Source: an optimization exercise on an open RTL-to-GDS flow (aim: small area). Production flows keep margins and buffers that such runs may drop.
Where RTL was checked, it was by simulation tests only, not by an equivalence proof against the original.
Not every run is shown, and edits may drop behaviour that the tests do not exercise.
For runs 2, 3, 5 and 6, only the layout was checked, not whether the RTL still works.

==> flow/design.v <==
`timescale 1ns / 1ps
module DOWN_CNT #(
  parameter MODULO = 10,
  parameter INIT_VAL = MODULO - 1,
  parameter BITS_NUM = $clog2(MODULO < INIT_VAL ? INIT_VAL : MODULO)
) (
  input CLK,
  input CLR,
  input CE,
  output reg [BITS_NUM-1:0] Q,
  output CEO
);
  always @(posedge CLK or posedge CLR) begin
    if (CLR)
      Q <= INIT_VAL;
    else begin
      if (CE) begin
        if ((|Q))
          Q <= Q - 1;
        else
          Q <= MODULO - 1;
      end
    end
  end
  assign CEO = CE & (~|Q);
endmodule
`timescale 1ns / 1ps
module SWITCH_DEBOUNCER #(
  parameter BITS_NUM = 4,
  parameter REPEAT_PRESC_CNT_MODULO = 100,
  parameter REPEAT_START_DELAY = REPEAT_PRESC_CNT_MODULO - 1
) (
  input CLK, 
  input CLR, 
  input CE,
  input REP_CE,
  input S_IN, 
  output KEY_EN, 
  output KEY_UP
);
  reg [BITS_NUM-1:0] P_OUT;
  wire repeat_presc_cnt_ceo;
  wire key_up_loc;
  wire key_up_repeat;
  localparam REP_BITS_NUM = $clog2(REPEAT_PRESC_CNT_MODULO < REPEAT_START_DELAY ? REPEAT_START_DELAY : REPEAT_PRESC_CNT_MODULO);
  reg [REP_BITS_NUM-1:0] repeat_presc_cnt_q;
  always @(posedge CLK or posedge CLR) begin
    if (CLR)
      repeat_presc_cnt_q <= REPEAT_START_DELAY;
    else begin
      if (key_up_loc)
        repeat_presc_cnt_q <= REPEAT_START_DELAY;  
      else if (REP_CE) begin
        if (|repeat_presc_cnt_q)
          repeat_presc_cnt_q <= repeat_presc_cnt_q - 1;
        else
          repeat_presc_cnt_q <= REPEAT_PRESC_CNT_MODULO - 1;
      end
    end
  end
  assign repeat_presc_cnt_ceo = REP_CE & (~|repeat_presc_cnt_q);
  always @(posedge CLK or posedge CLR) begin
    if (CLR)
      P_OUT <= {BITS_NUM{1'b0}};
    else begin
      if (CE)
        P_OUT <= {P_OUT[BITS_NUM-2:0], S_IN};  
    end
  end
  assign key_up_loc = ((&P_OUT[BITS_NUM-2:0]) & ~P_OUT[BITS_NUM-1] & CE); 
  assign key_up_repeat = ((&P_OUT[BITS_NUM-1:0]) & repeat_presc_cnt_ceo);
  assign KEY_UP = (key_up_loc | key_up_repeat);
  assign KEY_EN = (&P_OUT[BITS_NUM-1:0]);
endmodule
`timescale 1ns / 1ps
module RING_CNT #(
  parameter BITS_NUM = 8,
  parameter ACT_STATE = 1'b1
) (
  input CLK,
  input CLR,
  input CE,
  output reg [BITS_NUM-1:0] Q
);    
  always @(posedge CLK or posedge CLR) begin
    if (CLR)
      Q <= {BITS_NUM{~ACT_STATE}};
    else begin
      if (CE) begin
        if (ACT_STATE)
          Q <= {Q[BITS_NUM-2:0], ~|Q[BITS_NUM-2:0]};  
        else
          Q <= {Q[BITS_NUM-2:0], ~&Q[BITS_NUM-2:0]};  
      end
    end
  end
endmodule
`timescale 1ns / 1ps
module HEX_TO_7SEG(
  input [3:0] IN, 
  input DP, 
  output reg [7:0] Q
);
  always @(IN or DP) begin
    case(IN)
      4'h0: Q = {DP, 7'b1000000};
      4'h1: Q = {DP, 7'b1111001};
      4'h2: Q = {DP, 7'b0100100};
      4'h3: Q = {DP, 7'b0110000};
      4'h4: Q = {DP, 7'b0011001};
      4'h5: Q = {DP, 7'b0010010};
      4'h6: Q = {DP, 7'b0000010};
      4'h7: Q = {DP, 7'b1111000};
      4'h8: Q = {DP, 7'b0000000};
      4'h9: Q = {DP, 7'b0010000};
      4'hA: Q = {DP, 7'b0001000};
      4'hB: Q = {DP, 7'b0000011};
      4'hC: Q = {DP, 7'b1000110};
      4'hD: Q = {DP, 7'b0100001};
      4'hE: Q = {DP, 7'b0000110};
      4'hF: Q = {DP, 7'b0001110};
      default: Q = 8'b01111111;
    endcase 
  end
endmodule
`timescale 1ns / 1ps
module DISP_7SEG_DRV(
  input CLK, 
  input CLR, 
  input CE, 
  input [7:0] E,
  input [7:0] DP,
  input [31:0] IN, 
  output [7:0] EO,
  output [7:0] Q
);
  wire [7:0] zero_hot_q;
  reg [3:0] data;
  reg a_dp;
  RING_CNT #(
    .BITS_NUM(8),
    .ACT_STATE(0)
  ) zero_hot (
    .CLK(CLK),
    .CLR(CLR),
    .CE(CE),
    .Q(zero_hot_q)
  );
  HEX_TO_7SEG hex_to_7seg(
    .IN(data),
    .DP(a_dp),
    .Q(Q)
  );
  always @(posedge CLK) begin
    case (zero_hot_q)
      8'b11111110 : {a_dp, data} = {~DP[0], IN[3:0]};
      8'b11111101 : {a_dp, data} = {~DP[1], IN[7:4]};
      8'b11111011 : {a_dp, data} = {~DP[2], IN[11:8]};
      8'b11110111 : {a_dp, data} = {~DP[3], IN[15:12]};
      8'b11101111 : {a_dp, data} = {~DP[4], IN[19:16]};
      8'b11011111 : {a_dp, data} = {~DP[5], IN[23:20]};
      8'b10111111 : {a_dp, data} = {~DP[6], IN[27:24]};
      8'b01111111 : {a_dp, data} = {~DP[7], IN[31:28]};
      default: {a_dp, data} = {1'b0, 4'b1111};
    endcase
  end
  assign EO = ~(E & ~zero_hot_q);
endmodule
`timescale 1ns / 1ps
module INC_DEC_REG #(
  parameter BITS_NUM = 8
) (
  input CLK,
  input CLR,
  input INC_CE,
  input DEC_CE,
  output reg [BITS_NUM-1:0] Q
);
  always @(posedge CLK or posedge CLR) begin
    if (CLR)
      Q <= {BITS_NUM{1'b0}};
    else begin
      if (INC_CE)
        Q <= Q + 1;
      else if (DEC_CE)
        Q <= Q - 1;
      else
        Q <= Q;
    end
  end
endmodule
`timescale 1ns / 1ps
module DEMUX_1_4 #(
  parameter BITS_NUM = 1
) (
  input [BITS_NUM-1:0] X,
  input [1:0] SEL,
  output reg [BITS_NUM-1:0] Y0,
  output reg [BITS_NUM-1:0] Y1,
  output reg [BITS_NUM-1:0] Y2,
  output reg [BITS_NUM-1:0] Y3
);
  always @(X or SEL)
    case (SEL)
      2'b00   : {Y0, Y1, Y2, Y3} = {X, {3*BITS_NUM{1'b0}}};
      2'b01   : {Y0, Y1, Y2, Y3} = {{BITS_NUM{1'b0}}, X, {2*BITS_NUM{1'b0}}};
      2'b10   : {Y0, Y1, Y2, Y3} = {{2*BITS_NUM{1'b0}}, X, {BITS_NUM{1'b0}}};
      2'b11   : {Y0, Y1, Y2, Y3} = {{3*BITS_NUM{1'b0}}, X};
      default : {Y0, Y1, Y2, Y3} = {4*BITS_NUM{1'b0}};
    endcase
endmodule
`timescale 1ns / 1ps
module PWM_CHANNEL #(
  parameter ACT_STATE = 1,
  parameter FILL_FACTOR_MAX = 255,
  parameter FILL_FACTOR_BITS_NUM = $clog2(FILL_FACTOR_MAX)
) (
  input CLK,
  input CLR,
  input CE,
  input [FILL_FACTOR_BITS_NUM-1:0] FILL_FACTOR,
  output Q
);
  wire [FILL_FACTOR_BITS_NUM-1:0] pwm_cnt_q;
  DOWN_CNT #(
    .MODULO(FILL_FACTOR_MAX),
    .BITS_NUM(FILL_FACTOR_BITS_NUM)
  ) pwm_cnt (
    .CLK(CLK),
    .CLR(CLR),
    .CE(CE),
    .Q(pwm_cnt_q)
  );
  assign Q = ~CLR & (~ACT_STATE ^ (
    (pwm_cnt_q < FILL_FACTOR) | (FILL_FACTOR == FILL_FACTOR_MAX)
  ));
endmodule
`timescale 1ns / 1ps
module RGB_DRIVER #(
  parameter ACT_STATE = 1,
  parameter FILL_FACTOR_MAX = 255,
  parameter FILL_FACTOR_BITS_NUM = $clog2(FILL_FACTOR_MAX)
) (
  input CLK,
  input CLR,
  input CE,
  input [FILL_FACTOR_BITS_NUM-1:0] R_FILL_FACTOR,
  input [FILL_FACTOR_BITS_NUM-1:0] G_FILL_FACTOR,
  input [FILL_FACTOR_BITS_NUM-1:0] B_FILL_FACTOR,
  output R,
  output G,
  output B
);
  PWM_CHANNEL #(
    .ACT_STATE(ACT_STATE),
    .FILL_FACTOR_MAX(FILL_FACTOR_MAX)
  ) red_pwm_ch (
    .CLK(CLK),
    .CLR(CLR),
    .CE(CE),
    .FILL_FACTOR(R_FILL_FACTOR),
    .Q(R)
  );
  PWM_CHANNEL #(
    .ACT_STATE(ACT_STATE),
    .FILL_FACTOR_MAX(FILL_FACTOR_MAX)
  ) green_pwm_ch (
    .CLK(CLK),
    .CLR(CLR),
    .CE(CE),
    .FILL_FACTOR(G_FILL_FACTOR),
    .Q(G)
  );
  PWM_CHANNEL #(
    .ACT_STATE(ACT_STATE),
    .FILL_FACTOR_MAX(FILL_FACTOR_MAX)
  ) blue_pwm_ch (
    .CLK(CLK),
    .CLR(CLR),
    .CE(CE),
    .FILL_FACTOR(B_FILL_FACTOR),
    .Q(B)
  );
endmodule
`timescale 1ns / 1ps
module APP (
  input CLK,
  input CLR,
  input CE,
  input BTN_FILL_FACTOR_INC,
  input BTN_FILL_FACTOR_DEC,
  input BTN_SEL_INC,
  input BTN_SEL_DEC,
  output [7:0] DISP_7SEG_DATA,
  output [7:0] DISP_7SEG_EN,
  output RGB_R_CH,
  output RGB_G_CH,
  output RGB_B_CH
);
  parameter FILL_FACTOR_MAX = 255;
  parameter FILL_FACTOR_BITS_NUM = $clog2(FILL_FACTOR_MAX);
  parameter BTN_START_DELAY_MS = 1500;  
  parameter BTN_REPEAT_INTVAL_MS = 70;  
  parameter REFRESH_PRESC_MODULO = 100;  
  parameter RGB_PRESC_MODULO = 2;  
  parameter BLINK_PRESC_MODULO = 50000;  
  wire refresh_disp_btn_ceo;
  wire refresh_rgb_ceo;
  wire [FILL_FACTOR_BITS_NUM-1:0] rgb_r_fill_factor;
  wire [FILL_FACTOR_BITS_NUM-1:0] rgb_g_fill_factor;
  wire [FILL_FACTOR_BITS_NUM-1:0] rgb_b_fill_factor;
  wire btn_fill_fact_inc_act;
  wire btn_fill_fact_inc_ceo;
  wire btn_fill_fact_dec_act;
  wire btn_fill_fact_dec_ceo;
  wire btn_sel_inc_act;
  wire btn_sel_inc_ceo;
  wire btn_sel_dec_act;
  wire btn_sel_dec_ceo;
  wire mod_fill_factor_r_inc_ce;
  wire mod_fill_factor_r_dec_ce;
  wire mod_fill_factor_g_inc_ce;
  wire mod_fill_factor_g_dec_ce;
  wire mod_fill_factor_b_inc_ce;
  wire mod_fill_factor_b_dec_ce;
  wire [1:0] rgb_selected_color;
  wire blink_act_color_ce;
  wire blink_act_color;
  wire blink_act_color_r;
  wire blink_act_color_g;
  wire blink_act_color_b;
  DOWN_CNT #(
    .MODULO(REFRESH_PRESC_MODULO)
  ) refresh_disp_btn_cnt (
    .CLK(CLK),
    .CLR(CLR),
    .CE(CE),
    .CEO(refresh_disp_btn_ceo)
  );
  DOWN_CNT #(
    .MODULO(RGB_PRESC_MODULO)
  ) refresh_rgb_cnt (
    .CLK(CLK),
    .CLR(CLR),
    .CE(CE),
    .CEO(refresh_rgb_ceo)
  );
  DOWN_CNT #(
    .MODULO(BLINK_PRESC_MODULO)
  ) blink_dp_cnt (
    .CLK(CLK),
    .CLR(CLR),
    .CE(CE),
    .CEO(blink_act_color_ce)
  );
  DOWN_CNT #(
    .MODULO(2'd2)
  ) blink_cnt (
    .CLK(CLK),
    .CLR(CLR),
    .CE(blink_act_color_ce),
    .Q(blink_act_color)
  );
  SWITCH_DEBOUNCER #(
    .REPEAT_PRESC_CNT_MODULO(BTN_REPEAT_INTVAL_MS),
    .REPEAT_START_DELAY(BTN_START_DELAY_MS)
  ) btn_fill_fact_inc_debouncer (
    .CLK(CLK),
    .CLR(CLR),
    .CE(refresh_disp_btn_ceo),
    .REP_CE(refresh_disp_btn_ceo),
    .S_IN(BTN_FILL_FACTOR_INC),
    .KEY_EN(btn_fill_fact_inc_act),
    .KEY_UP(btn_fill_fact_inc_ceo)
  );
  SWITCH_DEBOUNCER #(
    .REPEAT_PRESC_CNT_MODULO(BTN_REPEAT_INTVAL_MS),
    .REPEAT_START_DELAY(BTN_START_DELAY_MS)
  ) btn_fill_fact_dec_debouncer (
    .CLK(CLK),
    .CLR(CLR),
    .CE(refresh_disp_btn_ceo),
    .REP_CE(refresh_disp_btn_ceo),
    .S_IN(BTN_FILL_FACTOR_DEC),
    .KEY_EN(btn_fill_fact_dec_act),
    .KEY_UP(btn_fill_fact_dec_ceo)
  );
  SWITCH_DEBOUNCER #(
    .REPEAT_PRESC_CNT_MODULO(BTN_REPEAT_INTVAL_MS),
    .REPEAT_START_DELAY(BTN_START_DELAY_MS)
  ) btn_sel_inc_debouncer (
    .CLK(CLK),
    .CLR(CLR),
    .CE(refresh_disp_btn_ceo),
    .REP_CE(1'b0),
    .S_IN(BTN_SEL_INC),
    .KEY_EN(btn_sel_inc_act),
    .KEY_UP(btn_sel_inc_ceo)
  );
  SWITCH_DEBOUNCER #(
    .REPEAT_PRESC_CNT_MODULO(BTN_REPEAT_INTVAL_MS),
    .REPEAT_START_DELAY(BTN_START_DELAY_MS)
  ) btn_sel_dec_debouncer (
    .CLK(CLK),
    .CLR(CLR),
    .CE(refresh_disp_btn_ceo),
    .REP_CE(1'b0),
    .S_IN(BTN_SEL_DEC),
    .KEY_EN(btn_sel_dec_act),
    .KEY_UP(btn_sel_dec_ceo)
  );
  INC_DEC_REG #(
    .BITS_NUM(2'd2)
  ) rgb_color_sel_reg (
    .CLK(CLK),
    .CLR(CLR),
    .INC_CE(btn_sel_inc_ceo & ~btn_sel_dec_act),
    .DEC_CE(btn_sel_dec_ceo & ~btn_sel_inc_act),
    .Q(rgb_selected_color)
  );
  DEMUX_1_4  #(
    .BITS_NUM(2'd2)
  ) mod_fill_factor_ce_demux (
    .X({btn_fill_fact_inc_ceo & ~btn_fill_fact_dec_act, btn_fill_fact_dec_ceo & ~btn_fill_fact_inc_act}),
    .SEL(rgb_selected_color),
    .Y1({mod_fill_factor_r_inc_ce, mod_fill_factor_r_dec_ce}),
    .Y2({mod_fill_factor_g_inc_ce, mod_fill_factor_g_dec_ce}),
    .Y3({mod_fill_factor_b_inc_ce, mod_fill_factor_b_dec_ce})
  );
  INC_DEC_REG #(
    .BITS_NUM(FILL_FACTOR_BITS_NUM)
  ) rgb_red_fill_factor_reg (
    .CLK(CLK),
    .CLR(CLR),
    .INC_CE(mod_fill_factor_r_inc_ce),
    .DEC_CE(mod_fill_factor_r_dec_ce),
    .Q(rgb_r_fill_factor)
  );
  INC_DEC_REG #(
    .BITS_NUM(FILL_FACTOR_BITS_NUM)
  ) rgb_green_fill_factor_reg (
    .CLK(CLK),
    .CLR(CLR),
    .INC_CE(mod_fill_factor_g_inc_ce),
    .DEC_CE(mod_fill_factor_g_dec_ce),
    .Q(rgb_g_fill_factor)
  );
  INC_DEC_REG #(
    .BITS_NUM(FILL_FACTOR_BITS_NUM)
  ) rgb_blue_fill_factor_reg (
    .CLK(CLK),
    .CLR(CLR),
    .INC_CE(mod_fill_factor_b_inc_ce),
    .DEC_CE(mod_fill_factor_b_dec_ce),
    .Q(rgb_b_fill_factor)
  );
  RGB_DRIVER #(
    .ACT_STATE(1'b1),
    .FILL_FACTOR_MAX(FILL_FACTOR_MAX)
  ) rgb_driver (
    .CLK(CLK),
    .CLR(CLR),
    .CE(refresh_rgb_ceo),
    .R_FILL_FACTOR(rgb_r_fill_factor),
    .G_FILL_FACTOR(rgb_g_fill_factor),
    .B_FILL_FACTOR(rgb_b_fill_factor),
    .R(RGB_R_CH),
    .G(RGB_G_CH),
    .B(RGB_B_CH)
  );
  DEMUX_1_4 blink_act_color_ce_demux (
    .X(blink_act_color),
    .SEL(rgb_selected_color),
    .Y1(blink_act_color_r),
    .Y2(blink_act_color_g),
    .Y3(blink_act_color_b)
  );
  DISP_7SEG_DRV disp_7seg_drv (
    .CLK(CLK),
    .CLR(CLR),
    .CE(refresh_disp_btn_ceo),
    .E(8'b00111111 & {8{CE}}),
    .DP({2'b0, {2{blink_act_color_r}}, {2{blink_act_color_g}}, {2{blink_act_color_b}}}),
    .IN({8'h00, rgb_r_fill_factor, rgb_g_fill_factor, rgb_b_fill_factor}),
    .EO(DISP_7SEG_EN),
    .Q(DISP_7SEG_DATA)
  );
endmodule
==> flow/run.sh <==
#!/bin/bash
# synth_recipe.tcl (not shown) runs the flow's synth.tcl, then flattens the netlist and writes it again
# the make line also repeats each setting of config.mk as NAME=value (left out here)
make -C /OpenROAD-flow-scripts/flow DESIGN_CONFIG=/design/flow/config.mk WORK_HOME=/design/flow/orfs CLKGATE_MAP_FILE= SYNTH_SCRIPT=/design/flow/synth_recipe.tcl finish
==> flow/config.mk <==
export PLATFORM = sky130hd
export DESIGN_NAME = APP
export DESIGN_NICKNAME = APP
export VERILOG_FILES = /design/flow/design.v
export SDC_FILE = /design/flow/constraint.sdc
export NUM_CORES = 4
export LEC_CHECK = 0
export CAP_MARGIN = 20
export CORE_MARGIN = 2
export CORE_UTILIZATION = 40
export SLEW_MARGIN = 20
==> flow/constraint.sdc <==
create_clock -name core_clock -period 10.0 [get_ports {CLK}]
set_input_delay 2.0000 -clock core_clock [delete_from_list [all_inputs] [get_ports {CLK}]]
set_output_delay 2.0000 -clock core_clock [all_outputs]
set_load 0.01 [all_outputs]
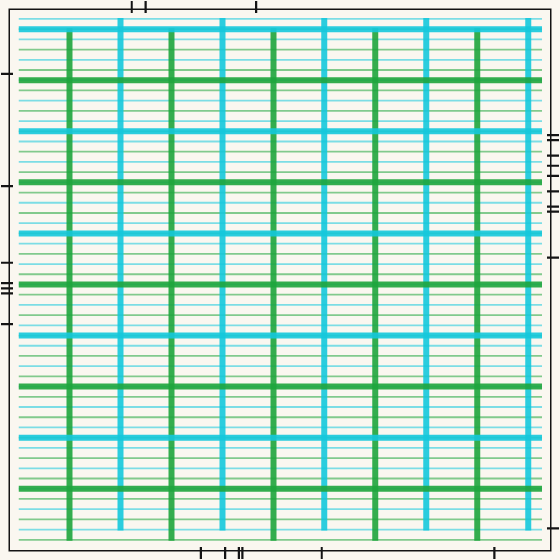
*PDN straps and rails, run 1*
Pins as bars on the die edge.
[VSS] green
[VDD] cyan
met1 rails: 52
rows: 51
met5 straps: 10
met4 straps: 10
signal pins: 26
Die Height: 143.8 um
core area: 19330 um2
die width: 143.8 um

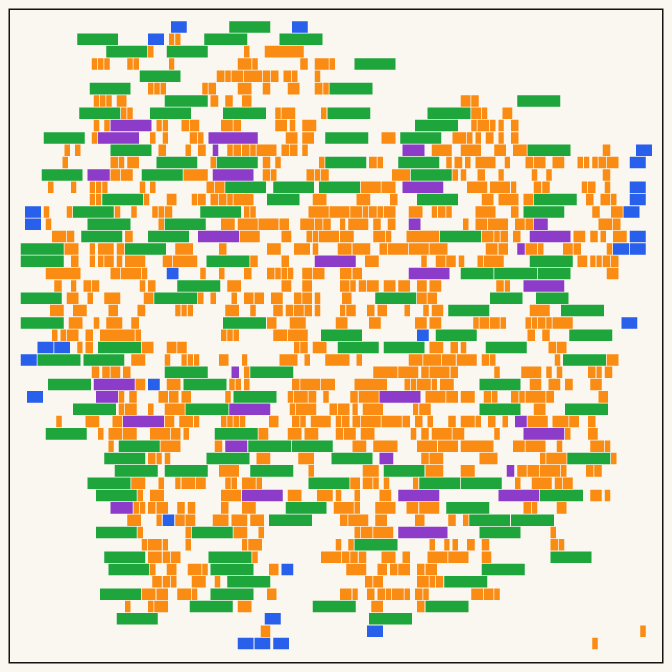
*Cell classes on the final placement, run 1*
[clock drivers and dummy loads] purple | cells: 32 | share of their area: 7.1%
[registers] green | cells: 126 | share of their area: 37%
[remaining logic cells] orange | cells: 717 | share of their area: 53%
[remaining buffers and delay cells] blue | cells: 28 | share of their area: 3.1%
Final Instance Area: 8914 um2
fin util: 46.10%
Seq/total area: 35.91%
Rows: 51

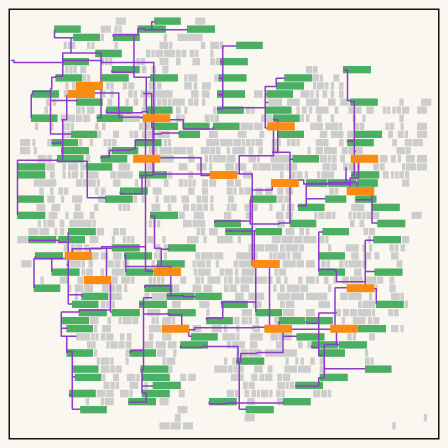
*Clock wires, drivers and flops, run 1*
[clock-net drivers] orange | count: 17
[clock wires] purple | length: 1820 um
[flip-flops] green | count: 126
flops lie: spread over the die
routed clock nets: 18
worst-skew pair later-pin latency: 0.42 ns
Final Skew: 0.008090 ns

==> results_dict.tcl, run 1 <==
set metrics [dict create \
    status "complete, no violations" \
    biggestRegsByFlops "blink_dp_cnt.Q: 16 flops, btn_fill_fact_dec_debouncer.repeat_presc_cnt_q: 11 flops, btn_fill_fact_inc_debouncer.repeat_presc_cnt_q: 11 flops" \
    cp_num_cells 6 \
    dominant_cells "multi-input gates" \
    path_buf_inv 4 \
    final_cell_mix "nand2_1, nor2_1, dfrtp_1" \
    yosysTopAreaCell "dfrtp_1" \
    n_all_inverters 51 \
    maxSlewHeadroom_pct 44.02 \
    multi_input_gates 666 \
    synth_cell_types 67 \
    h-tree-depth 4 \
    layout_commonest_cell "nand2_1" \
    wirelength_um 16030 \
    dr.pass1.iters 5 \
    cts_setup_buffers 0 \
    cp-startpoint "CLR" \
    clkCellAreaFrac_pct 6.794 \
    rr_worst_depth 13 \
    diodes 0 \
    critPathLaunchType "primary input" \
    cts_hold_buf 0 \
    crit_type "in -> out" \
    cts_resized 0 \
    cp_top_family "buffers and inverters" \
    synth-edff-count 0 \
    syn_avg_cell_area_um2 9.030 \
    cts_made_buffers 17 \
    seq_area_frac_synth_pct 40.93 \
    finalHoldViolations 0 \
    seq_area_um2 3201 \
    r2r-end "rgb_green_fill_factor_reg.Q[7]" \
    clock_buffers 23 \
    port_buffers 23 \
    synth_common_cells "nand2_1, nor2_1, dfrtp_1" \
    synth_seq_cells 126 \
    largest_register_ffs 16 \
    ios 26 \
    grt_pass1_vias 5733 \
    wl_per_cell_um 13.73 \
    critPathMaxStageDelay_ns 0.57 \
    final_nets 959 \
    area_delta_synth_final_pct 13.98 \
    grt_pass1_wl_um 27880 \
    max-cap-violations 0 \
    slowest_stage "clkdlybuf4s50_1" \
    n_tap_cell 265 \
    multi_input_area_share_pct 48.40 \
    critical_path.endpoint "RGB_B_CH" \
    cts.clk_slew.worst_paths_ns 0.05 \
    worstPathRequired_ns 8.00 \
    globalRouteOverflowTotal 0 \
    yosysMostFrequentCell "nand2_1" \
    hold_path_class "reg -> reg" \
    tns_ns 0 \
    rsz0062_at_grt "no" \
    synth_cells 866 \
    r2r_slack_ns 6.07 \
    crit_path_end_kind "output port" \
    setup_viol 0 \
    root_buffer "clkbuf_16" \
    synth_top_area_share_pct 20.16 \
    hpwl_um 11330 \
    antenna_found_initial 0 \
    vias_per_cell 5.122 \
    n_all_buffers 28 \
    ant_nets 0 \
    initial_core_util_pct 40.45 \
    buffer_area_share_pct 3.004 \
    numClockSinks 126 \
    drive_above_1_share_pct 13.62 \
    crit_top_cell "clkdlybuf4s50_1" \
    multi_input_area_um2 4314 \
    drt_iter0_drc 256 \
    path_cells "clkdlybuf4s50_1 > inv_4 > buf_4 > o21ai_0 > a21oi_1 > clkdlybuf4s50_1" \
    dp.cells 1136 \
    tightest_slew_ns 0.8380 \
    grt_max_degree 57 \
    synth.area.top_cells "dfrtp_1, dfstp_2, ha_1" \
    synth-async-reset-ratio_pct 96.03 \
    cp_max_fo 45 \
    ys_warn_count 13 \
    cts_tree "yes" \
]
==> run 1: per-layer routing <==
metal | share of wire (%) | wire, um | GRT usage (%)
met3 | 2.2 | 355 | 4.332
met4 | 0.74 | 119 | 3.870
met5 | 0 | 0 | 0
met1 | 51 | 8100 | 23.40
met2 | 47 | 7457 | 26.59
==> run 1: cells by family (layout without fill, tap and decap cells) <==
group	after synthesis	after routing	share of synthesized area, %
adders and majority gates	62	62	10.21
other	1	2	0.04795
and+or+nand+nor	350	350	22.18
DFF	126	126	40.93
AOI/OAI and AO/OA	186	186	14.86
xor gates and xnor gates	55	55	6.160
buffers and inverters	75	111	3.952
muxes	11	11	1.664
==> run 1: metrics by stage <==
step / hold slack, ns / cell area, um2 / util, % / setup WS, ns
final: 0.4799 / 8914 / 46.10 / 3.794
after global routing: 0.5013 / 8914 / 46.10 / 3.547
after CTS: 0.4789 / 8914 / 46.10 / 3.722
after detailed placement: 0.4730 / 8308 / 42.97 / 3.721
after global placement: 0.4707 / 8308 / 42.97 / 3.742
after floorplan: 0.4524 / 7824 / - / 2.876
## Run 2: files that changed since run 1, shown whole
==> flow/design.v <==
`timescale 1ns / 1ps
module APP (
  input CLK,
  input CLR,
  input CE,
  input BTN_FILL_FACTOR_INC,
  input BTN_FILL_FACTOR_DEC,
  input BTN_SEL_INC,
  input BTN_SEL_DEC,
  output [7:0] DISP_7SEG_DATA,
  output [7:0] DISP_7SEG_EN,
  output RGB_R_CH,
  output RGB_G_CH,
  output RGB_B_CH
);
  reg [6:0] pre;
  reg [2:0] dig;
  reg [6:0] grp;
  wire pre_end = pre[6] & pre[5] & pre[1] & pre[0];    
  wire tick = CE & pre_end;                             
  wire tick_rgb = CE & pre[0];                          
  wire grp_end = &grp;
  always @(posedge CLK or posedge CLR) begin
    if (CLR) begin
      pre <= 7'd0;
      dig <= 3'd0;
      grp <= 7'd2;
    end else begin
      if (CE)
        pre <= pre_end ? 7'd0 : pre + 7'd1;
      if (tick) begin
        dig <= dig + 3'd1;
        if (&dig)
          grp <= grp_end ? 7'd3 : grp + 7'd1;
      end
    end
  end
  wire blink = ~(grp[6] & (|grp[5:0] | dig[2]) & ~grp_end);
  wire init = ~|{grp[6:2], grp[0]};
  reg [2:0] d_fi, d_fd, d_si, d_sd;
  always @(posedge CLK or posedge CLR) begin
    if (CLR) begin
      d_fi <= 3'b000;
      d_fd <= 3'b000;
      d_si <= 3'b000;
      d_sd <= 3'b000;
    end else if (tick) begin
      d_fi <= {3{BTN_FILL_FACTOR_INC}} & {d_fi[1], d_fi[1] | d_fi[0], ~d_fi[2]};
      d_fd <= {3{BTN_FILL_FACTOR_DEC}} & {d_fd[1], d_fd[1] | d_fd[0], ~d_fd[2]};
      d_si <= {3{BTN_SEL_INC}} & {d_si[1], d_si[1] | d_si[0], ~d_si[2]};
      d_sd <= {3{BTN_SEL_DEC}} & {d_sd[1], d_sd[1] | d_sd[0], ~d_sd[2]};
    end
  end
  wire fi_en = d_fi[2] & ~d_fi[0];
  wire fd_en = d_fd[2] & ~d_fd[0];
  wire si_en = d_si[2] & ~d_si[0];
  wire sd_en = d_sd[2] & ~d_sd[0];
  wire fi_press = tick & d_fi[2] & d_fi[0];
  wire fd_press = tick & d_fd[2] & d_fd[0];
  wire si_press = tick & d_si[2] & d_si[0];
  wire sd_press = tick & d_sd[2] & d_sd[0];
  reg [10:0] rep_i, rep_d;
  wire rep_i_end = rep_i[10] & rep_i[8] & rep_i[7] & rep_i[6] & rep_i[4] & rep_i[3] & rep_i[2];  
  wire rep_d_end = rep_d[10] & rep_d[8] & rep_d[7] & rep_d[6] & rep_d[4] & rep_d[3] & rep_d[2];
  always @(posedge CLK or posedge CLR) begin
    if (CLR) begin
      rep_i <= 11'd0;
      rep_d <= 11'd0;
    end else begin
      if (~fi_en)
        rep_i <= 11'd0;
      else if (tick)
        rep_i <= rep_i_end ? 11'd1431 : rep_i + 11'd1;
      if (~fd_en)
        rep_d <= 11'd0;
      else if (tick)
        rep_d <= rep_d_end ? 11'd1431 : rep_d + 11'd1;
    end
  end
  wire fi_up = fi_press | (fi_en & tick & rep_i_end);
  wire fd_up = fd_press | (fd_en & tick & rep_d_end);
  reg [1:0] sel;
  wire sel_inc = si_press & ~sd_en;
  wire sel_dec = sd_press & ~si_en;
  always @(posedge CLK or posedge CLR) begin
    if (CLR)
      sel <= 2'd0;
    else if (sel_inc)
      sel <= sel + 2'd1;
    else if (sel_dec)
      sel <= sel - 2'd1;
  end
  wire ff_inc = fi_up & ~fd_en;
  wire ff_dec = fd_up & ~fi_en;
  reg [7:0] ff_r, ff_g, ff_b;
  always @(posedge CLK or posedge CLR) begin
    if (CLR) begin
      ff_r <= 8'd0;
      ff_g <= 8'd0;
      ff_b <= 8'd0;
    end else begin
      if (sel == 2'd1) begin
        if (ff_inc) ff_r <= ff_r + 8'd1;
        else if (ff_dec) ff_r <= ff_r - 8'd1;
      end
      if (sel == 2'd2) begin
        if (ff_inc) ff_g <= ff_g + 8'd1;
        else if (ff_dec) ff_g <= ff_g - 8'd1;
      end
      if (sel == 2'd3) begin
        if (ff_inc) ff_b <= ff_b + 8'd1;
        else if (ff_dec) ff_b <= ff_b - 8'd1;
      end
    end
  end
  reg [7:0] pwm;    
  wire pwm_end = &pwm[7:1];
  always @(posedge CLK or posedge CLR) begin
    if (CLR)
      pwm <= 8'd0;
    else if (tick_rgb)
      pwm <= pwm_end ? 8'd0 : pwm + 8'd1;
  end
  assign RGB_R_CH = ~CLR & (~pwm <= ff_r);
  assign RGB_G_CH = ~CLR & (~pwm <= ff_g);
  assign RGB_B_CH = ~CLR & (~pwm <= ff_b);
  assign DISP_7SEG_EN = {2'b11, ~({6{CE}} & {dig == 3'd6, dig == 3'd5, dig == 3'd4,
                                             dig == 3'd3, dig == 3'd2, dig == 3'd1})};
  reg [3:0] data;
  reg a_dp;
  always @(posedge CLK) begin
    case (dig)
      3'd1: {a_dp, data} <= {~(blink & (sel == 2'd3)), ff_b[3:0]};
      3'd2: {a_dp, data} <= {~(blink & (sel == 2'd3)), ff_b[7:4]};
      3'd3: {a_dp, data} <= {~(blink & (sel == 2'd2)), ff_g[3:0]};
      3'd4: {a_dp, data} <= {~(blink & (sel == 2'd2)), ff_g[7:4]};
      3'd5: {a_dp, data} <= {~(blink & (sel == 2'd1)), ff_r[3:0]};
      3'd6: {a_dp, data} <= {~(blink & (sel == 2'd1)), ff_r[7:4]};
      default: {a_dp, data} <= {~init, {4{init}}};
    endcase
  end
  localparam [15:0] SEG_A = 16'b0010_1000_0001_0010;
  localparam [15:0] SEG_B = 16'b1101_1000_0110_0000;
  localparam [15:0] SEG_C = 16'b1101_0000_0000_0100;
  localparam [15:0] SEG_D = 16'b1000_0100_1001_0010;
  localparam [15:0] SEG_E = 16'b0000_0010_1011_1010;
  localparam [15:0] SEG_F = 16'b0010_0000_1000_1110;
  localparam [15:0] SEG_G = 16'b0001_0000_1000_0011;
  assign DISP_7SEG_DATA = {a_dp, SEG_G[data], SEG_F[data], SEG_E[data], SEG_D[data],
                           SEG_C[data], SEG_B[data], SEG_A[data]};
endmodule
==> flow/config.mk <==
export PLATFORM = sky130hd
export DESIGN_NAME = APP
export DESIGN_NICKNAME = APP
export VERILOG_FILES = /design/flow/design.v
export SDC_FILE = /design/flow/constraint.sdc
export NUM_CORES = 4
export LEC_CHECK = 0
export CAP_MARGIN = 20
export CORE_MARGIN = 2
export CORE_UTILIZATION = 70
export CTS_BUF_LIST = sky130_fd_sc_hd__clkbuf_8
export CTS_CLUSTER_DIAMETER = 500
export CTS_CLUSTER_SIZE = 100
export SLEW_MARGIN = 20
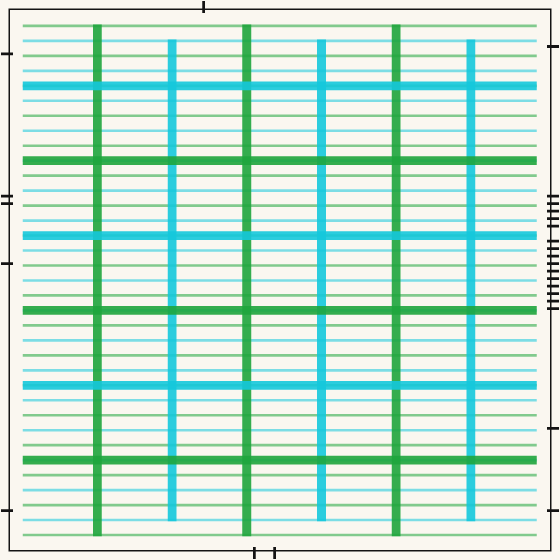
*PDN straps and rails, run 2*
Pins as bars on the die edge.
[VDD] cyan
[VSS] green
rows: 34
met4 straps: 6
die width: 98.09 um
core area: 8636 um2

==> run 2 against run 1 <==
Still clean. Clock skew rose by 0.0021 ns. Synthesized cell count fell by 22%. Wire length fell by 13%. Synthesized area fell by 21%. Global-route usage rose by 13 points. Via count fell by 14%. Largest cell class unchanged. Highest routed layer unchanged.
==> results_dict.tcl, run 2 <==
set metrics [dict create \
    globalRouteOverflowTotal 0 \
    ant_nets 0 \
    crit_path_end_kind "output port" \
    grt_util_met3_pct 5.011 \
    antenna_found_initial 0 \
    final_cell_mix "dfrtp_1, nand2_1, ha_1" \
    wl_met1_um 6227 \
    finalHoldViolations 0 \
    cp_num_cells 5 \
    crit_top_cell "clkdlybuf4s50_1" \
    synth-async-reset-ratio_pct 94.44 \
    port_buffers 23 \
    worstPathRequired_ns 8.00 \
    final_nets 767 \
    seq_area_frac_synth_pct 35.96 \
    cts_made_buffers 9 \
    tns_ns 0 \
    cp_max_fo 82 \
    synth.area.top_cells "dfrtp_1, ha_1, mux2i_1" \
    dp.cells 791 \
    finalWorstPathRequiredPeriod_ns 5.966 \
    rsz0062_at_grt "no" \
    cts_resized 0 \
    design.die.area_um2 9622 \
    diodes 0 \
    critPathMaxStageDelay_ns 0.60 \
    cp_top_family "buffers and inverters" \
    ys_warn_count 1 \
    biggestRegsByFlops "rep_d: 11 flops, rep_i: 11 flops" \
    status "complete, no violations" \
    rr_worst_depth 10 \
    root_buffer "clkbuf_8" \
    cts.clk_slew.worst_paths_ns 0.09 \
    path_buf_inv 4 \
    finalWorstSetupSlack_ns 4.034 \
    syn_avg_cell_area_um2 9.127 \
    drt_iter0_drc 420 \
    synth_common_cells "dfrtp_1, nand2_1, ha_1" \
    critPathLaunchType "primary input" \
    hold_path_class "reg -> reg" \
    tightest_slew_ns 0.8191 \
    synth_seq_cells 90 \
    synth-edff-count 0 \
    synth_cell_types 68 \
    yosysTopAreaCell "dfrtp_1" \
    path_cells "clkdlybuf4s50_1 > clkinv_2 > buf_6 > o311a_1 > clkdlybuf4s50_1" \
    grt_pass1_vias 4953 \
    cts_setup_buffers 0 \
    met2_length_um 6557 \
    r2r_slack_ns 6.66 \
    rows 34 \
    grt_pass1_wl_um 23350 \
    cts_hold_buf 0 \
    cp-startpoint "CLR" \
    max-cap-violations 0 \
    maxSlewHeadroom_pct 45.39 \
    design_area_um2 6720 \
    area_delta_synth_final_pct 8.439 \
    drive_above_1_share_pct 5.857 \
    synth_top_area_share_pct 33.92 \
    wirelength_um 14000 \
    pre_cts_slack_ns 3.732 \
    hpwl_um 10170 \
    whs_ns 0.5081 \
    cts_tree "yes" \
    h-tree-depth 3 \
    yosysMostFrequentCell "dfrtp_1" \
    ios 26 \
    clk_latency_ns 0.38 \
    vias_per_cell 6.370 \
    top_layer_used "met4" \
    final_cells 808 \
    wl_met3_um 806 \
    postPlaceCellArea_um2 6481 \
    utilization_pct 77.82 \
    critical_path.endpoint "RGB_G_CH" \
    numClockSinks 90 \
    final.setup_skew_ns 0.01020 \
    initial_core_util_pct 71.76 \
    met2_usage_pct 48.26 \
    slowest_stage "buf_6" \
]
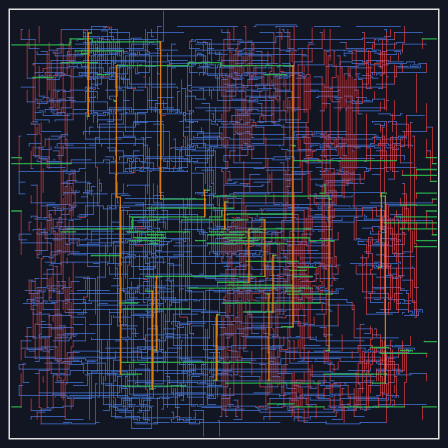
*Wiring by layer, run 2*
[M3] green | wire length: 807 um
[M1] blue | wire length: 6230 um
[M4] orange | wire length: 406 um
[M2] red | wire length: 6560 um
gr usage total: 30.01%
vias: 5147
wire length per cell: 17.32 um

[run 2: area by class of cell]
type | instances | area [um2] | area share (%)
clock buffers | 9 | 123.9 | 1.843
clock inverters | 7 | 100.1 | 1.489
inverters | 45 | 170.2 | 2.532
multi-input cells | 523 | 3702 | 55.09
flip-flops and latches | 90 | 2228 | 33.16
well taps | 108 | 135.1 | 2.011
repair buffers | 26 | 260.3 | 3.873
[run 2: cells by family (layout without fill, tap and decap cells)]
logic type,Yosys count,count (layout),synth area share [%]
XOR/XNOR,32,32,4.522
buffers and inverters,67,87,4.361
AND/OR/NAND/NOR,234,234,18.84
adder cells (fa/ha/maj),65,65,13.49
AO/OA/AOI/OAI,158,158,17.12
multiplexers,32,32,5.653
flip-flops,90,90,35.96
other,1,2,0.06051
[run 2: worst min path at each step]
stage	start	to	slack, ns	cells after the start
final	d_si[1]	d_si[2]	0.51	2
after CTS	d_si[1]	d_si[2]	0.51	2
after global placement	d_fd[1]	d_fd[2]	0.48	2
after global routing	d_sd[1]	d_sd[1]	0.54	2
after floorplan	rep_d[10]	rep_d[10]	0.47	2
after detailed placement	d_si[1]	d_si[2]	0.49	2
==> run 3: a larger rewrite; changed files in full <==
removed: flow/run.sh
==> flow/design.v <==
`timescale 1ns / 1ps
module APP (
  input CLK,
  input CLR,
  input CE,
  input BTN_FILL_FACTOR_INC,
  input BTN_FILL_FACTOR_DEC,
  input BTN_SEL_INC,
  input BTN_SEL_DEC,
  output [7:0] DISP_7SEG_DATA,
  output [7:0] DISP_7SEG_EN,
  output RGB_R_CH,
  output RGB_G_CH,
  output RGB_B_CH
);
  reg [6:0] pre;
  reg [9:0] cnt;
  wire tick = CE & (&pre);          
  wire tick_rgb = CE & pre[0];      
  always @(posedge CLK or posedge CLR) begin
    if (CLR) begin
      pre <= 7'd28;
      cnt <= 10'd16;
    end else begin
      if (CE)
        pre <= (pre + 7'd1) | {2'b00, {3{&pre}}, 2'b00};
      if (tick)
        cnt <= (cnt + 10'd1) | {5'b0, {2{&cnt}}, 3'b0};
    end
  end
  wire [2:0] dig = cnt[2:0];
  wire blink = ~(cnt[9] & (|cnt[8:2]) & ~(&cnt[8:3]));
  wire init = ~|{cnt[9:5], cnt[3], cnt[0]};
  reg [10:0] ui, ud;
  wire ui_held = |ui[10:2];
  wire ud_held = |ud[10:2];
  wire ui_end = ui[10] & ui[8] & ui[7] & ui[6] & ui[5];    
  wire ud_end = ud[10] & ud[8] & ud[7] & ud[6] & ud[5];
  wire ui_up = tick & ((~ui_held & ui[1] & ui[0]) | ui_end);
  wire ud_up = tick & ((~ud_held & ud[1] & ud[0]) | ud_end);
  always @(posedge CLK or posedge CLR) begin
    if (CLR) begin
      ui <= 11'd0;
      ud <= 11'd0;
    end else if (tick) begin
      ui <= {11{BTN_FILL_FACTOR_INC}} & (ui_end ? 11'd1435 : ui + 11'd1);
      ud <= {11{BTN_FILL_FACTOR_DEC}} & (ud_end ? 11'd1435 : ud + 11'd1);
    end
  end
  reg [2:0] d_si, d_sd;
  always @(posedge CLK or posedge CLR) begin
    if (CLR) begin
      d_si <= 3'b000;
      d_sd <= 3'b000;
    end else if (tick) begin
      d_si <= {3{BTN_SEL_INC}} & {d_si[1], d_si[1] | d_si[0], ~d_si[2]};
      d_sd <= {3{BTN_SEL_DEC}} & {d_sd[1], d_sd[1] | d_sd[0], ~d_sd[2]};
    end
  end
  wire si_held = d_si[2] & ~d_si[0];
  wire sd_held = d_sd[2] & ~d_sd[0];
  wire si_press = tick & d_si[2] & d_si[0];
  wire sd_press = tick & d_sd[2] & d_sd[0];
  reg [1:0] sel;
  always @(posedge CLK or posedge CLR) begin
    if (CLR)
      sel <= 2'd0;
    else if (si_press & ~sd_held)
      sel <= sel + 2'd1;
    else if (sd_press & ~si_held)
      sel <= sel - 2'd1;
  end
  wire ff_inc = ui_up & ~ud_held;
  wire ff_dec = ud_up & ~ui_held;
  reg [7:0] ff_r, ff_g, ff_b;
  wire [7:0] cur = sel[1] ? (sel[0] ? ff_b : ff_g) : ff_r;
  wire [8:0] c;
  assign c[0] = ff_inc | ff_dec;
  genvar i;
  generate
    for (i = 0; i < 8; i = i + 1) begin : chain
      assign c[i+1] = c[i] & ~(cur[i] ^ ff_inc);
    end
  endgenerate
  wire [7:0] nxt = cur ^ c[7:0];
  always @(posedge CLK or posedge CLR) begin
    if (CLR) begin
      ff_r <= 8'd0;
      ff_g <= 8'd0;
      ff_b <= 8'd0;
    end else begin
      if (sel == 2'd1) ff_r <= nxt;
      if (sel == 2'd2) ff_g <= nxt;
      if (sel == 2'd3) ff_b <= nxt;
    end
  end
  reg [7:0] p;
  always @(posedge CLK or posedge CLR) begin
    if (CLR)
      p <= 8'd1;
    else if (tick_rgb)
      p <= (p + 8'd1) | {7'd0, &p};
  end
  wire [8:0] cr, cg, cb;
  assign cr[0] = 1'b0;
  assign cg[0] = 1'b0;
  assign cb[0] = 1'b0;
  generate
    for (i = 0; i < 8; i = i + 1) begin : cmp
      assign cr[i+1] = (p[i] & ff_r[i]) | (cr[i] & (p[i] | ff_r[i]));
      assign cg[i+1] = (p[i] & ff_g[i]) | (cg[i] & (p[i] | ff_g[i]));
      assign cb[i+1] = (p[i] & ff_b[i]) | (cb[i] & (p[i] | ff_b[i]));
    end
  endgenerate
  assign RGB_R_CH = ~CLR & cr[8];
  assign RGB_G_CH = ~CLR & cg[8];
  assign RGB_B_CH = ~CLR & cb[8];
  assign DISP_7SEG_EN = {2'b11, ~({6{CE}} & {dig == 3'd6, dig == 3'd5, dig == 3'd4,
                                             dig == 3'd3, dig == 3'd2, dig == 3'd1})};
  reg [3:0] data;
  reg a_dp;
  always @(posedge CLK) begin
    case (dig)
      3'd1: {a_dp, data} <= {~(blink & (sel == 2'd3)), ff_b[3:0]};
      3'd2: {a_dp, data} <= {~(blink & (sel == 2'd3)), ff_b[7:4]};
      3'd3: {a_dp, data} <= {~(blink & (sel == 2'd2)), ff_g[3:0]};
      3'd4: {a_dp, data} <= {~(blink & (sel == 2'd2)), ff_g[7:4]};
      3'd5: {a_dp, data} <= {~(blink & (sel == 2'd1)), ff_r[3:0]};
      3'd6: {a_dp, data} <= {~(blink & (sel == 2'd1)), ff_r[7:4]};
      default: {a_dp, data} <= {~init, {4{init}}};
    endcase
  end
  localparam [15:0] SEG_A = 16'b0010_1000_0001_0010;
  localparam [15:0] SEG_B = 16'b1101_1000_0110_0000;
  localparam [15:0] SEG_C = 16'b1101_0000_0000_0100;
  localparam [15:0] SEG_D = 16'b1000_0100_1001_0010;
  localparam [15:0] SEG_E = 16'b0000_0010_1011_1010;
  localparam [15:0] SEG_F = 16'b0010_0000_1000_1110;
  localparam [15:0] SEG_G = 16'b0001_0000_1000_0011;
  assign DISP_7SEG_DATA = {a_dp, SEG_G[data], SEG_F[data], SEG_E[data], SEG_D[data],
                           SEG_C[data], SEG_B[data], SEG_A[data]};
endmodule
==> flow/flow/run.sh <==
#!/bin/bash
# Standard ORFS layout with an area-oriented ABC mapping script, small port
# buffers and a clock tree without dummy loads.
set -euo pipefail
HERE=$(pwd)
rm -rf "$HERE/scripts_local"
cp -r "$FLOW_HOME/scripts" "$HERE/scripts_local"
cp "$HERE/flow/abc_area.script" "$HERE/scripts_local/abc_area.script"
bash standard.sh \
  SCRIPTS_DIR="$HERE/scripts_local" \
  ABC_AREA=1 \
  BUFFER_PORTS_ARGS="-buffer_cell sky130_fd_sc_hd__buf_1" \
  CTS_ARGS="-sink_clustering_enable -sink_clustering_size 100 -sink_clustering_max_diameter 500 -buf_list sky130_fd_sc_hd__clkbuf_8 -dont_use_dummy_load -repair_clock_nets" \
  finish > "$HERE/orfs_flow.log" 2>&1
==> flow/flow/abc_area.script <==
strash
dch -f
amap
topo
==> flow/standard.sh <==
#!/bin/bash
# synth_recipe.tcl (not shown) runs the flow's synth.tcl, then flattens the netlist and writes it again
# the make line also repeats each setting of config.mk as NAME=value (left out here)
make -C /OpenROAD-flow-scripts/flow DESIGN_CONFIG=/design/flow/config.mk WORK_HOME=/design/flow/orfs CLKGATE_MAP_FILE= SYNTH_SCRIPT=/design/flow/synth_recipe.tcl "${@:-finish}"
==> flow/config.mk <==
export PLATFORM = sky130hd
export DESIGN_NAME = APP
export DESIGN_NICKNAME = APP
export VERILOG_FILES = /design/flow/design.v
export SDC_FILE = /design/flow/constraint.sdc
export NUM_CORES = 4
export LEC_CHECK = 0
export CAP_MARGIN = 20
export CORE_MARGIN = 2
export CORE_UTILIZATION = 50
export SLEW_MARGIN = 20
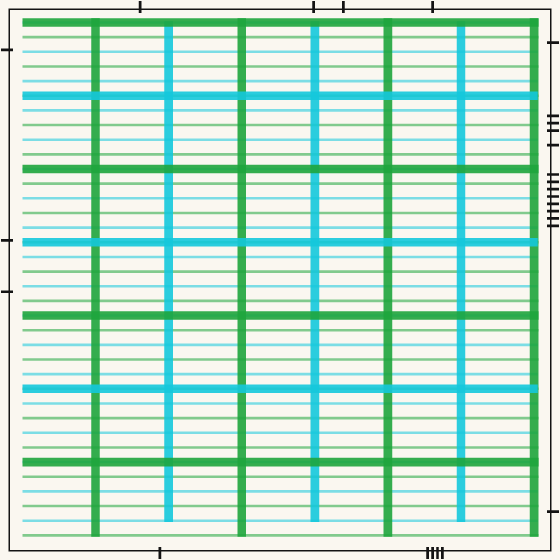
*PDN straps and rails, run 3*
Pins as bars on the die edge.
[VSS] green
[VDD] cyan
met5 straps: 7
signal pins: 26
die width: 100.2 um
core area: 9109 um2
Die Height: 100.2 um

==> run 3 against run 2 <==
Maximum frequency shrank 3.9%. Die area grew 4.4%. Clock skew increased by 0.022 ns. Wire length shrank 18%. Flip-flop and latch count decreased by 6. Critical path depth rose by 15. Largest cell class unchanged. Highest routed layer unchanged.
==> results_dict.tcl, run 3 <==
set metrics [dict create \
    ant_nets 0 \
    globalRouteOverflowTotal 0 \
    wl_per_cell_um 16.62 \
    rr_worst_depth 19 \
    final_cells 693 \
    hold_path_class "reg -> reg" \
    cts_hold_buf 0 \
    wl_met1_um 5284 \
    postPlaceCellArea_um2 4853 \
    tightest_slew_ns 0.7856 \
    synth-async-reset-ratio_pct 94.05 \
    holdPathStages 1 \
    grtUsageTotal_pct 24.51 \
    antenna_found_initial 0 \
    ios 26 \
    grt_pass1_wl_um 19410 \
    diodes 0 \
    crit_path_end_kind "flip-flop" \
    worstPathRequired_ns 10.21 \
    tns_ns 0 \
    cp_max_fo 22 \
    biggestRegsByFlops "ud: 11 flops, ui: 11 flops, cnt: 10 flops" \
    min_from "pre[5]" \
    maxSlewHeadroom_pct 47.14 \
    cts_made_buffers 9 \
    top_layer_used "met4" \
    synth_seq_cells 84 \
    cts_resized 0 \
    cts.clk_slew.worst_paths_ns 0.07 \
    synth-edff-count 0 \
    grt_pass1_vias 3935 \
    grt_util_met3_pct 5.362 \
    path_cells "buf_1 > clkinv_1 > nor2b_1 > nand2_1 > nor3b_1 > nand2_1 > clkinv_1 > o211ai_1 > o31ai_1 > clkinv_1 > nor2_1 > o221ai_1 > a221oi_1 > o221ai_1 > a221oi_1 > clkinv_1 > nor2_1 > nor2_1 > a21oi_1 > o22ai_1" \
    h-tree-depth 3 \
    synth_top_area_share_pct 39.99 \
    finalWorstSetupSlack_ns 3.790 \
    pre_cts_slack_ns 3.513 \
    synth_cell_types 38 \
    finalWorstPathRequiredPeriod_ns 6.210 \
    seq_area_um2 2083 \
    path_buf_inv 5 \
    critPathMaxStageDelay_ns 0.49 \
    yosysMostFrequentCell "clkinv_1" \
    area_delta_synth_final_pct 7.566 \
    r2r_slack_ns 5.39 \
    wl_met3_um 534 \
    yosysTopAreaCell "dfrtp_1" \
    finalHoldViolations 0 \
    crit_top_cell "clkinv_1" \
    critPathLaunchType "primary input" \
    hpwl_um 8338 \
    layout_commonest_cell "clkinv_1" \
    gp_congestion 0.9781 \
    ys_warn_count 1 \
    num_vias 4190 \
    status "complete, no violations" \
    met2_usage_pct 39.39 \
    drive_above_1_share_pct 2.921 \
    final_nets 609 \
    root_buffer "clkbuf_8" \
    cts_tree "yes" \
    numClockSinks 84 \
    rsz0062_at_grt "no" \
    max-cap-violations 0 \
    min_to "pre[5]" \
    synth.area.top_cells "dfrtp_1, o22ai_1, clkinv_1" \
    wirelength_um 11520 \
    initial_core_util_pct 50.84 \
    vias_per_cell 6.046 \
    met2_length_um 5428 \
    design.die.area_um2 10050 \
    arrival_ns 6.42 \
    cts_setup_buffers 0 \
    rows 35 \
    design_area_um2 4981 \
    multi_input_area_um2 2135 \
    port_buffers 23 \
    utilization_pct 54.68 \
    dp.cells 684 \
    drt_iter0_drc 252 \
    cp_top_family "compound AO/OA/AOI/OAI gates" \
    crit_type "in -> reg" \
    final_cell_mix "clkinv_1, dfrtp_1, nor2_1" \
    slowest_stage "nand2_1" \
    synth_cells 550 \
    syn_avg_cell_area_um2 8.419 \
    synth_common_cells "clkinv_1, dfrtp_1, nor2_1" \
    whs_ns 0.4693 \
    seq_area_frac_synth_pct 44.99 \
]
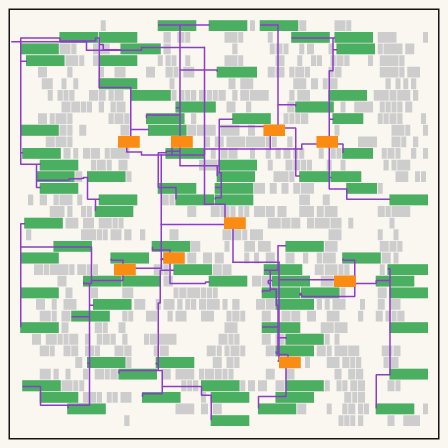
*Clock wires, drivers and flops, run 3*
[clock wires] purple | length: 1020 um
[clock-net drivers] orange | count: 9
[flip-flops] green | count: 84
routed clock nets: 10
Final Skew: 0.03267 ns
worst-skew pair later-pin latency: 0.37 ns

run 3: cell count changes after synthesis, moves of 18 or more:
cell	change
clkinv_1	+105
o22ai_1	+58
a221oi_1	+18
nand2_1	-30
xnor2_1	-22
ha_1	-44
nor2_1	+22
nand4_1	-18
inv_1	-45
mux2i_1	-26
nand3_1	-20
run 3: cells by family (layout without fill, tap and decap cells):
group | after synthesis | in the layout | synth area share [%]
compound gates | 184 | 184 | 26.64
simple gates | 155 | 155 | 14.43
flops | 84 | 84 | 44.99
buf+inv | 108 | 139 | 8.998
fa+ha+maj | 18 | 18 | 4.864
other cells | 1 | 2 | 0.08098
run 3: worst max path at each step:
stage          start       to  cells past startpoint  slack, ns
3_5_place_dp      CE  ff_g[7]                     20       3.51
6_report          CE  ff_g[7]                     20       3.79
3_3_place_gp      CE  ff_g[6]                     20       3.68
4_1_cts           CE  ff_g[7]                     20       3.88
5_1_grt           CE  ff_b[6]                     20       3.17
2_1_floorplan     CE  ff_r[6]                     19       4.15
run 3: layout make-up:
cell class / count / area share, %
inverters: 105 / 7.938
flip-flops and latches: 84 / 41.82
repair buffers: 25 / 2.110
multi-input cells: 359 / 42.85
well taps: 111 / 2.788
clock buffers: 9 / 2.487
==> inputs of run 4 (changes only) <==
--- a/flow/design.v
+++ b/flow/design.v
@@ -19,2 +19,15 @@
   wire tick_rgb = CE & pre[0];      
+  wire [7:0] tp;
+  wire [10:0] tc;
+  assign tp[0] = CE;
+  assign tc[0] = tick;
+  genvar i;
+  generate
+    for (i = 0; i < 7; i = i + 1) begin : pre_chain
+      assign tp[i+1] = tp[i] & pre[i];
+    end
+    for (i = 0; i < 10; i = i + 1) begin : cnt_chain
+      assign tc[i+1] = tc[i] & cnt[i];
+    end
+  endgenerate
   always @(posedge CLK or posedge CLR) begin
@@ -24,6 +37,4 @@
     end else begin
-      if (CE)
-        pre <= (pre + 7'd1) | {2'b00, {3{&pre}}, 2'b00};
-      if (tick)
-        cnt <= (cnt + 10'd1) | {5'b0, {2{&cnt}}, 3'b0};
+      pre <= (pre ^ tp[6:0]) | {2'b00, {3{tp[7]}}, 2'b00};
+      cnt <= (cnt ^ tc[9:0]) | {5'b0, {2{tc[10]}}, 3'b0};
     end
@@ -40,2 +51,15 @@
   wire ud_up = tick & ((~ud_held & ud[1] & ud[0]) | ud_end);
+  wire [11:0] ti, td;
+  assign ti[0] = tick;
+  assign td[0] = tick;
+  generate
+    for (i = 0; i < 11; i = i + 1) begin : rep_chain
+      assign ti[i+1] = ti[i] & ui[i];
+      assign td[i+1] = td[i] & ud[i];
+    end
+  endgenerate
+  wire ui_ld = tick & ui_end;
+  wire ud_ld = tick & ud_end;
+  wire ui_clr = tick & ~BTN_FILL_FACTOR_INC;
+  wire ud_clr = tick & ~BTN_FILL_FACTOR_DEC;
   always @(posedge CLK or posedge CLR) begin
@@ -44,5 +68,5 @@
       ud <= 11'd0;
-    end else if (tick) begin
-      ui <= {11{BTN_FILL_FACTOR_INC}} & (ui_end ? 11'd1435 : ui + 11'd1);
-      ud <= {11{BTN_FILL_FACTOR_DEC}} & (ud_end ? 11'd1435 : ud + 11'd1);
+    end else begin
+      ui <= {11{~ui_clr}} & (((ui ^ ti[10:0]) & ~{4'b0, {2{ui_ld}}, 5'b0}) | {6'b0, {2{ui_ld}}, 1'b0, ui_ld, 1'b0});
+      ud <= {11{~ud_clr}} & (((ud ^ td[10:0]) & ~{4'b0, {2{ud_ld}}, 5'b0}) | {6'b0, {2{ud_ld}}, 1'b0, ud_ld, 1'b0});
     end
@@ -78,3 +102,2 @@
   assign c[0] = ff_inc | ff_dec;
-  genvar i;
   generate
@@ -97,2 +120,9 @@
   reg [7:0] p;
+  wire [8:0] tq;
+  assign tq[0] = tick_rgb;
+  generate
+    for (i = 0; i < 8; i = i + 1) begin : pwm_chain
+      assign tq[i+1] = tq[i] & p[i];
+    end
+  endgenerate
   always @(posedge CLK or posedge CLR) begin
@@ -100,4 +130,4 @@
       p <= 8'd1;
-    else if (tick_rgb)
-      p <= (p + 8'd1) | {7'd0, &p};
+    else
+      p <= (p ^ tq[7:0]) | {7'd0, tq[8]};
   end
==> flow/flow/abc_area.script (replaced) <==
strash
&get -n
&st
&dch -f -r
&nf -R 1000 -p -a
&put
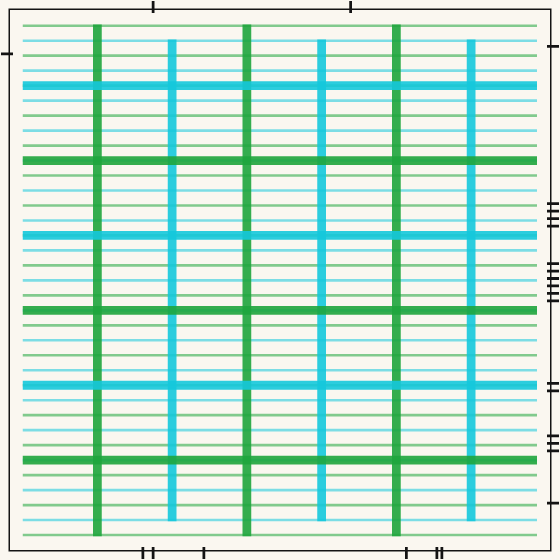
*PDN straps and rails, run 4*
Pins as bars on the die edge.
[VSS] green
[VDD] cyan
met4 straps: 6
rows: 34
core area: 8636 um2
Die Height: 98.06 um

==> run 4 against run 3 <==
Still clean. Utilization is 0.40 points higher. Clock-buffer cell count did not move. Synthesized area decreased by 4.5%. Maximum frequency up 16%. Clock skew decreased by 0.015 ns. Cell area fell by 4.5%. Cell count fell by 17%. Wire length fell by 20%. Die area fell by 4.3%.
==> results_dict.tcl, run 4 <==
set metrics [dict create \
    dp.cells 563 \
    crit_path_end_kind "flip-flop" \
    postPlaceCellArea_um2 4633 \
    syn_avg_cell_area_um2 10.21 \
    final_nets 527 \
    tns_ns 0 \
    top_layer_used "met4" \
    hold_path_class "reg -> reg" \
    finalWorstSetupSlack_ns 4.625 \
    max-cap-violations 0 \
    gp_congestion 0.9284 \
    synthAdderAreaFrac_pct 15.28 \
    grt_pass1_wl_um 15790 \
    cts_resized 0 \
    ys_warn_count 1 \
    cts_setup_buffers 0 \
    num_vias 3278 \
    clk_latency_ns 0.35 \
    root_buffer "clkbuf_8" \
    drive_above_1_share_pct 3.664 \
    cp_max_fo 15 \
    yosysTopAreaCell "dfrtp_1" \
    biggestRegsByFlops "ud: 11 flops, ui: 11 flops, cnt: 10 flops" \
    synth_seq_cells 84 \
    cts.clk_slew.worst_paths_ns 0.08 \
    design.die.area_um2 9615 \
    seq_area_um2 2083 \
    antenna_found_initial 0 \
    hpwl_um 6644 \
    rsz0062_at_grt "no" \
    cts_hold_buf 0 \
    yosys.area_share.simple_pct 15.73 \
    synth_top_family_by_area "simple AND/OR/NAND/NOR gates" \
    synth-async-reset-ratio_pct 94.05 \
    synth-compound-area-share_pct 14.23 \
    synth_cells 433 \
    maxSlewHeadroom_pct 32.12 \
    final_cell_mix "dfrtp_1, nor2_1, ha_1" \
    tightest_slew_ns 1.010 \
    finalHoldViolations 0 \
    yosysMostFrequentCell "dfrtp_1" \
    diodes 0 \
    finalWorstPathRequiredPeriod_ns 5.375 \
    design_area_um2 4757 \
    crit_type "in -> reg" \
    whs_ns 0.5161 \
    layout_commonest_cell "dfrtp_1" \
    port_buffers 23 \
    initial_core_util_pct 51.22 \
    rr_worst_depth 14 \
    dr.pass1.iters 4 \
    ios 26 \
    pre_cts_slack_ns 4.231 \
    cts_made_buffers 9 \
    grt_pass1_vias 3203 \
    utilization_pct 55.09 \
    status "complete, no violations" \
    critPathLaunchType "primary input" \
    h-tree-depth 3 \
    globalRouteOverflowTotal 0 \
    holdPathStages 2 \
    wl_met3_um 478 \
    synth.area.top_cells "dfrtp_1, ha_1, nor2_1" \
    ant_nets 0 \
    area_delta_synth_final_pct 7.553 \
    rows 34 \
    wl_per_cell_um 16.19 \
    vias_per_cell 5.731 \
    synth_common_cells "dfrtp_1, nor2_1, ha_1" \
    final.setup_skew_ns 0.01771 \
    die_w_um 98.06 \
    synth-edff-count 0 \
    wl_met1_um 4160 \
    numClockSinks 84 \
    cts_tree "yes" \
    met2_usage_pct 34.09 \
    synth-xor-area-share_pct 2.970 \
    drt_iter0_drc 199 \
    synth_cell_types 40 \
    multi_input_area_um2 2272 \
    met2_length_um 4462 \
    worstPathRequired_ns 10.21 \
]
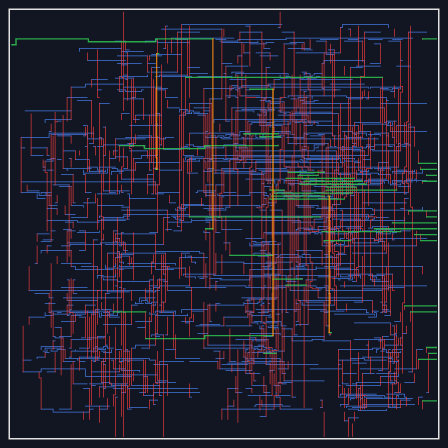
*Wiring by layer, run 4*
[M4] orange | wire length: 158 um
[M3] green | wire length: 479 um
[M1] blue | wire length: 4160 um
[M2] red | wire length: 4460 um
gr usage total: 20.57%
final wirelength: 9259 um

## run 4: cell types whose count changed after synthesis, moves of 13 or more
cell / delta
a21oi_1: +16
a221oi_1: -16
clkinv_1: -92
ha_1: +36
nand2_1: -13
o22ai_1: -56
## run 4: worst paths after layout
path,from,endpoint,slack [ns]
max,CE,ui[9],4.63
max reg2reg,pre[1],ui[9],6.11
max in group asynchronous,CLR,ff_g[1],7.13
min reg2reg,d_si[1],d_si[1],0.52
min,d_si[1],d_si[1],0.52
min in group asynchronous,CLR,ff_b[6],1.77
## run 4: final cells by class
cell class                 instances  area share, %
clock buffer                       9          2.604
inverter                          13          1.026
multi-input combinational        334          47.76
tap                              108          2.841
timing repair buffer              24          1.973
sequential                        84          43.79
## run 4: critical path, stage by stage
cell      delay (ns)
buf_1           0.22
nand4_1         0.13
or2_0           0.59
clkinv_1        0.48
ha_1            0.32
ha_1            0.18
ha_1            0.18
ha_1            0.18
ha_1            0.19
ha_1            0.18
ha_1            0.18
ha_1            0.17
ha_1            0.18
ha_1            0.27
nor2b_1         0.13
==> inputs of run 5 (changes only) <==
--- a/flow/design.v
+++ b/flow/design.v
@@ -151,22 +151,93 @@
   reg a_dp;
-  always @(posedge CLK) begin
-    case (dig)
-      3'd1: {a_dp, data} <= {~(blink & (sel == 2'd3)), ff_b[3:0]};
-      3'd2: {a_dp, data} <= {~(blink & (sel == 2'd3)), ff_b[7:4]};
-      3'd3: {a_dp, data} <= {~(blink & (sel == 2'd2)), ff_g[3:0]};
-      3'd4: {a_dp, data} <= {~(blink & (sel == 2'd2)), ff_g[7:4]};
-      3'd5: {a_dp, data} <= {~(blink & (sel == 2'd1)), ff_r[3:0]};
-      3'd6: {a_dp, data} <= {~(blink & (sel == 2'd1)), ff_r[7:4]};
-      default: {a_dp, data} <= {~init, {4{init}}};
-    endcase
-  end
-  localparam [15:0] SEG_A = 16'b0010_1000_0001_0010;
-  localparam [15:0] SEG_B = 16'b1101_1000_0110_0000;
-  localparam [15:0] SEG_C = 16'b1101_0000_0000_0100;
-  localparam [15:0] SEG_D = 16'b1000_0100_1001_0010;
-  localparam [15:0] SEG_E = 16'b0000_0010_1011_1010;
-  localparam [15:0] SEG_F = 16'b0010_0000_1000_1110;
-  localparam [15:0] SEG_G = 16'b0001_0000_1000_0011;
-  assign DISP_7SEG_DATA = {a_dp, SEG_G[data], SEG_F[data], SEG_E[data], SEG_D[data],
-                           SEG_C[data], SEG_B[data], SEG_A[data]};
+  wire [3:0] mux_data;
+  wire mux_dp;
+  wire _00_;
+  wire _01_;
+  wire _02_;
+  wire _03_;
+  wire _04_;
+  wire _05_;
+  wire _06_;
+  wire _07_;
+  wire _08_;
+  wire _09_;
+  wire _10_;
+  wire _11_;
+  wire _12_;
+  wire _13_;
+  wire _14_;
+  wire _15_;
+  wire _16_;
+  wire _17_;
+  wire _18_;
+  wire _19_;
+  wire _20_;
+  wire _21_;
+  wire _22_;
+  wire _23_;
+  wire _24_;
+  wire _25_;
+  wire _26_;
+  wire _27_;
+  wire _28_;
+  wire _29_;
+  assign _00_ = (~(cnt[0])&~(cnt[2])&(cnt[1]));
+  assign _01_ = (~(cnt[0])&(cnt[2])&(cnt[1]));
+  assign _02_ = (~(ff_b[6])&~(_01_)) | (~(ff_b[6])&~(ff_r[6])) | (~(_00_)&~(_01_)) | (~(_00_)&~(ff_r[6]));
+  assign _03_ = (~(cnt[2])&~(cnt[1])&(cnt[0]));
+  assign _04_ = (~(cnt[0])&~(cnt[1])&(cnt[2]));
+  assign _05_ = (~(ff_b[2])&~(_04_)) | (~(ff_b[2])&~(ff_g[6])) | (~(_03_)&~(_04_)) | (~(_03_)&~(ff_g[6]));
+  assign _06_ = (~(cnt[3])&~(cnt[6]));
+  assign _07_ = (~(cnt[5])&~(cnt[8])&~(cnt[7])&~(cnt[2]));
+  assign _08_ = (~(_06_)) | (~(_07_));
+  assign _09_ = (~(cnt[0])&~(cnt[9])&~(cnt[1])&~(_08_));
+  assign _10_ = (~(cnt[1])&(cnt[2])&(cnt[0]));
+  assign _11_ = (~(cnt[2])&(cnt[1])&(cnt[0]));
+  assign _12_ = (~(ff_r[2])&~(_11_)&~(_09_)) | (~(ff_r[2])&~(ff_g[2])&~(_09_)) | (~(_10_)&~(_11_)&~(_09_)) | (~(_10_)&~(ff_g[2])&~(_09_));
+  assign mux_data[2] = (~(_02_)) | (~(_05_)) | (~(_12_));
+  assign _13_ = (~(ff_b[5])&~(_04_)) | (~(ff_b[5])&~(ff_g[5])) | (~(_00_)&~(_04_)) | (~(_00_)&~(ff_g[5]));
+  assign _14_ = (~(ff_b[1])&~(_11_)) | (~(ff_b[1])&~(ff_g[1])) | (~(_03_)&~(_11_)) | (~(_03_)&~(ff_g[1]));
+  assign _15_ = (~(ff_r[5])&~(_10_)&~(_09_)) | (~(ff_r[5])&~(ff_r[1])&~(_09_)) | (~(_01_)&~(_10_)&~(_09_)) | (~(_01_)&~(ff_r[1])&~(_09_));
+  assign mux_data[1] = (~(_13_)) | (~(_14_)) | (~(_15_));
+  assign _16_ = (~(ff_g[4])&~(_10_)) | (~(ff_g[4])&~(ff_r[0])) | (~(_04_)&~(_10_)) | (~(_04_)&~(ff_r[0]));
+  assign _17_ = (~(ff_b[4])&~(_03_)) | (~(ff_b[4])&~(ff_b[0])) | (~(_00_)&~(_03_)) | (~(_00_)&~(ff_b[0]));
+  assign _18_ = (~(ff_r[4])&~(_11_)&~(_09_)) | (~(ff_r[4])&~(ff_g[0])&~(_09_)) | (~(_01_)&~(_11_)&~(_09_)) | (~(_01_)&~(ff_g[0])&~(_09_));
+  assign mux_data[0] = (~(_16_)) | (~(_17_)) | (~(_18_));
+  assign _19_ = (~(cnt[3])) | (~(cnt[6]));
+  assign _20_ = (~(cnt[5])) | (~(cnt[8])) | (~(cnt[7])) | (~(cnt[4]));
+  assign _21_ = (~(_19_)&~(_20_)) | (~(cnt[4])&~(_08_)) | (~(cnt[9]));
+  assign _22_ = (~(sel[1])&~(_01_)&~(_10_));
+  assign _23_ = (~(sel[0])&~(_04_)&~(_11_));
+  assign _24_ = (~(sel[1])) | (~(sel[0]));
+  assign _25_ = (~(_00_)&~(_03_)&~(_24_));
+  assign _26_ = (~(_22_)&~(_23_)&~(_25_));
+  assign mux_dp = (~(_21_)&~(_09_)) | (~(_26_)&~(_09_));
+  assign _27_ = (~(ff_r[7])&~(_10_)) | (~(ff_r[7])&~(ff_r[3])) | (~(_01_)&~(_10_)) | (~(_01_)&~(ff_r[3]));
+  assign _28_ = (~(ff_b[7])&~(_11_)) | (~(ff_b[7])&~(ff_g[3])) | (~(_00_)&~(_11_)) | (~(_00_)&~(ff_g[3]));
+  assign _29_ = (~(ff_b[3])&~(_04_)&~(_09_)) | (~(ff_b[3])&~(ff_g[7])&~(_09_)) | (~(_03_)&~(_04_)&~(_09_)) | (~(_03_)&~(ff_g[7])&~(_09_));
+  assign mux_data[3] = (~(_27_)) | (~(_28_)) | (~(_29_));
+  always @(posedge CLK)
+    {a_dp, data} <= {mux_dp, mux_data};
+  wire [3:0] d = data;
+  wire n02 = ~(d[0] & ~d[1]);
+  wire n03 = ~((d[1] | d[2]) & d[0]);
+  wire n04 = ~(d[2] & n02);
+  wire n05 = ~((d[2] & n02) | n03);
+  wire n06 = ~(d[3] & n04);
+  wire n07 = ~((~d[0] & d[1] & n06) | n05);
+  wire n08 = d[2] & ~d[1];
+  wire n09 = ~(d[3] ^ n08);
+  wire n10 = ~(d[0] | ~d[1] | d[2]);
+  wire n11 = ~((d[3] | n10) & n06);
+  wire n12 = ~((d[0] | n08) & ~d[3]);
+  wire n13 = ~((d[3] & n04) | n03);
+  wire [6:0] seg;
+  assign seg[6] = n07 & n09;
+  assign seg[5] = (d[0] | n10) & n09;
+  assign seg[4] = ~((d[2] | n02) & n12);
+  assign seg[3] = ~((~d[1] & n12) | ~n07);
+  assign seg[2] = ~n11;
+  assign seg[1] = ~((n07 & n11) | seg[5]);
+  assign seg[0] = ~((n03 & n12) | n13);
+  assign DISP_7SEG_DATA = {a_dp, seg};
 endmodule
--- a/flow/flow/run.sh
+++ b/flow/flow/run.sh
@@ -12,3 +12,3 @@
   BUFFER_PORTS_ARGS="-buffer_cell sky130_fd_sc_hd__buf_1" \
-  CTS_ARGS="-sink_clustering_enable -sink_clustering_size 100 -sink_clustering_max_diameter 500 -buf_list sky130_fd_sc_hd__clkbuf_8 -dont_use_dummy_load -repair_clock_nets" \
+  CTS_ARGS="-sink_clustering_enable -sink_clustering_size 100 -sink_clustering_max_diameter 500 -buf_list \"sky130_fd_sc_hd__clkbuf_4 sky130_fd_sc_hd__clkbuf_8\" -dont_use_dummy_load -repair_clock_nets" \
   finish > "$HERE/orfs_flow.log" 2>&1
==> run 5 against run 4 <==
The flow now stops in 4_1_cts. Synthesized area shrank 3.2%. Synthesized cell count is 2.8% lower.
==> results_dict.tcl, run 5 <==
set metrics [dict create \
    synthFlopType "dfrtp_1" \
    synth_common_cells "dfrtp_1, nor2_1, a21oi_1, ha_1, nand2_1" \
    synth_seq_cells 84 \
    dp.cells 548 \
    ios 26 \
    postPlaceCellArea_um2 4487 \
    pre_cts_slack_ns 4.244 \
    yosysTopAreaCell "dfrtp_1" \
    port_buffers 23 \
    synth-edff-count 0 \
    synth.area.top_cells "dfrtp_1, ha_1, nor2_1" \
    die_h_um 96.53 \
    status "aborted with a tool error" \
    initial_core_util_pct 51.83 \
    synth-async-reset-ratio_pct 94.05 \
    syn_avg_cell_area_um2 10.17 \
    ys_warn_count 1 \
    synth_top_area_share_pct 43.26 \
    synth_cells 421 \
    seq_area_frac_synth_pct 48.67 \
    stop_error "[ERROR STA-0564] clock_tree_synthesis positional arguments not supported." \
    yosysMostFrequentCell "dfrtp_1" \
    hpwl_um 6280 \
    synth_cell_types 37 \
    die_w_um 96.53 \
    lastStage "4_1_cts" \
    gp_congestion 0.9145 \
    synth_area_um2 4280 \
    rows 33 \
]
run 5: logic make-up after synthesis:
family	Yosys count	synth area share, %
and+or+nand+nor	153	16.52
xor gates and xnor gates	19	3.888
other	1	0.08761
adders and majority gates	50	14.50
AOI/OAI and AO/OA	95	13.39
buffers and inverters	12	1.315
muxes	7	1.637
DFF	84	48.67
run 5: worst max-delay path by stage:
stage / slack, ns / to / cells past startpoint / startpoint
detailed placement: 4.24 / ff_g[7] / 14 / CE
global placement: 4.40 / ff_b[7] / 14 / CE
floorplan: 5.21 / ff_b[7] / 13 / CE
run 5: through the flow:
| stage | util (%) |
|---|---|
| after global placement | 54.33 |
| after floorplan | - |
| after detailed placement | 54.33 |
==> inputs of run 6 (changes only) <==
--- a/flow/flow/run.sh
+++ b/flow/flow/run.sh
@@ -12,3 +12,3 @@
   BUFFER_PORTS_ARGS="-buffer_cell sky130_fd_sc_hd__buf_1" \
-  CTS_ARGS="-sink_clustering_enable -sink_clustering_size 100 -sink_clustering_max_diameter 500 -buf_list \"sky130_fd_sc_hd__clkbuf_4 sky130_fd_sc_hd__clkbuf_8\" -dont_use_dummy_load -repair_clock_nets" \
+  CTS_ARGS="-sink_clustering_enable -sink_clustering_size 100 -sink_clustering_max_diameter 500 -buf_list {sky130_fd_sc_hd__clkbuf_4 sky130_fd_sc_hd__clkbuf_8} -dont_use_dummy_load -repair_clock_nets" \
   finish > "$HERE/orfs_flow.log" 2>&1
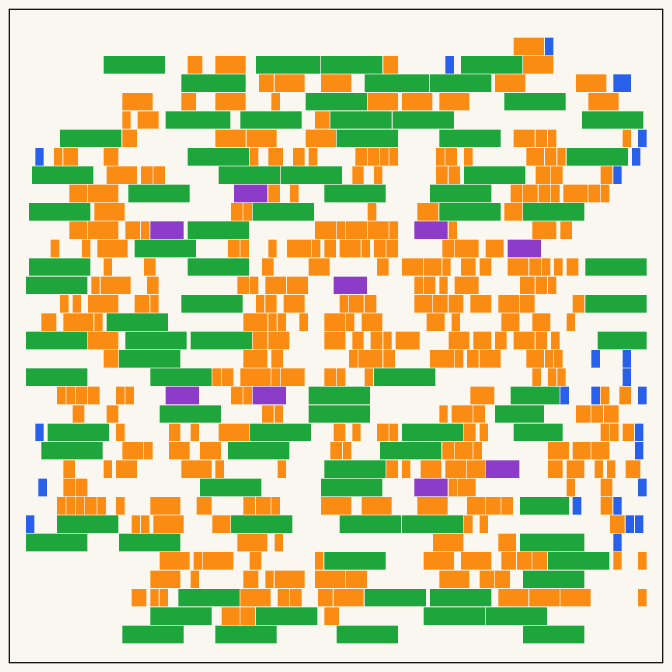
*Cell classes on the final placement, run 6*
[remaining logic cells] orange | cells: 335 | share of their area: 49%
[clock-net drivers] purple | cells: 9 | share of their area: 2.8%
[registers] green | cells: 84 | share of their area: 46%
[remaining buffers and delay cells] blue | cells: 24 | share of their area: 2.1%
Final Instance Area: 4616 um2
core area: 8258 um2
fin util: 55.89%

==> run 6 against run 5 <==
The run now finishes clean. Synthesized cell count is the same. Synthesized area is the same.
==> results_dict.tcl, run 6 <==
set metrics [dict create \
    status "complete, no violations" \
    design.die.area_um2 9317 \
    h-tree-depth 3 \
    drt_iter0_drc 195 \
    crit_type "in -> reg" \
    postPlaceCellArea_um2 4487 \
    r2r-end "cnt[3]" \
    setup_viol 0 \
    synthFlopType "dfrtp_1" \
    antenna_found_initial 0 \
    yosysTopAreaCell "dfrtp_1" \
    vias_per_cell 5.684 \
    critPathLaunchType "primary input" \
    nFlopsAndLatches 84 \
    dp.cells 548 \
    maxSlewViolCount 0 \
    path_buf_inv 2 \
    sh_seq_area_pct 45.13 \
    syn_avg_cell_area_um2 10.17 \
    rows 33 \
    holdPathStages 1 \
    synth-async-reset-ratio_pct 94.05 \
    synth_cell_types 37 \
    port_buffers 23 \
    initial_core_util_pct 51.83 \
    biggestRegsByFlops "ud: 11 flops, ui: 11 flops, cnt: 10 flops" \
    cts_hold_buf 0 \
    slowest_stage "or3_1" \
    die_w_um 96.53 \
    rsz0062_at_grt "no" \
    buffer_area_share_pct 2.033 \
    final_cells 557 \
    clkCellAreaFrac_pct 2.684 \
    numClockSinks 84 \
    ios 26 \
    cts_setup_buffers 0 \
    ant_nets 0 \
    cp_top_family "adder cells" \
    grt_pass1_vias 3024 \
    dr.pass1.iters 4 \
    n_all_inverters 9 \
    num_vias 3166 \
    pre_cts_slack_ns 4.244 \
    gp_congestion 0.9145 \
    clk_latency_ns 0.36 \
    n_all_buffers 24 \
    max-cap-violations 0 \
    synth_common_cells "dfrtp_1, nor2_1, a21oi_1, ha_1, nand2_1" \
    dominant_cells "multi-input gates" \
    yosysMostFrequentCell "dfrtp_1" \
    final_cell_mix "dfrtp_1, nor2_1, a21oi_1, ha_1, nand2_1" \
    n_tap_cell 105 \
    hpwl_um 6280 \
    synth-edff-count 0 \
    period_share_pct 51.92 \
    synth.area.top_cells "dfrtp_1, ha_1, nor2_1" \
    synth_cells 421 \
    multi_input_area_share_pct 46.57 \
    drc 0 \
    area_delta_synth_final_pct 7.834 \
    globalRouteOverflowTotal 0 \
    clock_buffers 9 \
    finalHoldViolations 0 \
    die_h_um 96.53 \
    synth_top_area_share_pct 43.26 \
    cts.clk_slew.worst_paths_ns 0.08 \
    finalWorstPathRequiredPeriod_ns 5.192 \
    diodes 0 \
    crit_top_cell "ha_1" \
    rr_worst_depth 14 \
    root_buffer "clkbuf_8" \
    cp_max_fo 14 \
    r2r_slack_ns 6.31 \
    hold_path_class "reg -> reg" \
    fillers 744 \
    grt_max_degree 68 \
    cts_made_buffers 9 \
    synth_seq_cells 84 \
    seq_area_um2 2083 \
    cts_tree "yes" \
    cp-startpoint "CE" \
    layout_commonest_cell "dfrtp_1" \
    critPathMaxStageDelay_ns 0.47 \
    cts_resized 0 \
    min_to "pre[5]" \
    final_nets 509 \
    final.setup_skew_ns 0.02599 \
    whs_ns 0.5074 \
    seq_area_frac_synth_pct 48.67 \
    crit_path_end_kind "flip-flop" \
    synth_area_um2 4280 \
    min_from "pre[5]" \
    max_freq_mhz 192.6 \
    tightest_slew_ns 0.8480 \
    finalWorstSetupSlack_ns 4.808 \
    ys_warn_count 1 \
    multi_input_area_um2 2150 \
]
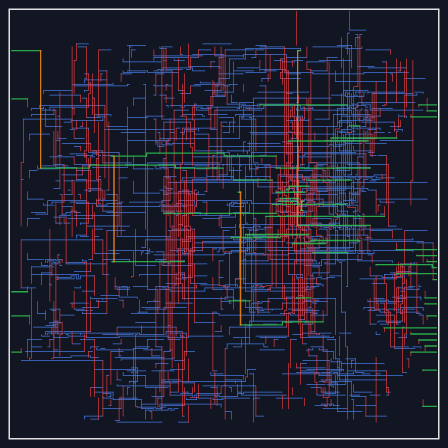
*Wiring by layer, run 6*
[M3] green | wire length: 491 um
[M1] blue | wire length: 4130 um
[M4] orange | wire length: 122 um
[M2] red | wire length: 3900 um
wire length per cell: 15.52 um
final wirelength: 8646 um
gr usage total: 20.67%

-- run 6: logic make-up after synthesis --
logic type | after synthesis | synth area share, %
xor gates and xnor gates | 19 | 3.888
DFF | 84 | 48.67
buffers and inverters | 12 | 1.315
AOI/OAI and AO/OA | 95 | 13.39
and+or+nand+nor | 153 | 16.52
other | 1 | 0.08761
adders and majority gates | 50 | 14.50
muxes | 7 | 1.637
-- run 6: how the worst max path moves through the flow --
stage	end	slack (ns)	depth (start not counted)
6_report	cnt[3]	4.81	15
5_1_grt	ud[10]	4.57	16
4_1_cts	ff_g[7]	4.59	14
3_5_place_dp	ff_g[7]	4.24	14
3_3_place_gp	ff_b[7]	4.40	14
2_1_floorplan	ff_b[7]	5.21	13
-- run 6: metal layers --
layer  up-vias  GRT usage, %  part of all wire (%)
met2        82         32.29                    45
li1       1573             -                     -
met4         0         5.986                   1.4
met3        10         5.043                   5.7
met5         -             0                     0
met1      1501         28.77                    48
==> inputs of run 7 (changes only) <==
--- a/flow/design.v
+++ b/flow/design.v
@@ -74,2 +74,45 @@
   reg [2:0] d_si, d_sd;
+  wire [2:0] n_si, n_sd;
+  wire [1:0] nsel;
+  wire _c00_;
+  wire _c01_;
+  wire _c02_;
+  wire _c03_;
+  wire _c04_;
+  wire _c05_;
+  wire _c06_;
+  wire _c07_;
+  wire _c08_;
+  wire _c09_;
+  wire _c10_;
+  wire _c11_;
+  wire _c12_;
+  wire _c13_;
+  wire _c14_;
+  wire _c15_;
+  assign _c00_ = (~(BTN_SEL_INC));
+  assign _c01_ = (~(d_si[2]));
+  assign _c02_ = (~(d_si[0]));
+  assign _c03_ = (~(BTN_SEL_DEC));
+  assign _c04_ = (~(d_sd[2]));
+  assign _c05_ = (~(d_sd[0]));
+  assign _c06_ = (~(BTN_SEL_INC)) | (~(tick));
+  assign n_si[0] = (~(_c06_)&~(d_si[2])) | (~(_c02_)&~(tick));
+  assign _c07_ = (~(tick)) | (~(BTN_SEL_DEC));
+  assign n_sd[0] = (~(_c07_)&~(d_sd[2])) | (~(tick)&~(_c05_));
+  assign _c08_ = (~(_c01_)) | (~(tick)) | (~(d_sd[2])) | (~(d_sd[0]));
+  assign _c09_ = (~(_c04_)&~(d_sd[0])) | (~(d_si[2])) | (~(d_si[0])) | (~(tick));
+  assign _c10_ = (~(_c08_)) | (~(_c09_));
+  assign nsel[0] = ((sel[0])&~(_c10_)) | (~(sel[0])&(_c10_));
+  assign _c11_ = (~(tick)&~(d_sd[1])) | (~(d_sd[0])&~(d_sd[1]));
+  assign n_sd[1] = (~(tick)&~(_c11_)) | (~(_c03_)&~(_c11_));
+  assign _c12_ = (~(_c08_)&~(sel[0])) | (~(_c09_)&(sel[0]));
+  assign nsel[1] = ((sel[1])&~(_c12_)) | (~(sel[1])&(_c12_));
+  assign _c13_ = (~(d_si[0])&~(d_si[1])) | (~(tick)&~(d_si[1]));
+  assign n_si[1] = (~(_c00_)&~(_c13_)) | (~(tick)&~(_c13_));
+  assign _c14_ = (~(tick)) | (~(BTN_SEL_DEC)) | (~(d_sd[1]));
+  assign n_sd[2] = (~(tick)&~(_c04_)) | (~(_c14_));
+  assign _c15_ = (~(BTN_SEL_INC)) | (~(tick)) | (~(d_si[1]));
+  assign n_si[2] = (~(_c01_)&~(tick)) | (~(_c15_));
+  reg [1:0] sel;
   always @(posedge CLK or posedge CLR) begin
@@ -78,5 +121,7 @@
       d_sd <= 3'b000;
-    end else if (tick) begin
-      d_si <= {3{BTN_SEL_INC}} & {d_si[1], d_si[1] | d_si[0], ~d_si[2]};
-      d_sd <= {3{BTN_SEL_DEC}} & {d_sd[1], d_sd[1] | d_sd[0], ~d_sd[2]};
+      sel <= 2'd0;
+    end else begin
+      d_si <= n_si;
+      d_sd <= n_sd;
+      sel <= nsel;
     end
@@ -85,13 +130,2 @@
   wire sd_held = d_sd[2] & ~d_sd[0];
-  wire si_press = tick & d_si[2] & d_si[0];
-  wire sd_press = tick & d_sd[2] & d_sd[0];
-  reg [1:0] sel;
-  always @(posedge CLK or posedge CLR) begin
-    if (CLR)
-      sel <= 2'd0;
-    else if (si_press & ~sd_held)
-      sel <= sel + 2'd1;
-    else if (sd_press & ~si_held)
-      sel <= sel - 2'd1;
-  end
   wire ff_inc = ui_up & ~ud_held;
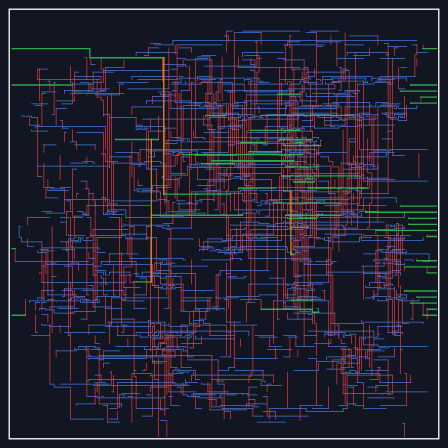
*Wiring by layer, run 7*
[M4] orange | wire length: 76.8 um
[M3] green | wire length: 450 um
[M2] red | wire length: 3780 um
[M1] blue | wire length: 4220 um
vias: 3099
wire length per cell: 15.51 um

==> run 7 against run 6 <==
Still clean. Worst setup slack better by 0.46 ns. Sequential share of layout area rose by 0.37 points.
==> results_dict.tcl, run 7 <==
set metrics [dict create \
    status "complete, no violations" \
    met2_usage_pct 31.13 \
    cts_setup_buffers 0 \
    cp_max_fo 9 \
    synth_top_area_share_pct 43.71 \
    rsz0062_at_grt "no" \
    numClockSinks 84 \
    root_buffer "clkbuf_8" \
    drc 0 \
    synth_common_cells "dfrtp_1, nand2_1, ha_1" \
    cp_num_cells 14 \
    synth-async-reset-ratio_pct 94.05 \
    top_layer_used "met4" \
    crit_type "in -> reg" \
    cts_made_buffers 9 \
    grt_pass1_vias 2949 \
    initial_core_util_pct 51.56 \
    critPathMaxStageDelay_ns 0.31 \
    r2r_slack_ns 6.62 \
    dr.pass1.iters 5 \
    met2_length_um 3783 \
    pre_cts_slack_ns 4.901 \
    ant_nets 0 \
    yosysMostFrequentCell "dfrtp_1" \
    min_to "pre[0]" \
    maxSlewViolCount 0 \
    utilization_pct 55.72 \
    cts.clk_slew.worst_paths_ns 0.07 \
    cts_hold_buf 0 \
    synth_area_um2 4237 \
    wl_met1_um 4220 \
    layout_commonest_cell "dfrtp_1" \
    rr_worst_depth 13 \
    min_from "pre[0]" \
    seq_area_um2 2083 \
    tightest_slew_ns 0.9192 \
    synth_cells 413 \
    vias_per_cell 5.635 \
    max-cap-violations 0 \
    holdPathStages 1 \
    r2r-end "ff_r[7]" \
    grtUsageTotal_pct 20.52 \
    synth_cell_types 35 \
    critPathLaunchType "primary input" \
    met1_usage_pct 29.45 \
    biggestRegsByFlops "ud: 11 flops, ui: 11 flops, cnt: 10 flops" \
]
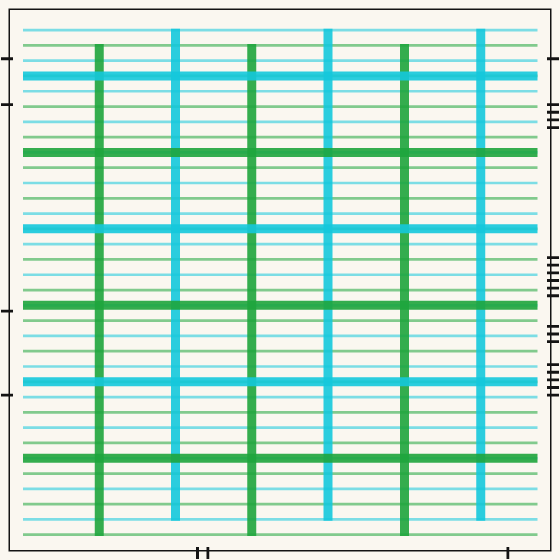
*PDN straps and rails, run 7*
Pins as bars on the die edge.
[VSS] green
[VDD] cyan
met4 straps: 6
rows: 33
signal pins: 26
met5 straps: 6
Die Height: 96.05 um
core area: 8217 um2
die width: 96.05 um

run 7: changes by cell type after synthesis, sizes merged, moves of 6 or more:
cell	delta
a21oi	-39
mux2i	-7
nand2	+27
nor2	-32
o21ai	+30
o22a	+6
run 7: final cells by class:
cell class	instances	area share, %
Clock buffer	9	2.706
Multi-Input combinational cell	322	46.21
Tap cell	105	2.870
Timing Repair Buffer	25	2.296
Inverter	5	0.4099
Sequential cell	84	45.50
run 7: cells by family (layout without fill, tap and decap cells):
logic type / after synthesis / in the layout / share of synthesized area (%)
AND/OR/NAND/NOR: 160 / 160 / 17.99
AO/OA/AOI/OAI: 95 / 95 / 14.35
flip-flops: 84 / 84 / 49.17
adder cells (fa/ha/maj): 45 / 45 / 13.29
XOR/XNOR: 20 / 20 / 4.135
buffers and inverters: 8 / 39 / 0.9746
other: 1 / 2 / 0.08852
==> inputs of run 8 (changes only) <==
--- a/flow/flow/run.sh
+++ b/flow/flow/run.sh
@@ -1,3 +1,4 @@
 #!/bin/bash
-# Standard ORFS layout with an area-oriented ABC mapping script, small port
+# Standard ORFS layout with an area-oriented ABC mapping script (no adder
+# extraction before it), small port
 # buffers and a clock tree without dummy loads.
@@ -8,2 +9,6 @@
 cp "$HERE/flow/abc_area.script" "$HERE/scripts_local/abc_area.script"
+# Leave adders and counters to ABC instead of mapping them to half/full
+# adder cells first (registers are not affected).
+sed -i 's/^  extract_fa {\*}\[dont_use_extract_fa_args\]/  # extract_fa skipped/' "$HERE/scripts_local/synth.tcl"
+grep -q "extract_fa skipped" "$HERE/scripts_local/synth.tcl"
 bash standard.sh \
==> flow/flow/abc_area.script (replaced) <==
strash
&get -n
&st
&dch -f
&nf -R 1000
&put
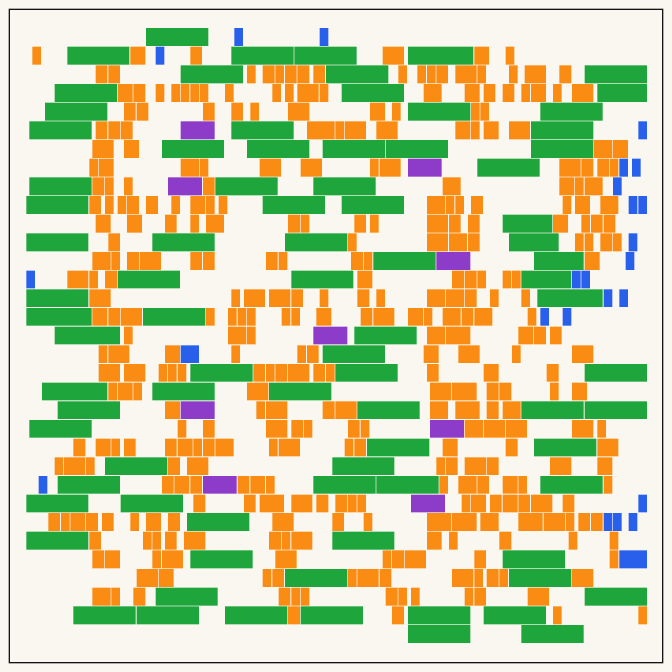
*Cell classes on the final placement, run 8*
[registers] green | cells: 84 | share of their area: 48%
[remaining logic cells] orange | cells: 367 | share of their area: 47%
[clock-net drivers] purple | cells: 9 | share of their area: 2.8%
[remaining buffers and delay cells] blue | cells: 25 | share of their area: 2.4%
Final Instance Area: 4488 um2
fin util: 55.18%
core area: 8134 um2
Rows: 33

==> run 8 against run 7 <==
Still clean. Critical path depth unchanged. Maximum frequency shrank 11%. Utilization fell by 0.54 points. Worst setup slack worse by 0.59 ns. First-iteration DRC count increased by 33%. Register-to-register slack worse by 0.30 ns.
==> results_dict.tcl, run 8 <==
set metrics [dict create \
    status "complete, no violations" \
    num_vias 3441 \
    grt_pass1_wl_um 15310 \
    crit_type "in -> reg" \
    yosysMostFrequentCell "nand2_1" \
    wl_met1_um 4431 \
    root_buffer "clkbuf_8" \
    synthFlopType "dfrtp_1" \
    gp_congestion 0.8559 \
    synth_cell_types 41 \
    wl_per_cell_um 15.26 \
    synth_cells 453 \
    numClockSinks 84 \
    final_cell_mix "nand2_1, dfrtp_1, o21ai_0" \
    dr.pass1.iters 5 \
    tns_ns 0 \
    drive_above_1_share_pct 3.505 \
    arrival_ns 5.53 \
    critPathLaunchType "primary input" \
    setup_viol 0 \
    clk_latency_ns 0.34 \
    dp.cells 581 \
    maxSlewHeadroom_pct 39.97 \
    synth_area_um2 4146 \
    biggestRegsByFlops "ud: 11 flops, ui: 11 flops, cnt: 10 flops" \
    finalWorstSetupSlack_ns 4.673 \
    antenna_found_initial 0 \
    r2r-end "ff_g[7]" \
    h-tree-depth 3 \
    pre_cts_slack_ns 4.292 \
    min_from "pre[1]" \
    tightest_slew_ns 0.8922 \
    area_delta_synth_final_pct 8.238 \
    finalWorstPathRequiredPeriod_ns 5.327 \
    layout_commonest_cell "nand2_1" \
    wirelength_um 9005 \
    grtUsageTotal_pct 21.73 \
    syn_avg_cell_area_um2 9.153 \
    rr_worst_depth 13 \
    hpwl_um 6308 \
    synth-async-reset-ratio_pct 94.05 \
    worstPathRequired_ns 10.20 \
    synth_common_cells "nand2_1, dfrtp_1, o21ai_0" \
    cts_hold_buf 0 \
    grt_pass1_vias 3177 \
    cp_max_fo 18 \
    wl_met3_um 422 \
    cts_tree "yes" \
    holdPathStages 1 \
    ys_warn_count 1 \
    maxSlewViolCount 0 \
    cts_resized 0 \
    max-cap-violations 0 \
    min_to "pre[1]" \
    final.setup_skew_ns 0.02258 \
    cts.clk_slew.worst_paths_ns 0.08 \
    synth_top_area_share_pct 44.66 \
    synth_seq_cells 84 \
    max_freq_mhz 187.7 \
    ant_nets 0 \
    final_cells 590 \
    met2_length_um 3928 \
    hold_path_class "reg -> reg" \
    synth-edff-count 0 \
    period_share_pct 53.27 \
    r2r-start "pre[0]" \
    cts_setup_buffers 0 \
    ios 26 \
    design.die.area_um2 9037 \
    vias_per_cell 5.832 \
    cts_made_buffers 9 \
    rsz0062_at_grt "no" \
    r2r_slack_ns 6.32 \
    synth.area.top_cells "dfrtp_1, nand2_1, o21ai_0" \
    top_layer_used "met4" \
    initial_core_util_pct 50.98 \
    drc 0 \
]
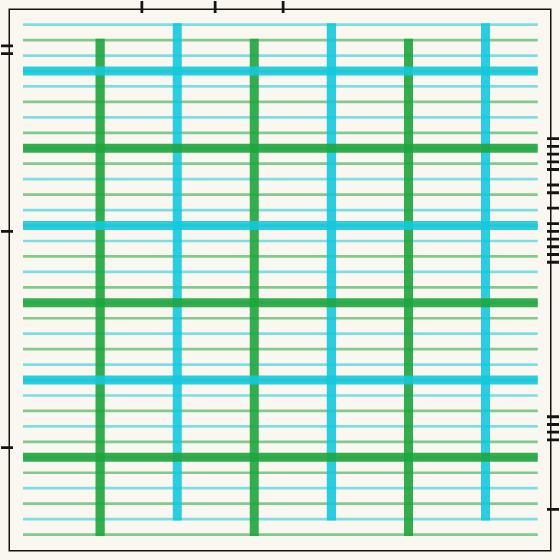
*PDN straps and rails, run 8*
Pins as bars on the die edge.
[VSS] green
[VDD] cyan
met4 straps: 6
signal pins: 26
met1 rails: 34
met5 straps: 6
die width: 95.07 um
Die Height: 95.07 um

run 8: through the flow:
step / instance area, um2
6_report: 4488
5_1_grt: 4488
4_1_cts: 4484
3_5_place_dp: 4360
3_3_place_gp: 4360
2_1_floorplan: 4150
run 8: critical path: stages:
cell	delay, ns
buf_1	0.43
and4_1	0.37
and4_1	0.29
nand2_1	0.35
or3_1	0.57
o21ai_0	0.12
nand2_1	0.11
o31ai_1	0.34
nand2_1	0.14
nor2_1	0.21
nand2_1	0.13
nor2_1	0.15
xor2_1	0.21
o21ai_0	0.10
run 8: final cells by class:
cell class	instances	area [um2]
Fill cell	745	3646
Sequential cell	84	2083
Multi-Input combinational cell	359	2014
Tap cell	105	131.4
Clock buffer	9	123.9
Timing Repair Buffer	25	105.1
Inverter	8	30.03
run 8: routing by layer:
layer | track usage, % | vias up
li1 | - | 1711
met1 | 31.37 | 1615
met2 | 31.98 | 94
met3 | 4.111 | 21
met4 | 9.420 | 0
met5 | 0 | -
run 8: kinds of logic after synthesis:
group	synth area share, %
other cells	0.09044
xor+xnor	7.393
mux	0.2716
buf+inv	1.267
simple gates	20.49
compound gates	20.25
flops	50.24
==> inputs of run 9 (changes only) <==
--- a/flow/design.v
+++ b/flow/design.v
@@ -44,2 +44,3 @@
   wire init = ~|{cnt[9:5], cnt[3], cnt[0]};
+  wire start = ~|{cnt[9:5], cnt[3:0]} & ~tick;
   reg [10:0] ui, ud;
@@ -62,9 +63,6 @@
   wire ud_ld = tick & ud_end;
-  wire ui_clr = tick & ~BTN_FILL_FACTOR_INC;
-  wire ud_clr = tick & ~BTN_FILL_FACTOR_DEC;
-  always @(posedge CLK or posedge CLR) begin
-    if (CLR) begin
-      ui <= 11'd0;
-      ud <= 11'd0;
-    end else begin
+  wire ui_clr = (tick & ~BTN_FILL_FACTOR_INC) | start;
+  wire ud_clr = (tick & ~BTN_FILL_FACTOR_DEC) | start;
+  always @(posedge CLK) begin
+    begin
       ui <= {11{~ui_clr}} & (((ui ^ ti[10:0]) & ~{4'b0, {2{ui_ld}}, 5'b0}) | {6'b0, {2{ui_ld}}, 1'b0, ui_ld, 1'b0});
@@ -117,12 +115,6 @@
   reg [1:0] sel;
-  always @(posedge CLK or posedge CLR) begin
-    if (CLR) begin
-      d_si <= 3'b000;
-      d_sd <= 3'b000;
-      sel <= 2'd0;
-    end else begin
-      d_si <= n_si;
-      d_sd <= n_sd;
-      sel <= nsel;
-    end
+  always @(posedge CLK) begin
+    d_si <= n_si & {3{~start}};
+    d_sd <= n_sd & {3{~start}};
+    sel <= nsel & {2{~start}};
   end
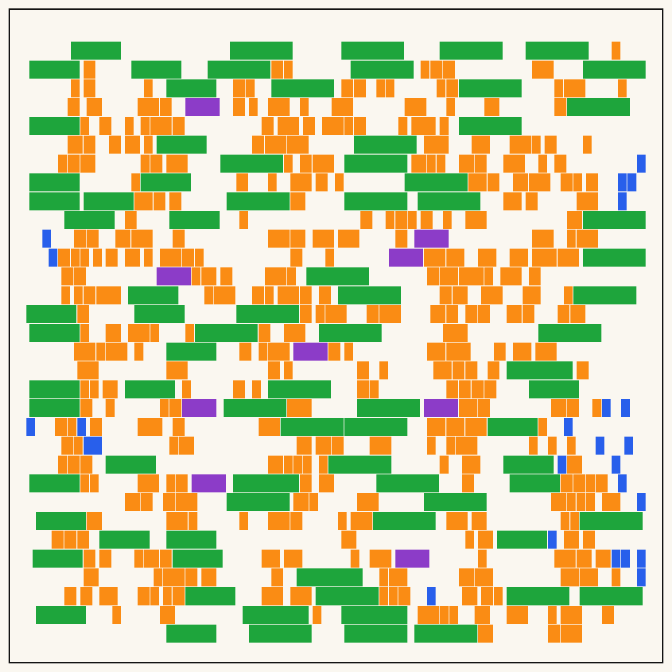
*Cell classes on the final placement, run 9*
[registers] green | cells: 84 | share of their area: 45%
[clock-net drivers] purple | cells: 9 | share of their area: 2.9%
[remaining logic cells] orange | cells: 374 | share of their area: 50%
[remaining buffers and delay cells] blue | cells: 24 | share of their area: 2.2%
Seq/total area: 43.89%
Rows: 32

==> run 9 against run 8 <==
Still clean on timing, DRC and antenna. Worst setup slack got worse by 0.052 ns. Wire length rose by 2.9%. Maximum frequency fell by 0.97%. Critical path depth did not move.
==> results_dict.tcl, run 9 <==
set metrics [dict create \
    holdPathStages 1 \
    synth.area.top_cells "dfrtp_1, dfxtp_1, nand2_1" \
    cp_max_fo 15 \
    biggestRegsByFlops "ud: 11 flops, ui: 11 flops, cnt: 10 flops" \
    fillers 764 \
    cts_tree "yes" \
    n_all_inverters 7 \
    multi_input_area_share_pct 47.64 \
    synth_cells 460 \
    grt_pass1_vias 3369 \
    synth_seq_cells 84 \
    r2r_slack_ns 6.19 \
    layout_commonest_cell "nand2_1" \
    maxSlewHeadroom_pct 42.75 \
    clkCellAreaFrac_pct 2.813 \
    clock_buffers 9 \
    initial_core_util_pct 52.21 \
    setup_viol 0 \
    h-tree-depth 3 \
    cts_made_buffers 9 \
    drc 0 \
    crit_path_end_kind "flip-flop" \
    pre_cts_slack_ns 4.272 \
    clk_latency_ns 0.35 \
    yosysMostFrequentCell "nand2_1" \
    seq_area_um2 1933 \
    crit_type "in -> reg" \
    rsz0062_at_grt "no" \
    design.die.area_um2 8891 \
    r2r-start "pre[3]" \
    grt_util_met3_pct 3.291 \
    dominant_cells "multi-input gates" \
    r2r-end "ff_b[7]" \
    die_w_um 94.29 \
    multi_input_area_um2 2098 \
    coreArea_um2 7807 \
    final.setup_skew_ns 0.01770 \
    met1_usage_pct 29.71 \
    finalWorstPathRequiredPeriod_ns 5.379 \
    worstPathRequired_ns 10.20 \
    antenna_found_initial 0 \
    arrival_ns 5.58 \
    root_buffer "clkbuf_8" \
    utilization_pct 56.41 \
    postPlaceCellArea_um2 4279 \
    dr.pass1.iters 5 \
    rr_worst_depth 12 \
    synth_top_area_share_pct 27.01 \
    hold_path_class "reg -> reg" \
    synth-edff-count 0 \
    max_freq_mhz 185.9 \
    synth_area_um2 4076 \
    maxSlewViolCount 0 \
    final_cells 593 \
    tightest_slew_ns 0.8578 \
    dp.cells 584 \
    hpwl_um 6650 \
    cts_setup_buffers 0 \
    wl_met1_um 4287 \
    ys_warn_count 1 \
    finalWorstSetupSlack_ns 4.621 \
    min_to "ud[10]" \
    grt_pass1_wl_um 15730 \
    met2_length_um 4272 \
    synth-async-reset-ratio_pct 58.33 \
    multi_input_gates 367 \
    tns_ns 0 \
    min_from "ud[10]" \
    final_cell_mix "nand2_1, o21ai_0, dfrtp_1" \
    wl_met3_um 538 \
    top_usage_layer "met2" \
    die_h_um 94.29 \
    syn_avg_cell_area_um2 8.862 \
    period_share_pct 53.79 \
    synthFlopType "dfrtp_1" \
    cts_resized 0 \
    numClockSinks 84 \
    yosysTopAreaCell "dfrtp_1" \
    vias_per_cell 5.912 \
    drive_above_1_share_pct 3.259 \
    synth_common_cells "nand2_1, o21ai_0, dfrtp_1" \
    gp_congestion 0.8741 \
    cts_hold_buf 0 \
    n_tap_cell 102 \
    ios 26 \
    synth_cell_types 42 \
    ant_nets 0 \
    met2_usage_pct 36.79 \
    status "complete, no violations" \
    buffer_area_share_pct 2.131 \
    area_delta_synth_final_pct 8.042 \
    n_all_buffers 24 \
    cts.clk_slew.worst_paths_ns 0.08 \
    critPathLaunchType "primary input" \
    max-cap-violations 0 \
]
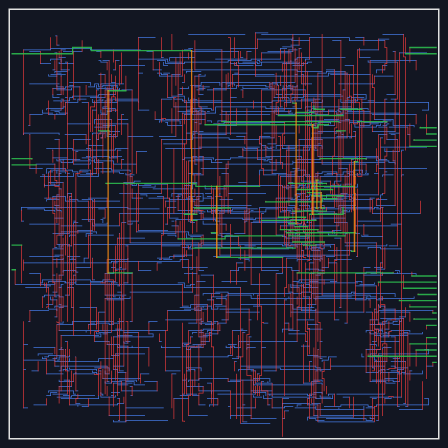
*Wiring by layer, run 9*
[M4] orange | wire length: 169 um
[M1] blue | wire length: 4290 um
[M3] green | wire length: 539 um
[M2] red | wire length: 4270 um
gr usage total: 22.43%
wire length per cell: 15.63 um
vias: 3506
final wirelength: 9266 um

run 9: cell types whose count changed after synthesis, sizes merged, moves of 2 or more:
cell   previous run  this run
o22ai            13         8
o21ai            46        50
dfrtp            74        44
a21oi            29        32
nor2             42        32
dfxtp             5        35
nand4             1         6
a41oi             0         2
xnor2            17        22
a31oi             9         7
or2               0         3
and2              4         7
run 9: kinds of logic (layout without fill, tap and decap cells):
family / count (synthesis) / in the layout / synth area share, %
AOI/OAI and AO/OA: 138 / 138 / 20.84
buffers and inverters: 10 / 40 / 1.197
DFF: 84 / 84 / 47.42
and+or+nand+nor: 187 / 187 / 21.82
muxes: 1 / 1 / 0.2456
other: 1 / 2 / 0.09199
xor gates and xnor gates: 39 / 39 / 8.379
run 9: worst max-delay path, cell delays in order:
cell     delay, ns
buf_1         0.35
and3_1        0.29
nand2_1       0.08
nor2_1        0.55
buf_4         0.31
nand2_1       0.11
o21ai_0       0.19
nand2_1       0.11
o21ai_0       0.47
nand4_1       0.28
nor3_1        0.36
nand2_1       0.12
xnor2_1       0.23
o21ai_0       0.11
==> inputs of run 10 (changes only) <==
--- a/flow/design.v
+++ b/flow/design.v
@@ -44,3 +44,4 @@
   wire init = ~|{cnt[9:5], cnt[3], cnt[0]};
-  wire start = ~|{cnt[9:5], cnt[3:0]} & ~tick;
+  wire first = ~|{cnt[9:5], cnt[3:0]};
+  wire start = first & ~tick;
   reg [10:0] ui, ud;
@@ -134,4 +135,4 @@
   wire [7:0] nxt = cur ^ c[7:0];
-  always @(posedge CLK or posedge CLR) begin
-    if (CLR) begin
+  always @(posedge CLK) begin
+    if (start) begin
       ff_r <= 8'd0;
@@ -170,5 +171,5 @@
   endgenerate
-  assign RGB_R_CH = ~CLR & cr[8];
-  assign RGB_G_CH = ~CLR & cg[8];
-  assign RGB_B_CH = ~CLR & cb[8];
+  assign RGB_R_CH = ~CLR & ~first & cr[8];
+  assign RGB_G_CH = ~CLR & ~first & cg[8];
+  assign RGB_B_CH = ~CLR & ~first & cb[8];
   assign DISP_7SEG_EN = {2'b11, ~({6{CE}} & {dig == 3'd6, dig == 3'd5, dig == 3'd4,
--- a/flow/config.mk
+++ b/flow/config.mk
@@ -10,2 +10,3 @@
 export CORE_UTILIZATION = 50
+export GPL_TIMING_DRIVEN = 0
 export SLEW_MARGIN = 20
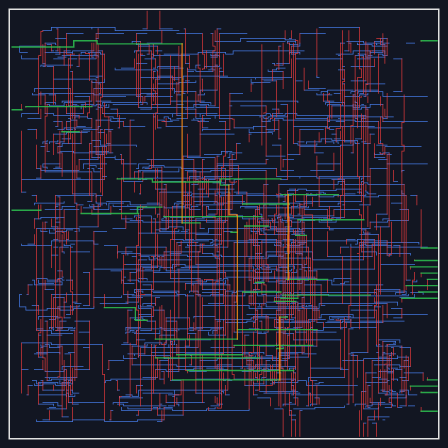
*Wiring by layer, run 10*
[M4] orange | wire length: 106 um
[M2] red | wire length: 4170 um
[M1] blue | wire length: 4360 um
[M3] green | wire length: 446 um
vias: 3524
gr usage total: 22.39%
wire length per cell: 15.40 um
final wirelength: 9088 um

==> run 10 against run 9 <==
Still clean on timing, DRC and antenna. Via count grew 0.51%. Non-clock buffer count grew 3. Cell area shrank 2.9%. Die area shrank 3.4%. Clock-buffer cell count is the same. Flip-flop and latch count is the same. Register-to-register slack lost 0.57 ns. Cell count shrank 0.51%. Largest cell class unchanged.
==> results_dict.tcl, run 10 <==
set metrics [dict create \
    status "complete, no violations" \
    path_buf_inv 1 \
    worstPathRequired_ns 10.20 \
    vias_per_cell 5.973 \
    yosysTopAreaCell "dfxtp_1" \
    cts_resized 0 \
    cts_setup_buffers 0 \
    finalWorstSetupSlack_ns 3.995 \
    n_tap_cell 102 \
    n_all_inverters 7 \
    seq_area_um2 1813 \
    grt_pass1_vias 3228 \
    multi_input_gates 361 \
    area_delta_synth_final_pct 8.816 \
    r2r_slack_ns 5.62 \
    die_h_um 92.67 \
    n_all_buffers 27 \
    multi_input_area_share_pct 48.46 \
    grt_pass1_wl_um 15350 \
    yosysMostFrequentCell "a21oi_1" \
    biggestRegsByFlops "ud: 11 flops, ui: 11 flops, cnt: 10 flops" \
    critPathMaxStageDelay_ns 0.70 \
    grt_util_met3_pct 4.475 \
    path_cells "buf_1 > and3_1 > and3_1 > and3_1 > and2_1 > nand4_1 > o21ai_0 > nand2_1 > o21ai_0 > nand3_1 > nor2_1 > nand2_1 > nor2_1 > xor2_1 > a21oi_1" \
    ios 26 \
    max_freq_mhz 166.5 \
    buffer_area_share_pct 2.662 \
    cts_hold_buf 0 \
    sh_seq_area_pct 42.38 \
    cp_num_cells 15 \
    synth-edff-count 0 \
    synth-async-reset-ratio_pct 29.76 \
    crit_path_end_kind "flip-flop" \
    wl_met3_um 445 \
    min_to "d_si[2]" \
    hold_path_class "reg -> reg" \
    drive_above_1_share_pct 3.689 \
    pre_cts_slack_ns 3.591 \
    maxSlewHeadroom_pct 33.55 \
    rr_worst_depth 14 \
    wl_met1_um 4364 \
    cp_max_fo 24 \
    finalWorstPathRequiredPeriod_ns 6.005 \
    multi_input_area_um2 2073 \
    top_usage_layer "met2" \
    dominant_cells "multi-input gates" \
    r2r-start "pre[0]" \
    cts_made_buffers 9 \
    initial_core_util_pct 51.14 \
    postPlaceCellArea_um2 4154 \
    synth_top_area_share_pct 30.04 \
    final_cell_mix "a21oi_1, dfxtp_1, o21ai_0" \
    dr.pass1.iters 8 \
    crit_top_cell "and3_1" \
    met1_usage_pct 30.71 \
    dp.cells 581 \
    die_w_um 92.67 \
    setup_viol 0 \
    gp_congestion 0.8296 \
    numClockSinks 84 \
    synthFlopType "dfxtp_1" \
    drc 0 \
    final_cells 590 \
    clkCellAreaFrac_pct 2.896 \
    period_share_pct 60.05 \
    rows 32 \
    design.die.area_um2 8588 \
]
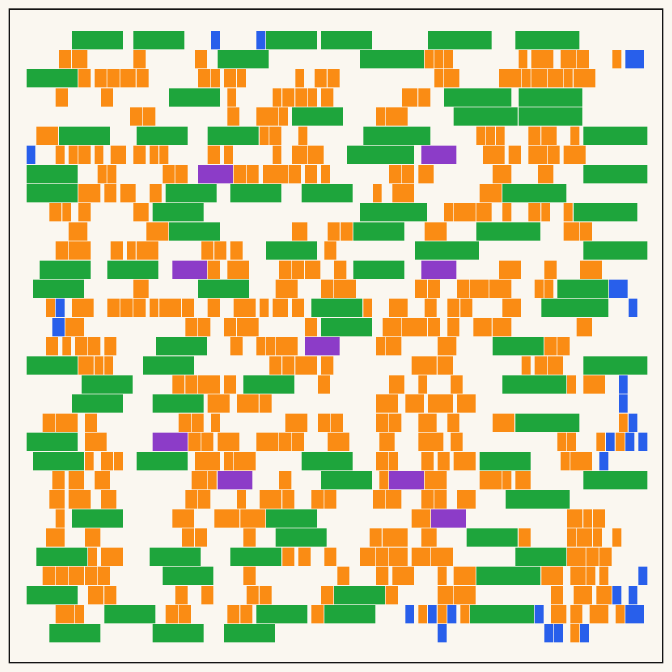
*Cell classes on the final placement, run 10*
[remaining logic cells] orange | cells: 368 | share of their area: 51%
[clock-net drivers] purple | cells: 9 | share of their area: 3.0%
[remaining buffers and delay cells] blue | cells: 27 | share of their area: 2.7%
[registers] green | cells: 84 | share of their area: 44%
Final Instance Area: 4278 um2
fin util: 55.65%

==> run 10: cell count changes in the layout (fill, tap and decap cells not counted), sizes merged, moves of 3 or more <==
cell	change
dfxtp	+24
nand2	-32
and3	+6
a21oi	+34
nand4	-3
buf	+3
xor2	-3
dfrtp	-24
==> run 10: worst max path at each step <==
stage / slack (ns) / startpoint / to
finish: 4.00 / CE / ff_g[7]
floorplan: 4.69 / CE / ff_g[7]
CTS: 3.96 / CE / ff_g[7]
detailed placement: 3.59 / CE / ff_g[7]
global placement: 3.36 / CE / ff_r[7]
global route: 3.47 / CE / ff_g[7]
==> run 10: logic make-up (layout without fill, tap and decap cells) <==
| family | after synthesis | in the layout | synth area share (%) |
|---|---|---|---|
| xor gates and xnor gates | 35 | 35 | 7.798 |
| muxes | 1 | 1 | 0.2546 |
| and+or+nand+nor | 154 | 154 | 19.19 |
| AOI/OAI and AO/OA | 169 | 169 | 25.30 |
| buffers and inverters | 10 | 43 | 1.241 |
| other | 1 | 2 | 0.09539 |
| DFF | 84 | 84 | 46.12 |
==> inputs of run 11 (changes only) <==
--- a/flow/config.mk
+++ b/flow/config.mk
@@ -7,3 +7,3 @@
 export LEC_CHECK = 0
-export CAP_MARGIN = 20
+export CAP_MARGIN = 0
 export CORE_MARGIN = 2
@@ -11,2 +11,2 @@
 export GPL_TIMING_DRIVEN = 0
-export SLEW_MARGIN = 20
+export SLEW_MARGIN = 0
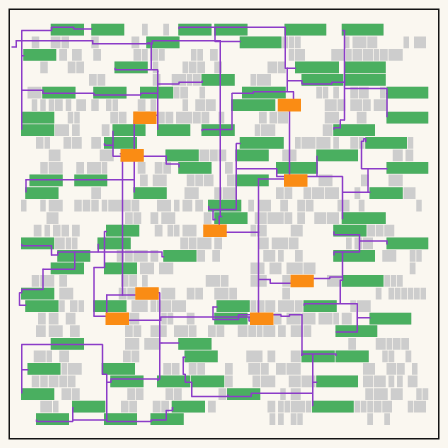
*Clock wires, drivers and flops, run 11*
[clock-net drivers] orange | count: 9
[clock wires] purple | length: 1020 um
[flip-flops] green | count: 84
routed clock nets: 10
Final Skew: 0.03057 ns

==> run 11 against run 10 <==
Synthesized cell count stayed put. Worst hold slack worse by 0.0064 ns. Cell area is 0.12% lower. Sequential share of layout area hardly changed.
==> results_dict.tcl, run 11 <==
set metrics [dict create \
    numClockSinks 84 \
    crit_path_end_kind "flip-flop" \
    period_share_pct 63.54 \
    area_delta_synth_final_pct 8.689 \
    yosysTopAreaCell "dfxtp_1" \
    finalWorstSetupSlack_ns 3.646 \
    synth-xor-area-share_pct 7.798 \
    cp-startpoint "CE" \
    synthAdderAreaFrac_pct 0 \
    synth-async-reset-ratio_pct 29.76 \
    layout_commonest_cell "a21oi_1" \
    min_to "d_sd[2]" \
    synthFlopType "dfxtp_1" \
    port_buffers 23 \
    cp_max_fo 24 \
    hold_path_class "reg -> reg" \
    num_vias 3497 \
    ios 26 \
    max_freq_mhz 157.4 \
    r2r_slack_ns 5.26 \
    clock_path_buffers 2 \
    cts_hold_buf 0 \
    antenna_found_initial 0 \
    wl_per_cell_um 15.42 \
    cts_setup_buffers 0 \
    syn_avg_cell_area_um2 8.659 \
    die_w_um 92.67 \
    dr.pass1.iters 6 \
    top_usage_layer "met2" \
    yosys.area_share.simple_pct 19.19 \
    grt_util_met3_pct 3.499 \
    gp_congestion 0.8296 \
    synth_seq_cells 84 \
    drc 0 \
    setup_viol 0 \
    critical_path.endpoint "ff_g[7]" \
    synth_top_area_share_pct 30.04 \
    maxSlewHeadroom_pct 20.89 \
    maxSlewViolCount 0 \
    worstPathRequired_ns 10.19 \
    grtUsageTotal_pct 22.23 \
    synth_common_cells "a21oi_1, dfxtp_1, o21ai_0" \
    cts_resized 0 \
    arrival_ns 6.55 \
    final_cell_mix "a21oi_1, dfxtp_1, o21ai_0" \
    initial_core_util_pct 51.14 \
    die_h_um 92.67 \
    rows 32 \
    tightest_slew_ns 1.186 \
    synth-compound-area-share_pct 25.30 \
    cts_made_buffers 9 \
    r2r-end "ff_g[7]" \
    met1_usage_pct 30.27 \
    postPlaceCellArea_um2 4149 \
    pre_cts_slack_ns 3.234 \
    grt_pass1_wl_um 15330 \
    biggestRegsByFlops "ud: 11 flops, ui: 11 flops, cnt: 10 flops" \
    synth_top_family_by_area "compound AO/OA/AOI/OAI gates" \
    yosysMostFrequentCell "a21oi_1" \
    root_buffer "clkbuf_8" \
    diodes 0 \
    globalRouteOverflowTotal 0 \
    r2r-start "pre[0]" \
    drive_above_1_share_pct 3.491 \
    max-cap-violations 0 \
    status "complete, no violations" \
    rr_worst_depth 14 \
    design.die.area_um2 8588 \
    finalWorstPathRequiredPeriod_ns 6.354 \
    synth_cell_types 41 \
    muxShareOfSynthArea_pct 0.2546 \
    wirelength_um 9080 \
    grt_pass1_vias 3177 \
    vias_per_cell 5.937 \
    synth-edff-count 0 \
]
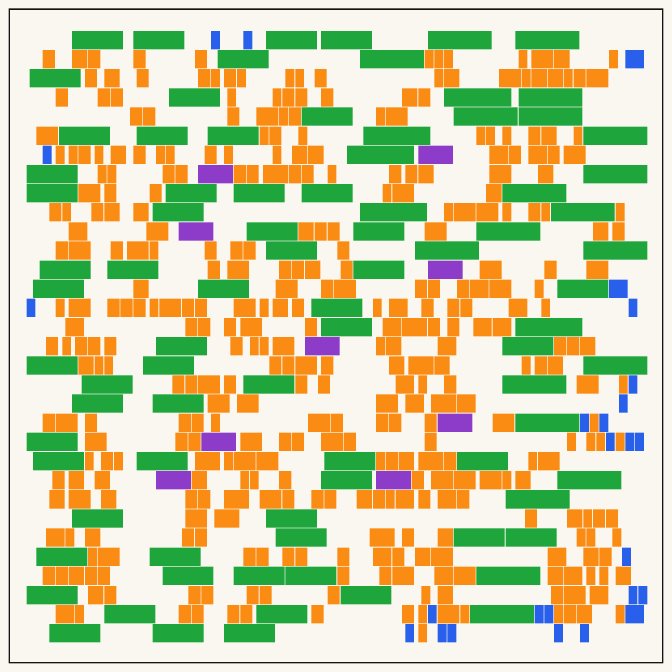
*Cell classes on the final placement, run 11*
[registers] green | cells: 84 | share of their area: 44%
[remaining buffers and delay cells] blue | cells: 26 | share of their area: 2.6%
[remaining logic cells] orange | cells: 368 | share of their area: 51%
[clock-net drivers] purple | cells: 9 | share of their area: 3.0%
fin util: 55.58%
Seq/total area: 42.43%
Final Instance Area: 4273 um2

-- run 11: cell type report --
class                   count  area, um2
multi-input cells         361       2073
clock buffers               9      123.9
repair buffers             23      86.33
well taps                 102      127.6
plain buffers               3      22.52
inverters                   7      26.28
flip-flops and latches     84       1813
fillers                   738       3415
-- run 11: critical path, cell delays in order --
cell and delay (ns):
buf_1 0.33, and3_1 0.33, and3_1 0.26, and3_1 0.23, and2_0 0.93, nand4_1 0.42, o21ai_0 0.24, nand2_1 0.28
o21ai_0 0.46, nand3_1 0.19, nor2_1 0.23, nand2_1 0.12, nor2_1 0.14, xor2_1 0.26, a21oi_1 0.11
-- run 11: through the flow --
step,hold slack [ns],cells
5_1_grt,0.5063,589
6_report,0.4849,589
3_5_place_dp,0.4758,580
3_3_place_gp,0.4556,580
2_1_floorplan,0.4476,455
4_1_cts,0.4888,589
-- run 11: metal layers --
layer	vias to the layer above	wire, um
li1	1756	-
met3	8	347
met5	-	0
met2	69	4212
met4	0	98
met1	1664	4421
==> inputs of run 12 (changes only) <==
--- a/flow/flow/run.sh
+++ b/flow/flow/run.sh
@@ -17,2 +17,3 @@
   BUFFER_PORTS_ARGS="-buffer_cell sky130_fd_sc_hd__buf_1" \
+  MIN_BUF_CELL_AND_PORTS="sky130_fd_sc_hd__buf_1 A X" \
   CTS_ARGS="-sink_clustering_enable -sink_clustering_size 100 -sink_clustering_max_diameter 500 -buf_list {sky130_fd_sc_hd__clkbuf_4 sky130_fd_sc_hd__clkbuf_8} -dont_use_dummy_load -repair_clock_nets" \
--- a/flow/config.mk
+++ b/flow/config.mk
@@ -7,3 +7,3 @@
 export LEC_CHECK = 0
-export CAP_MARGIN = 0
+export CAP_MARGIN = 20
 export CORE_MARGIN = 2
@@ -11,2 +11,2 @@
 export GPL_TIMING_DRIVEN = 0
-export SLEW_MARGIN = 0
+export SLEW_MARGIN = 20
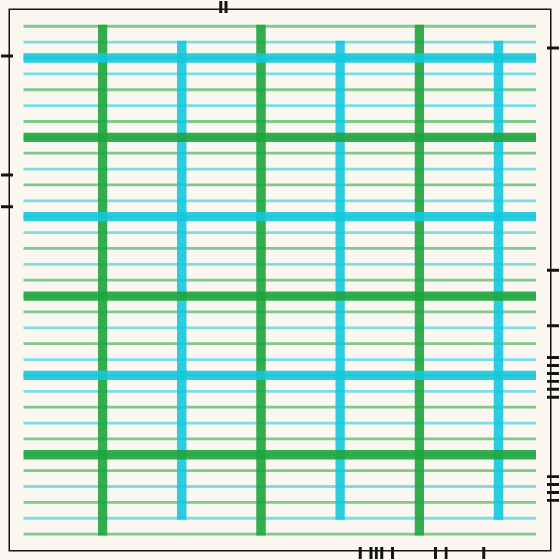
*PDN straps and rails, run 12*
Pins as bars on the die edge.
[VDD] cyan
[VSS] green
met1 rails: 33
met4 straps: 6
signal pins: 26
rows: 32
met5 straps: 6
Die Height: 92.55 um
die width: 92.55 um

==> run 12 against run 11 <==
Global-route usage rose by 0.062 points. Die area fell by 0.27%. Wire length fell by 0.55%. Utilization rose by 0.29 points. Clock skew fell by 0.0066 ns. Sequential share of layout area did not move. Synthesized cell count did not move. Cell count rose by 0.17%. Critical endpoint is now ff_r[7]. Critical path type unchanged. Clock-buffer cell count did not move.
==> results_dict.tcl, run 12 <==
set metrics [dict create \
    globalRouteOverflowTotal 0 \
    drc 0 \
    layout_commonest_cell "a21oi_1" \
    gp_congestion 0.8300 \
    synth_area_um2 3920 \
    final_cells 590 \
    yosysTopAreaCell "dfxtp_1" \
    rr_worst_depth 15 \
    final.setup_skew_ns 0.02394 \
    coreArea_um2 7647 \
    slowest_stage "and2_0" \
    ant_nets 0 \
    synth.area.top_cells "dfxtp_1, dfrtp_1, a21oi_1" \
    area_delta_synth_final_pct 9.001 \
    cts_made_buffers 9 \
    synth-edff-count 0 \
    synth_seq_cells 84 \
    setup_viol 0 \
    design.die.area_um2 8565 \
    drive_above_1_share_pct 3.074 \
    antenna_found_initial 0 \
    critPathMaxStageDelay_ns 0.48 \
    grt_pass1_vias 3196 \
    root_buffer "clkbuf_8" \
    pre_cts_slack_ns 3.779 \
    design_area_um2 4273 \
    holdPathStages 2 \
    min_to "d_si[2]" \
    postPlaceCellArea_um2 4149 \
    synth_top_area_share_pct 30.13 \
    r2r-start "pre[0]" \
    rsz0062_at_grt "no" \
    crit_type "in -> reg" \
    maxSlewViolCount 0 \
    r2r-end "ff_r[7]" \
    synth-async-reset-ratio_pct 29.76 \
    worstPathRequired_ns 10.20 \
    synth_common_cells "a21oi_1, dfxtp_1, o21ai_0" \
    max-cap-violations 0 \
    diodes 0 \
    cts_hold_buf 0 \
    clock_path_buffers 2 \
    crit_path_end_kind "flip-flop" \
    hold_path_class "reg -> reg" \
    final_nets 497 \
    port_buffers 23 \
    max_freq_mhz 170.5 \
    cp-startpoint "CE" \
    synth_cell_types 41 \
    finalHoldViolations 0 \
    arrival_ns 6.07 \
    synthFlopType "dfxtp_1" \
    numClockSinks 84 \
    final_cell_mix "a21oi_1, dfxtp_1, o21ai_0" \
    cts_setup_buffers 0 \
    cp_num_cells 16 \
    utilization_pct 55.87 \
    crit_top_cell "and3_1" \
    hpwl_um 6331 \
    finalWorstSetupSlack_ns 4.134 \
    period_share_pct 58.66 \
    grt_pass1_wl_um 15280 \
    cts_tree "yes" \
    status "complete, no violations" \
    finalWorstPathRequiredPeriod_ns 5.866 \
    synth_cells 454 \
    syn_avg_cell_area_um2 8.634 \
    whs_ns 0.4757 \
    cp_max_fo 15 \
    cts_resized 0 \
    initial_core_util_pct 51.26 \
    biggestRegsByFlops "ud: 11 flops, ui: 11 flops, cnt: 10 flops" \
    rows 32 \
    dp.cells 581 \
    maxSlewHeadroom_pct 31.65 \
    vias_per_cell 5.915 \
    cp_top_family "simple AND/OR/NAND/NOR gates" \
    path_cells "buf_1 > and3_1 > and3_1 > and3_1 > and2_0 > buf_6 > nand4_1 > o21ai_0 > nand2_1 > o21ai_0 > nand3_1 > nor2_1 > nand2_1 > nor2_1 > xor2_1 > a21oi_1" \
    critPathLaunchType "primary input" \
    r2r_slack_ns 5.77 \
    tightest_slew_ns 1.022 \
    drt_iter0_drc 199 \
    grt_max_degree 29 \
    path_buf_inv 2 \
    dr.pass1.iters 5 \
    yosysMostFrequentCell "a21oi_1" \
    ios 26 \
    critical_path.endpoint "ff_r[7]" \
]
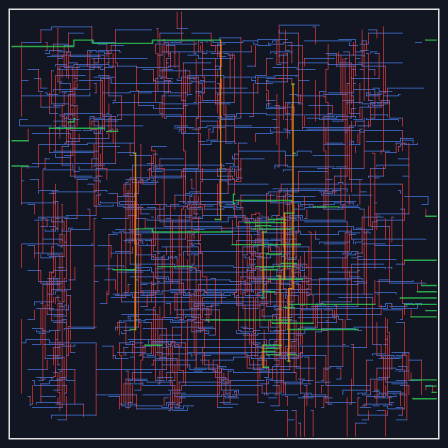
*Wiring by layer, run 12*
[M2] red | wire length: 4110 um
[M4] orange | wire length: 187 um
[M1] blue | wire length: 4400 um
[M3] green | wire length: 337 um
final wirelength: 9030 um
vias: 3490
wire length per cell: 15.31 um
gr usage total: 22.29%

==> run 12: cell types whose count changed in the layout (fill, tap and decap cells not counted) <==
cell / delta
buf_4: -3
buf_1: +3
o21ai_1: +1
o21ai_0: -1
buf_6: +1
==> run 12: cells by family (layout without fill, tap and decap cells) <==
kind of cell,after synthesis,count (layout),share of synthesized area (%)
and+or+nand+nor,154,154,19.25
xor gates and xnor gates,35,35,7.820
DFF,84,84,46.25
AOI/OAI and AO/OA,169,169,25.38
muxes,1,1,0.2554
other,1,2,0.09566
buffers and inverters,10,43,0.9577
==> run 12: routing by layer <==
metal  GRT usage [%]  wire, um  vias up  share of wire (%)
li1                -         -     1754                  -
met1           30.68      4398     1634                 49
met2           34.98      4108       84                 45
met3           3.906       336       18                3.7
met4           8.831       186        0                2.1
met5               0         0        -                  0
==> run 12: final cells by class <==
class | count | area (um2)
Fill cell | 725 | 3374
Multi-Input combinational cell | 361 | 2073
Sequential cell | 84 | 1813
Tap cell | 102 | 127.6
Clock buffer | 9 | 123.9
Timing Repair Buffer | 24 | 97.59
Inverter | 7 | 26.28
Buffer | 3 | 11.26

==> port drivers added, routing unchanged <==
The results above use ideal ports. As a check the final layouts listed here were re-extracted and re-timed, cells and wires unchanged. Step 1, drivers: a clkbuf_16 drives CLK and a buf_2 each remaining input, both assumed. Step 2, shift: input delay + t, output delay - t, t = (earliest + latest rising clock arrival at the registers) / 2. This alone moves slack from input paths to output paths. Slacks: no drivers / after step 1 / after step 2; pairs: no drivers / after step 1.
| run | t (ns) | setup slack, ns | hold slack, ns | worst setup path at the end |
|---|---|---|---|---|
| run 1 | 0.458 | 3.794 / 3.772 / 3.772 | 0.480 / 0.480 / 0.480 | input to output |
| run 2 | 0.411 | 4.034 / 4.010 / 4.010 | 0.508 / 0.508 / 0.508 | input to output |
| run 3 | 0.385 | 3.790 / 3.788 / 3.403 | 0.469 / 0.469 / 0.469 | input to register |
| run 4 | 0.377 | 4.625 / 4.639 / 4.262 | 0.516 / 0.516 / 0.516 | input to register |
| run 6 | 0.374 | 4.808 / 4.818 / 4.444 | 0.507 / 0.507 / 0.507 | input to register |
| run 7 | 0.363 | 5.266 / 5.268 / 4.905 | 0.500 / 0.500 / 0.500 | input to register |
| run 8 | 0.365 | 4.673 / 4.685 / 4.320 | 0.496 / 0.496 / 0.496 | input to register |
| run 9 | 0.369 | 4.621 / 4.628 / 4.259 | 0.483 / 0.483 / 0.483 | input to register |
| run 10 | 0.378 | 3.995 / 4.003 / 3.625 | 0.491 / 0.491 / 0.491 | input to register |
| run 11 | 0.373 | 3.646 / 3.655 / 3.282 | 0.485 / 0.485 / 0.485 | input to register |
| run 12 | 0.378 | 4.134 / 4.145 / 3.767 | 0.476 / 0.476 / 0.476 | input to register |
After both steps setup and hold are still met in every run listed. The setup slack of run 3, which loses most, moves by -0.002 ns with the drivers and by -0.387 ns with both steps.
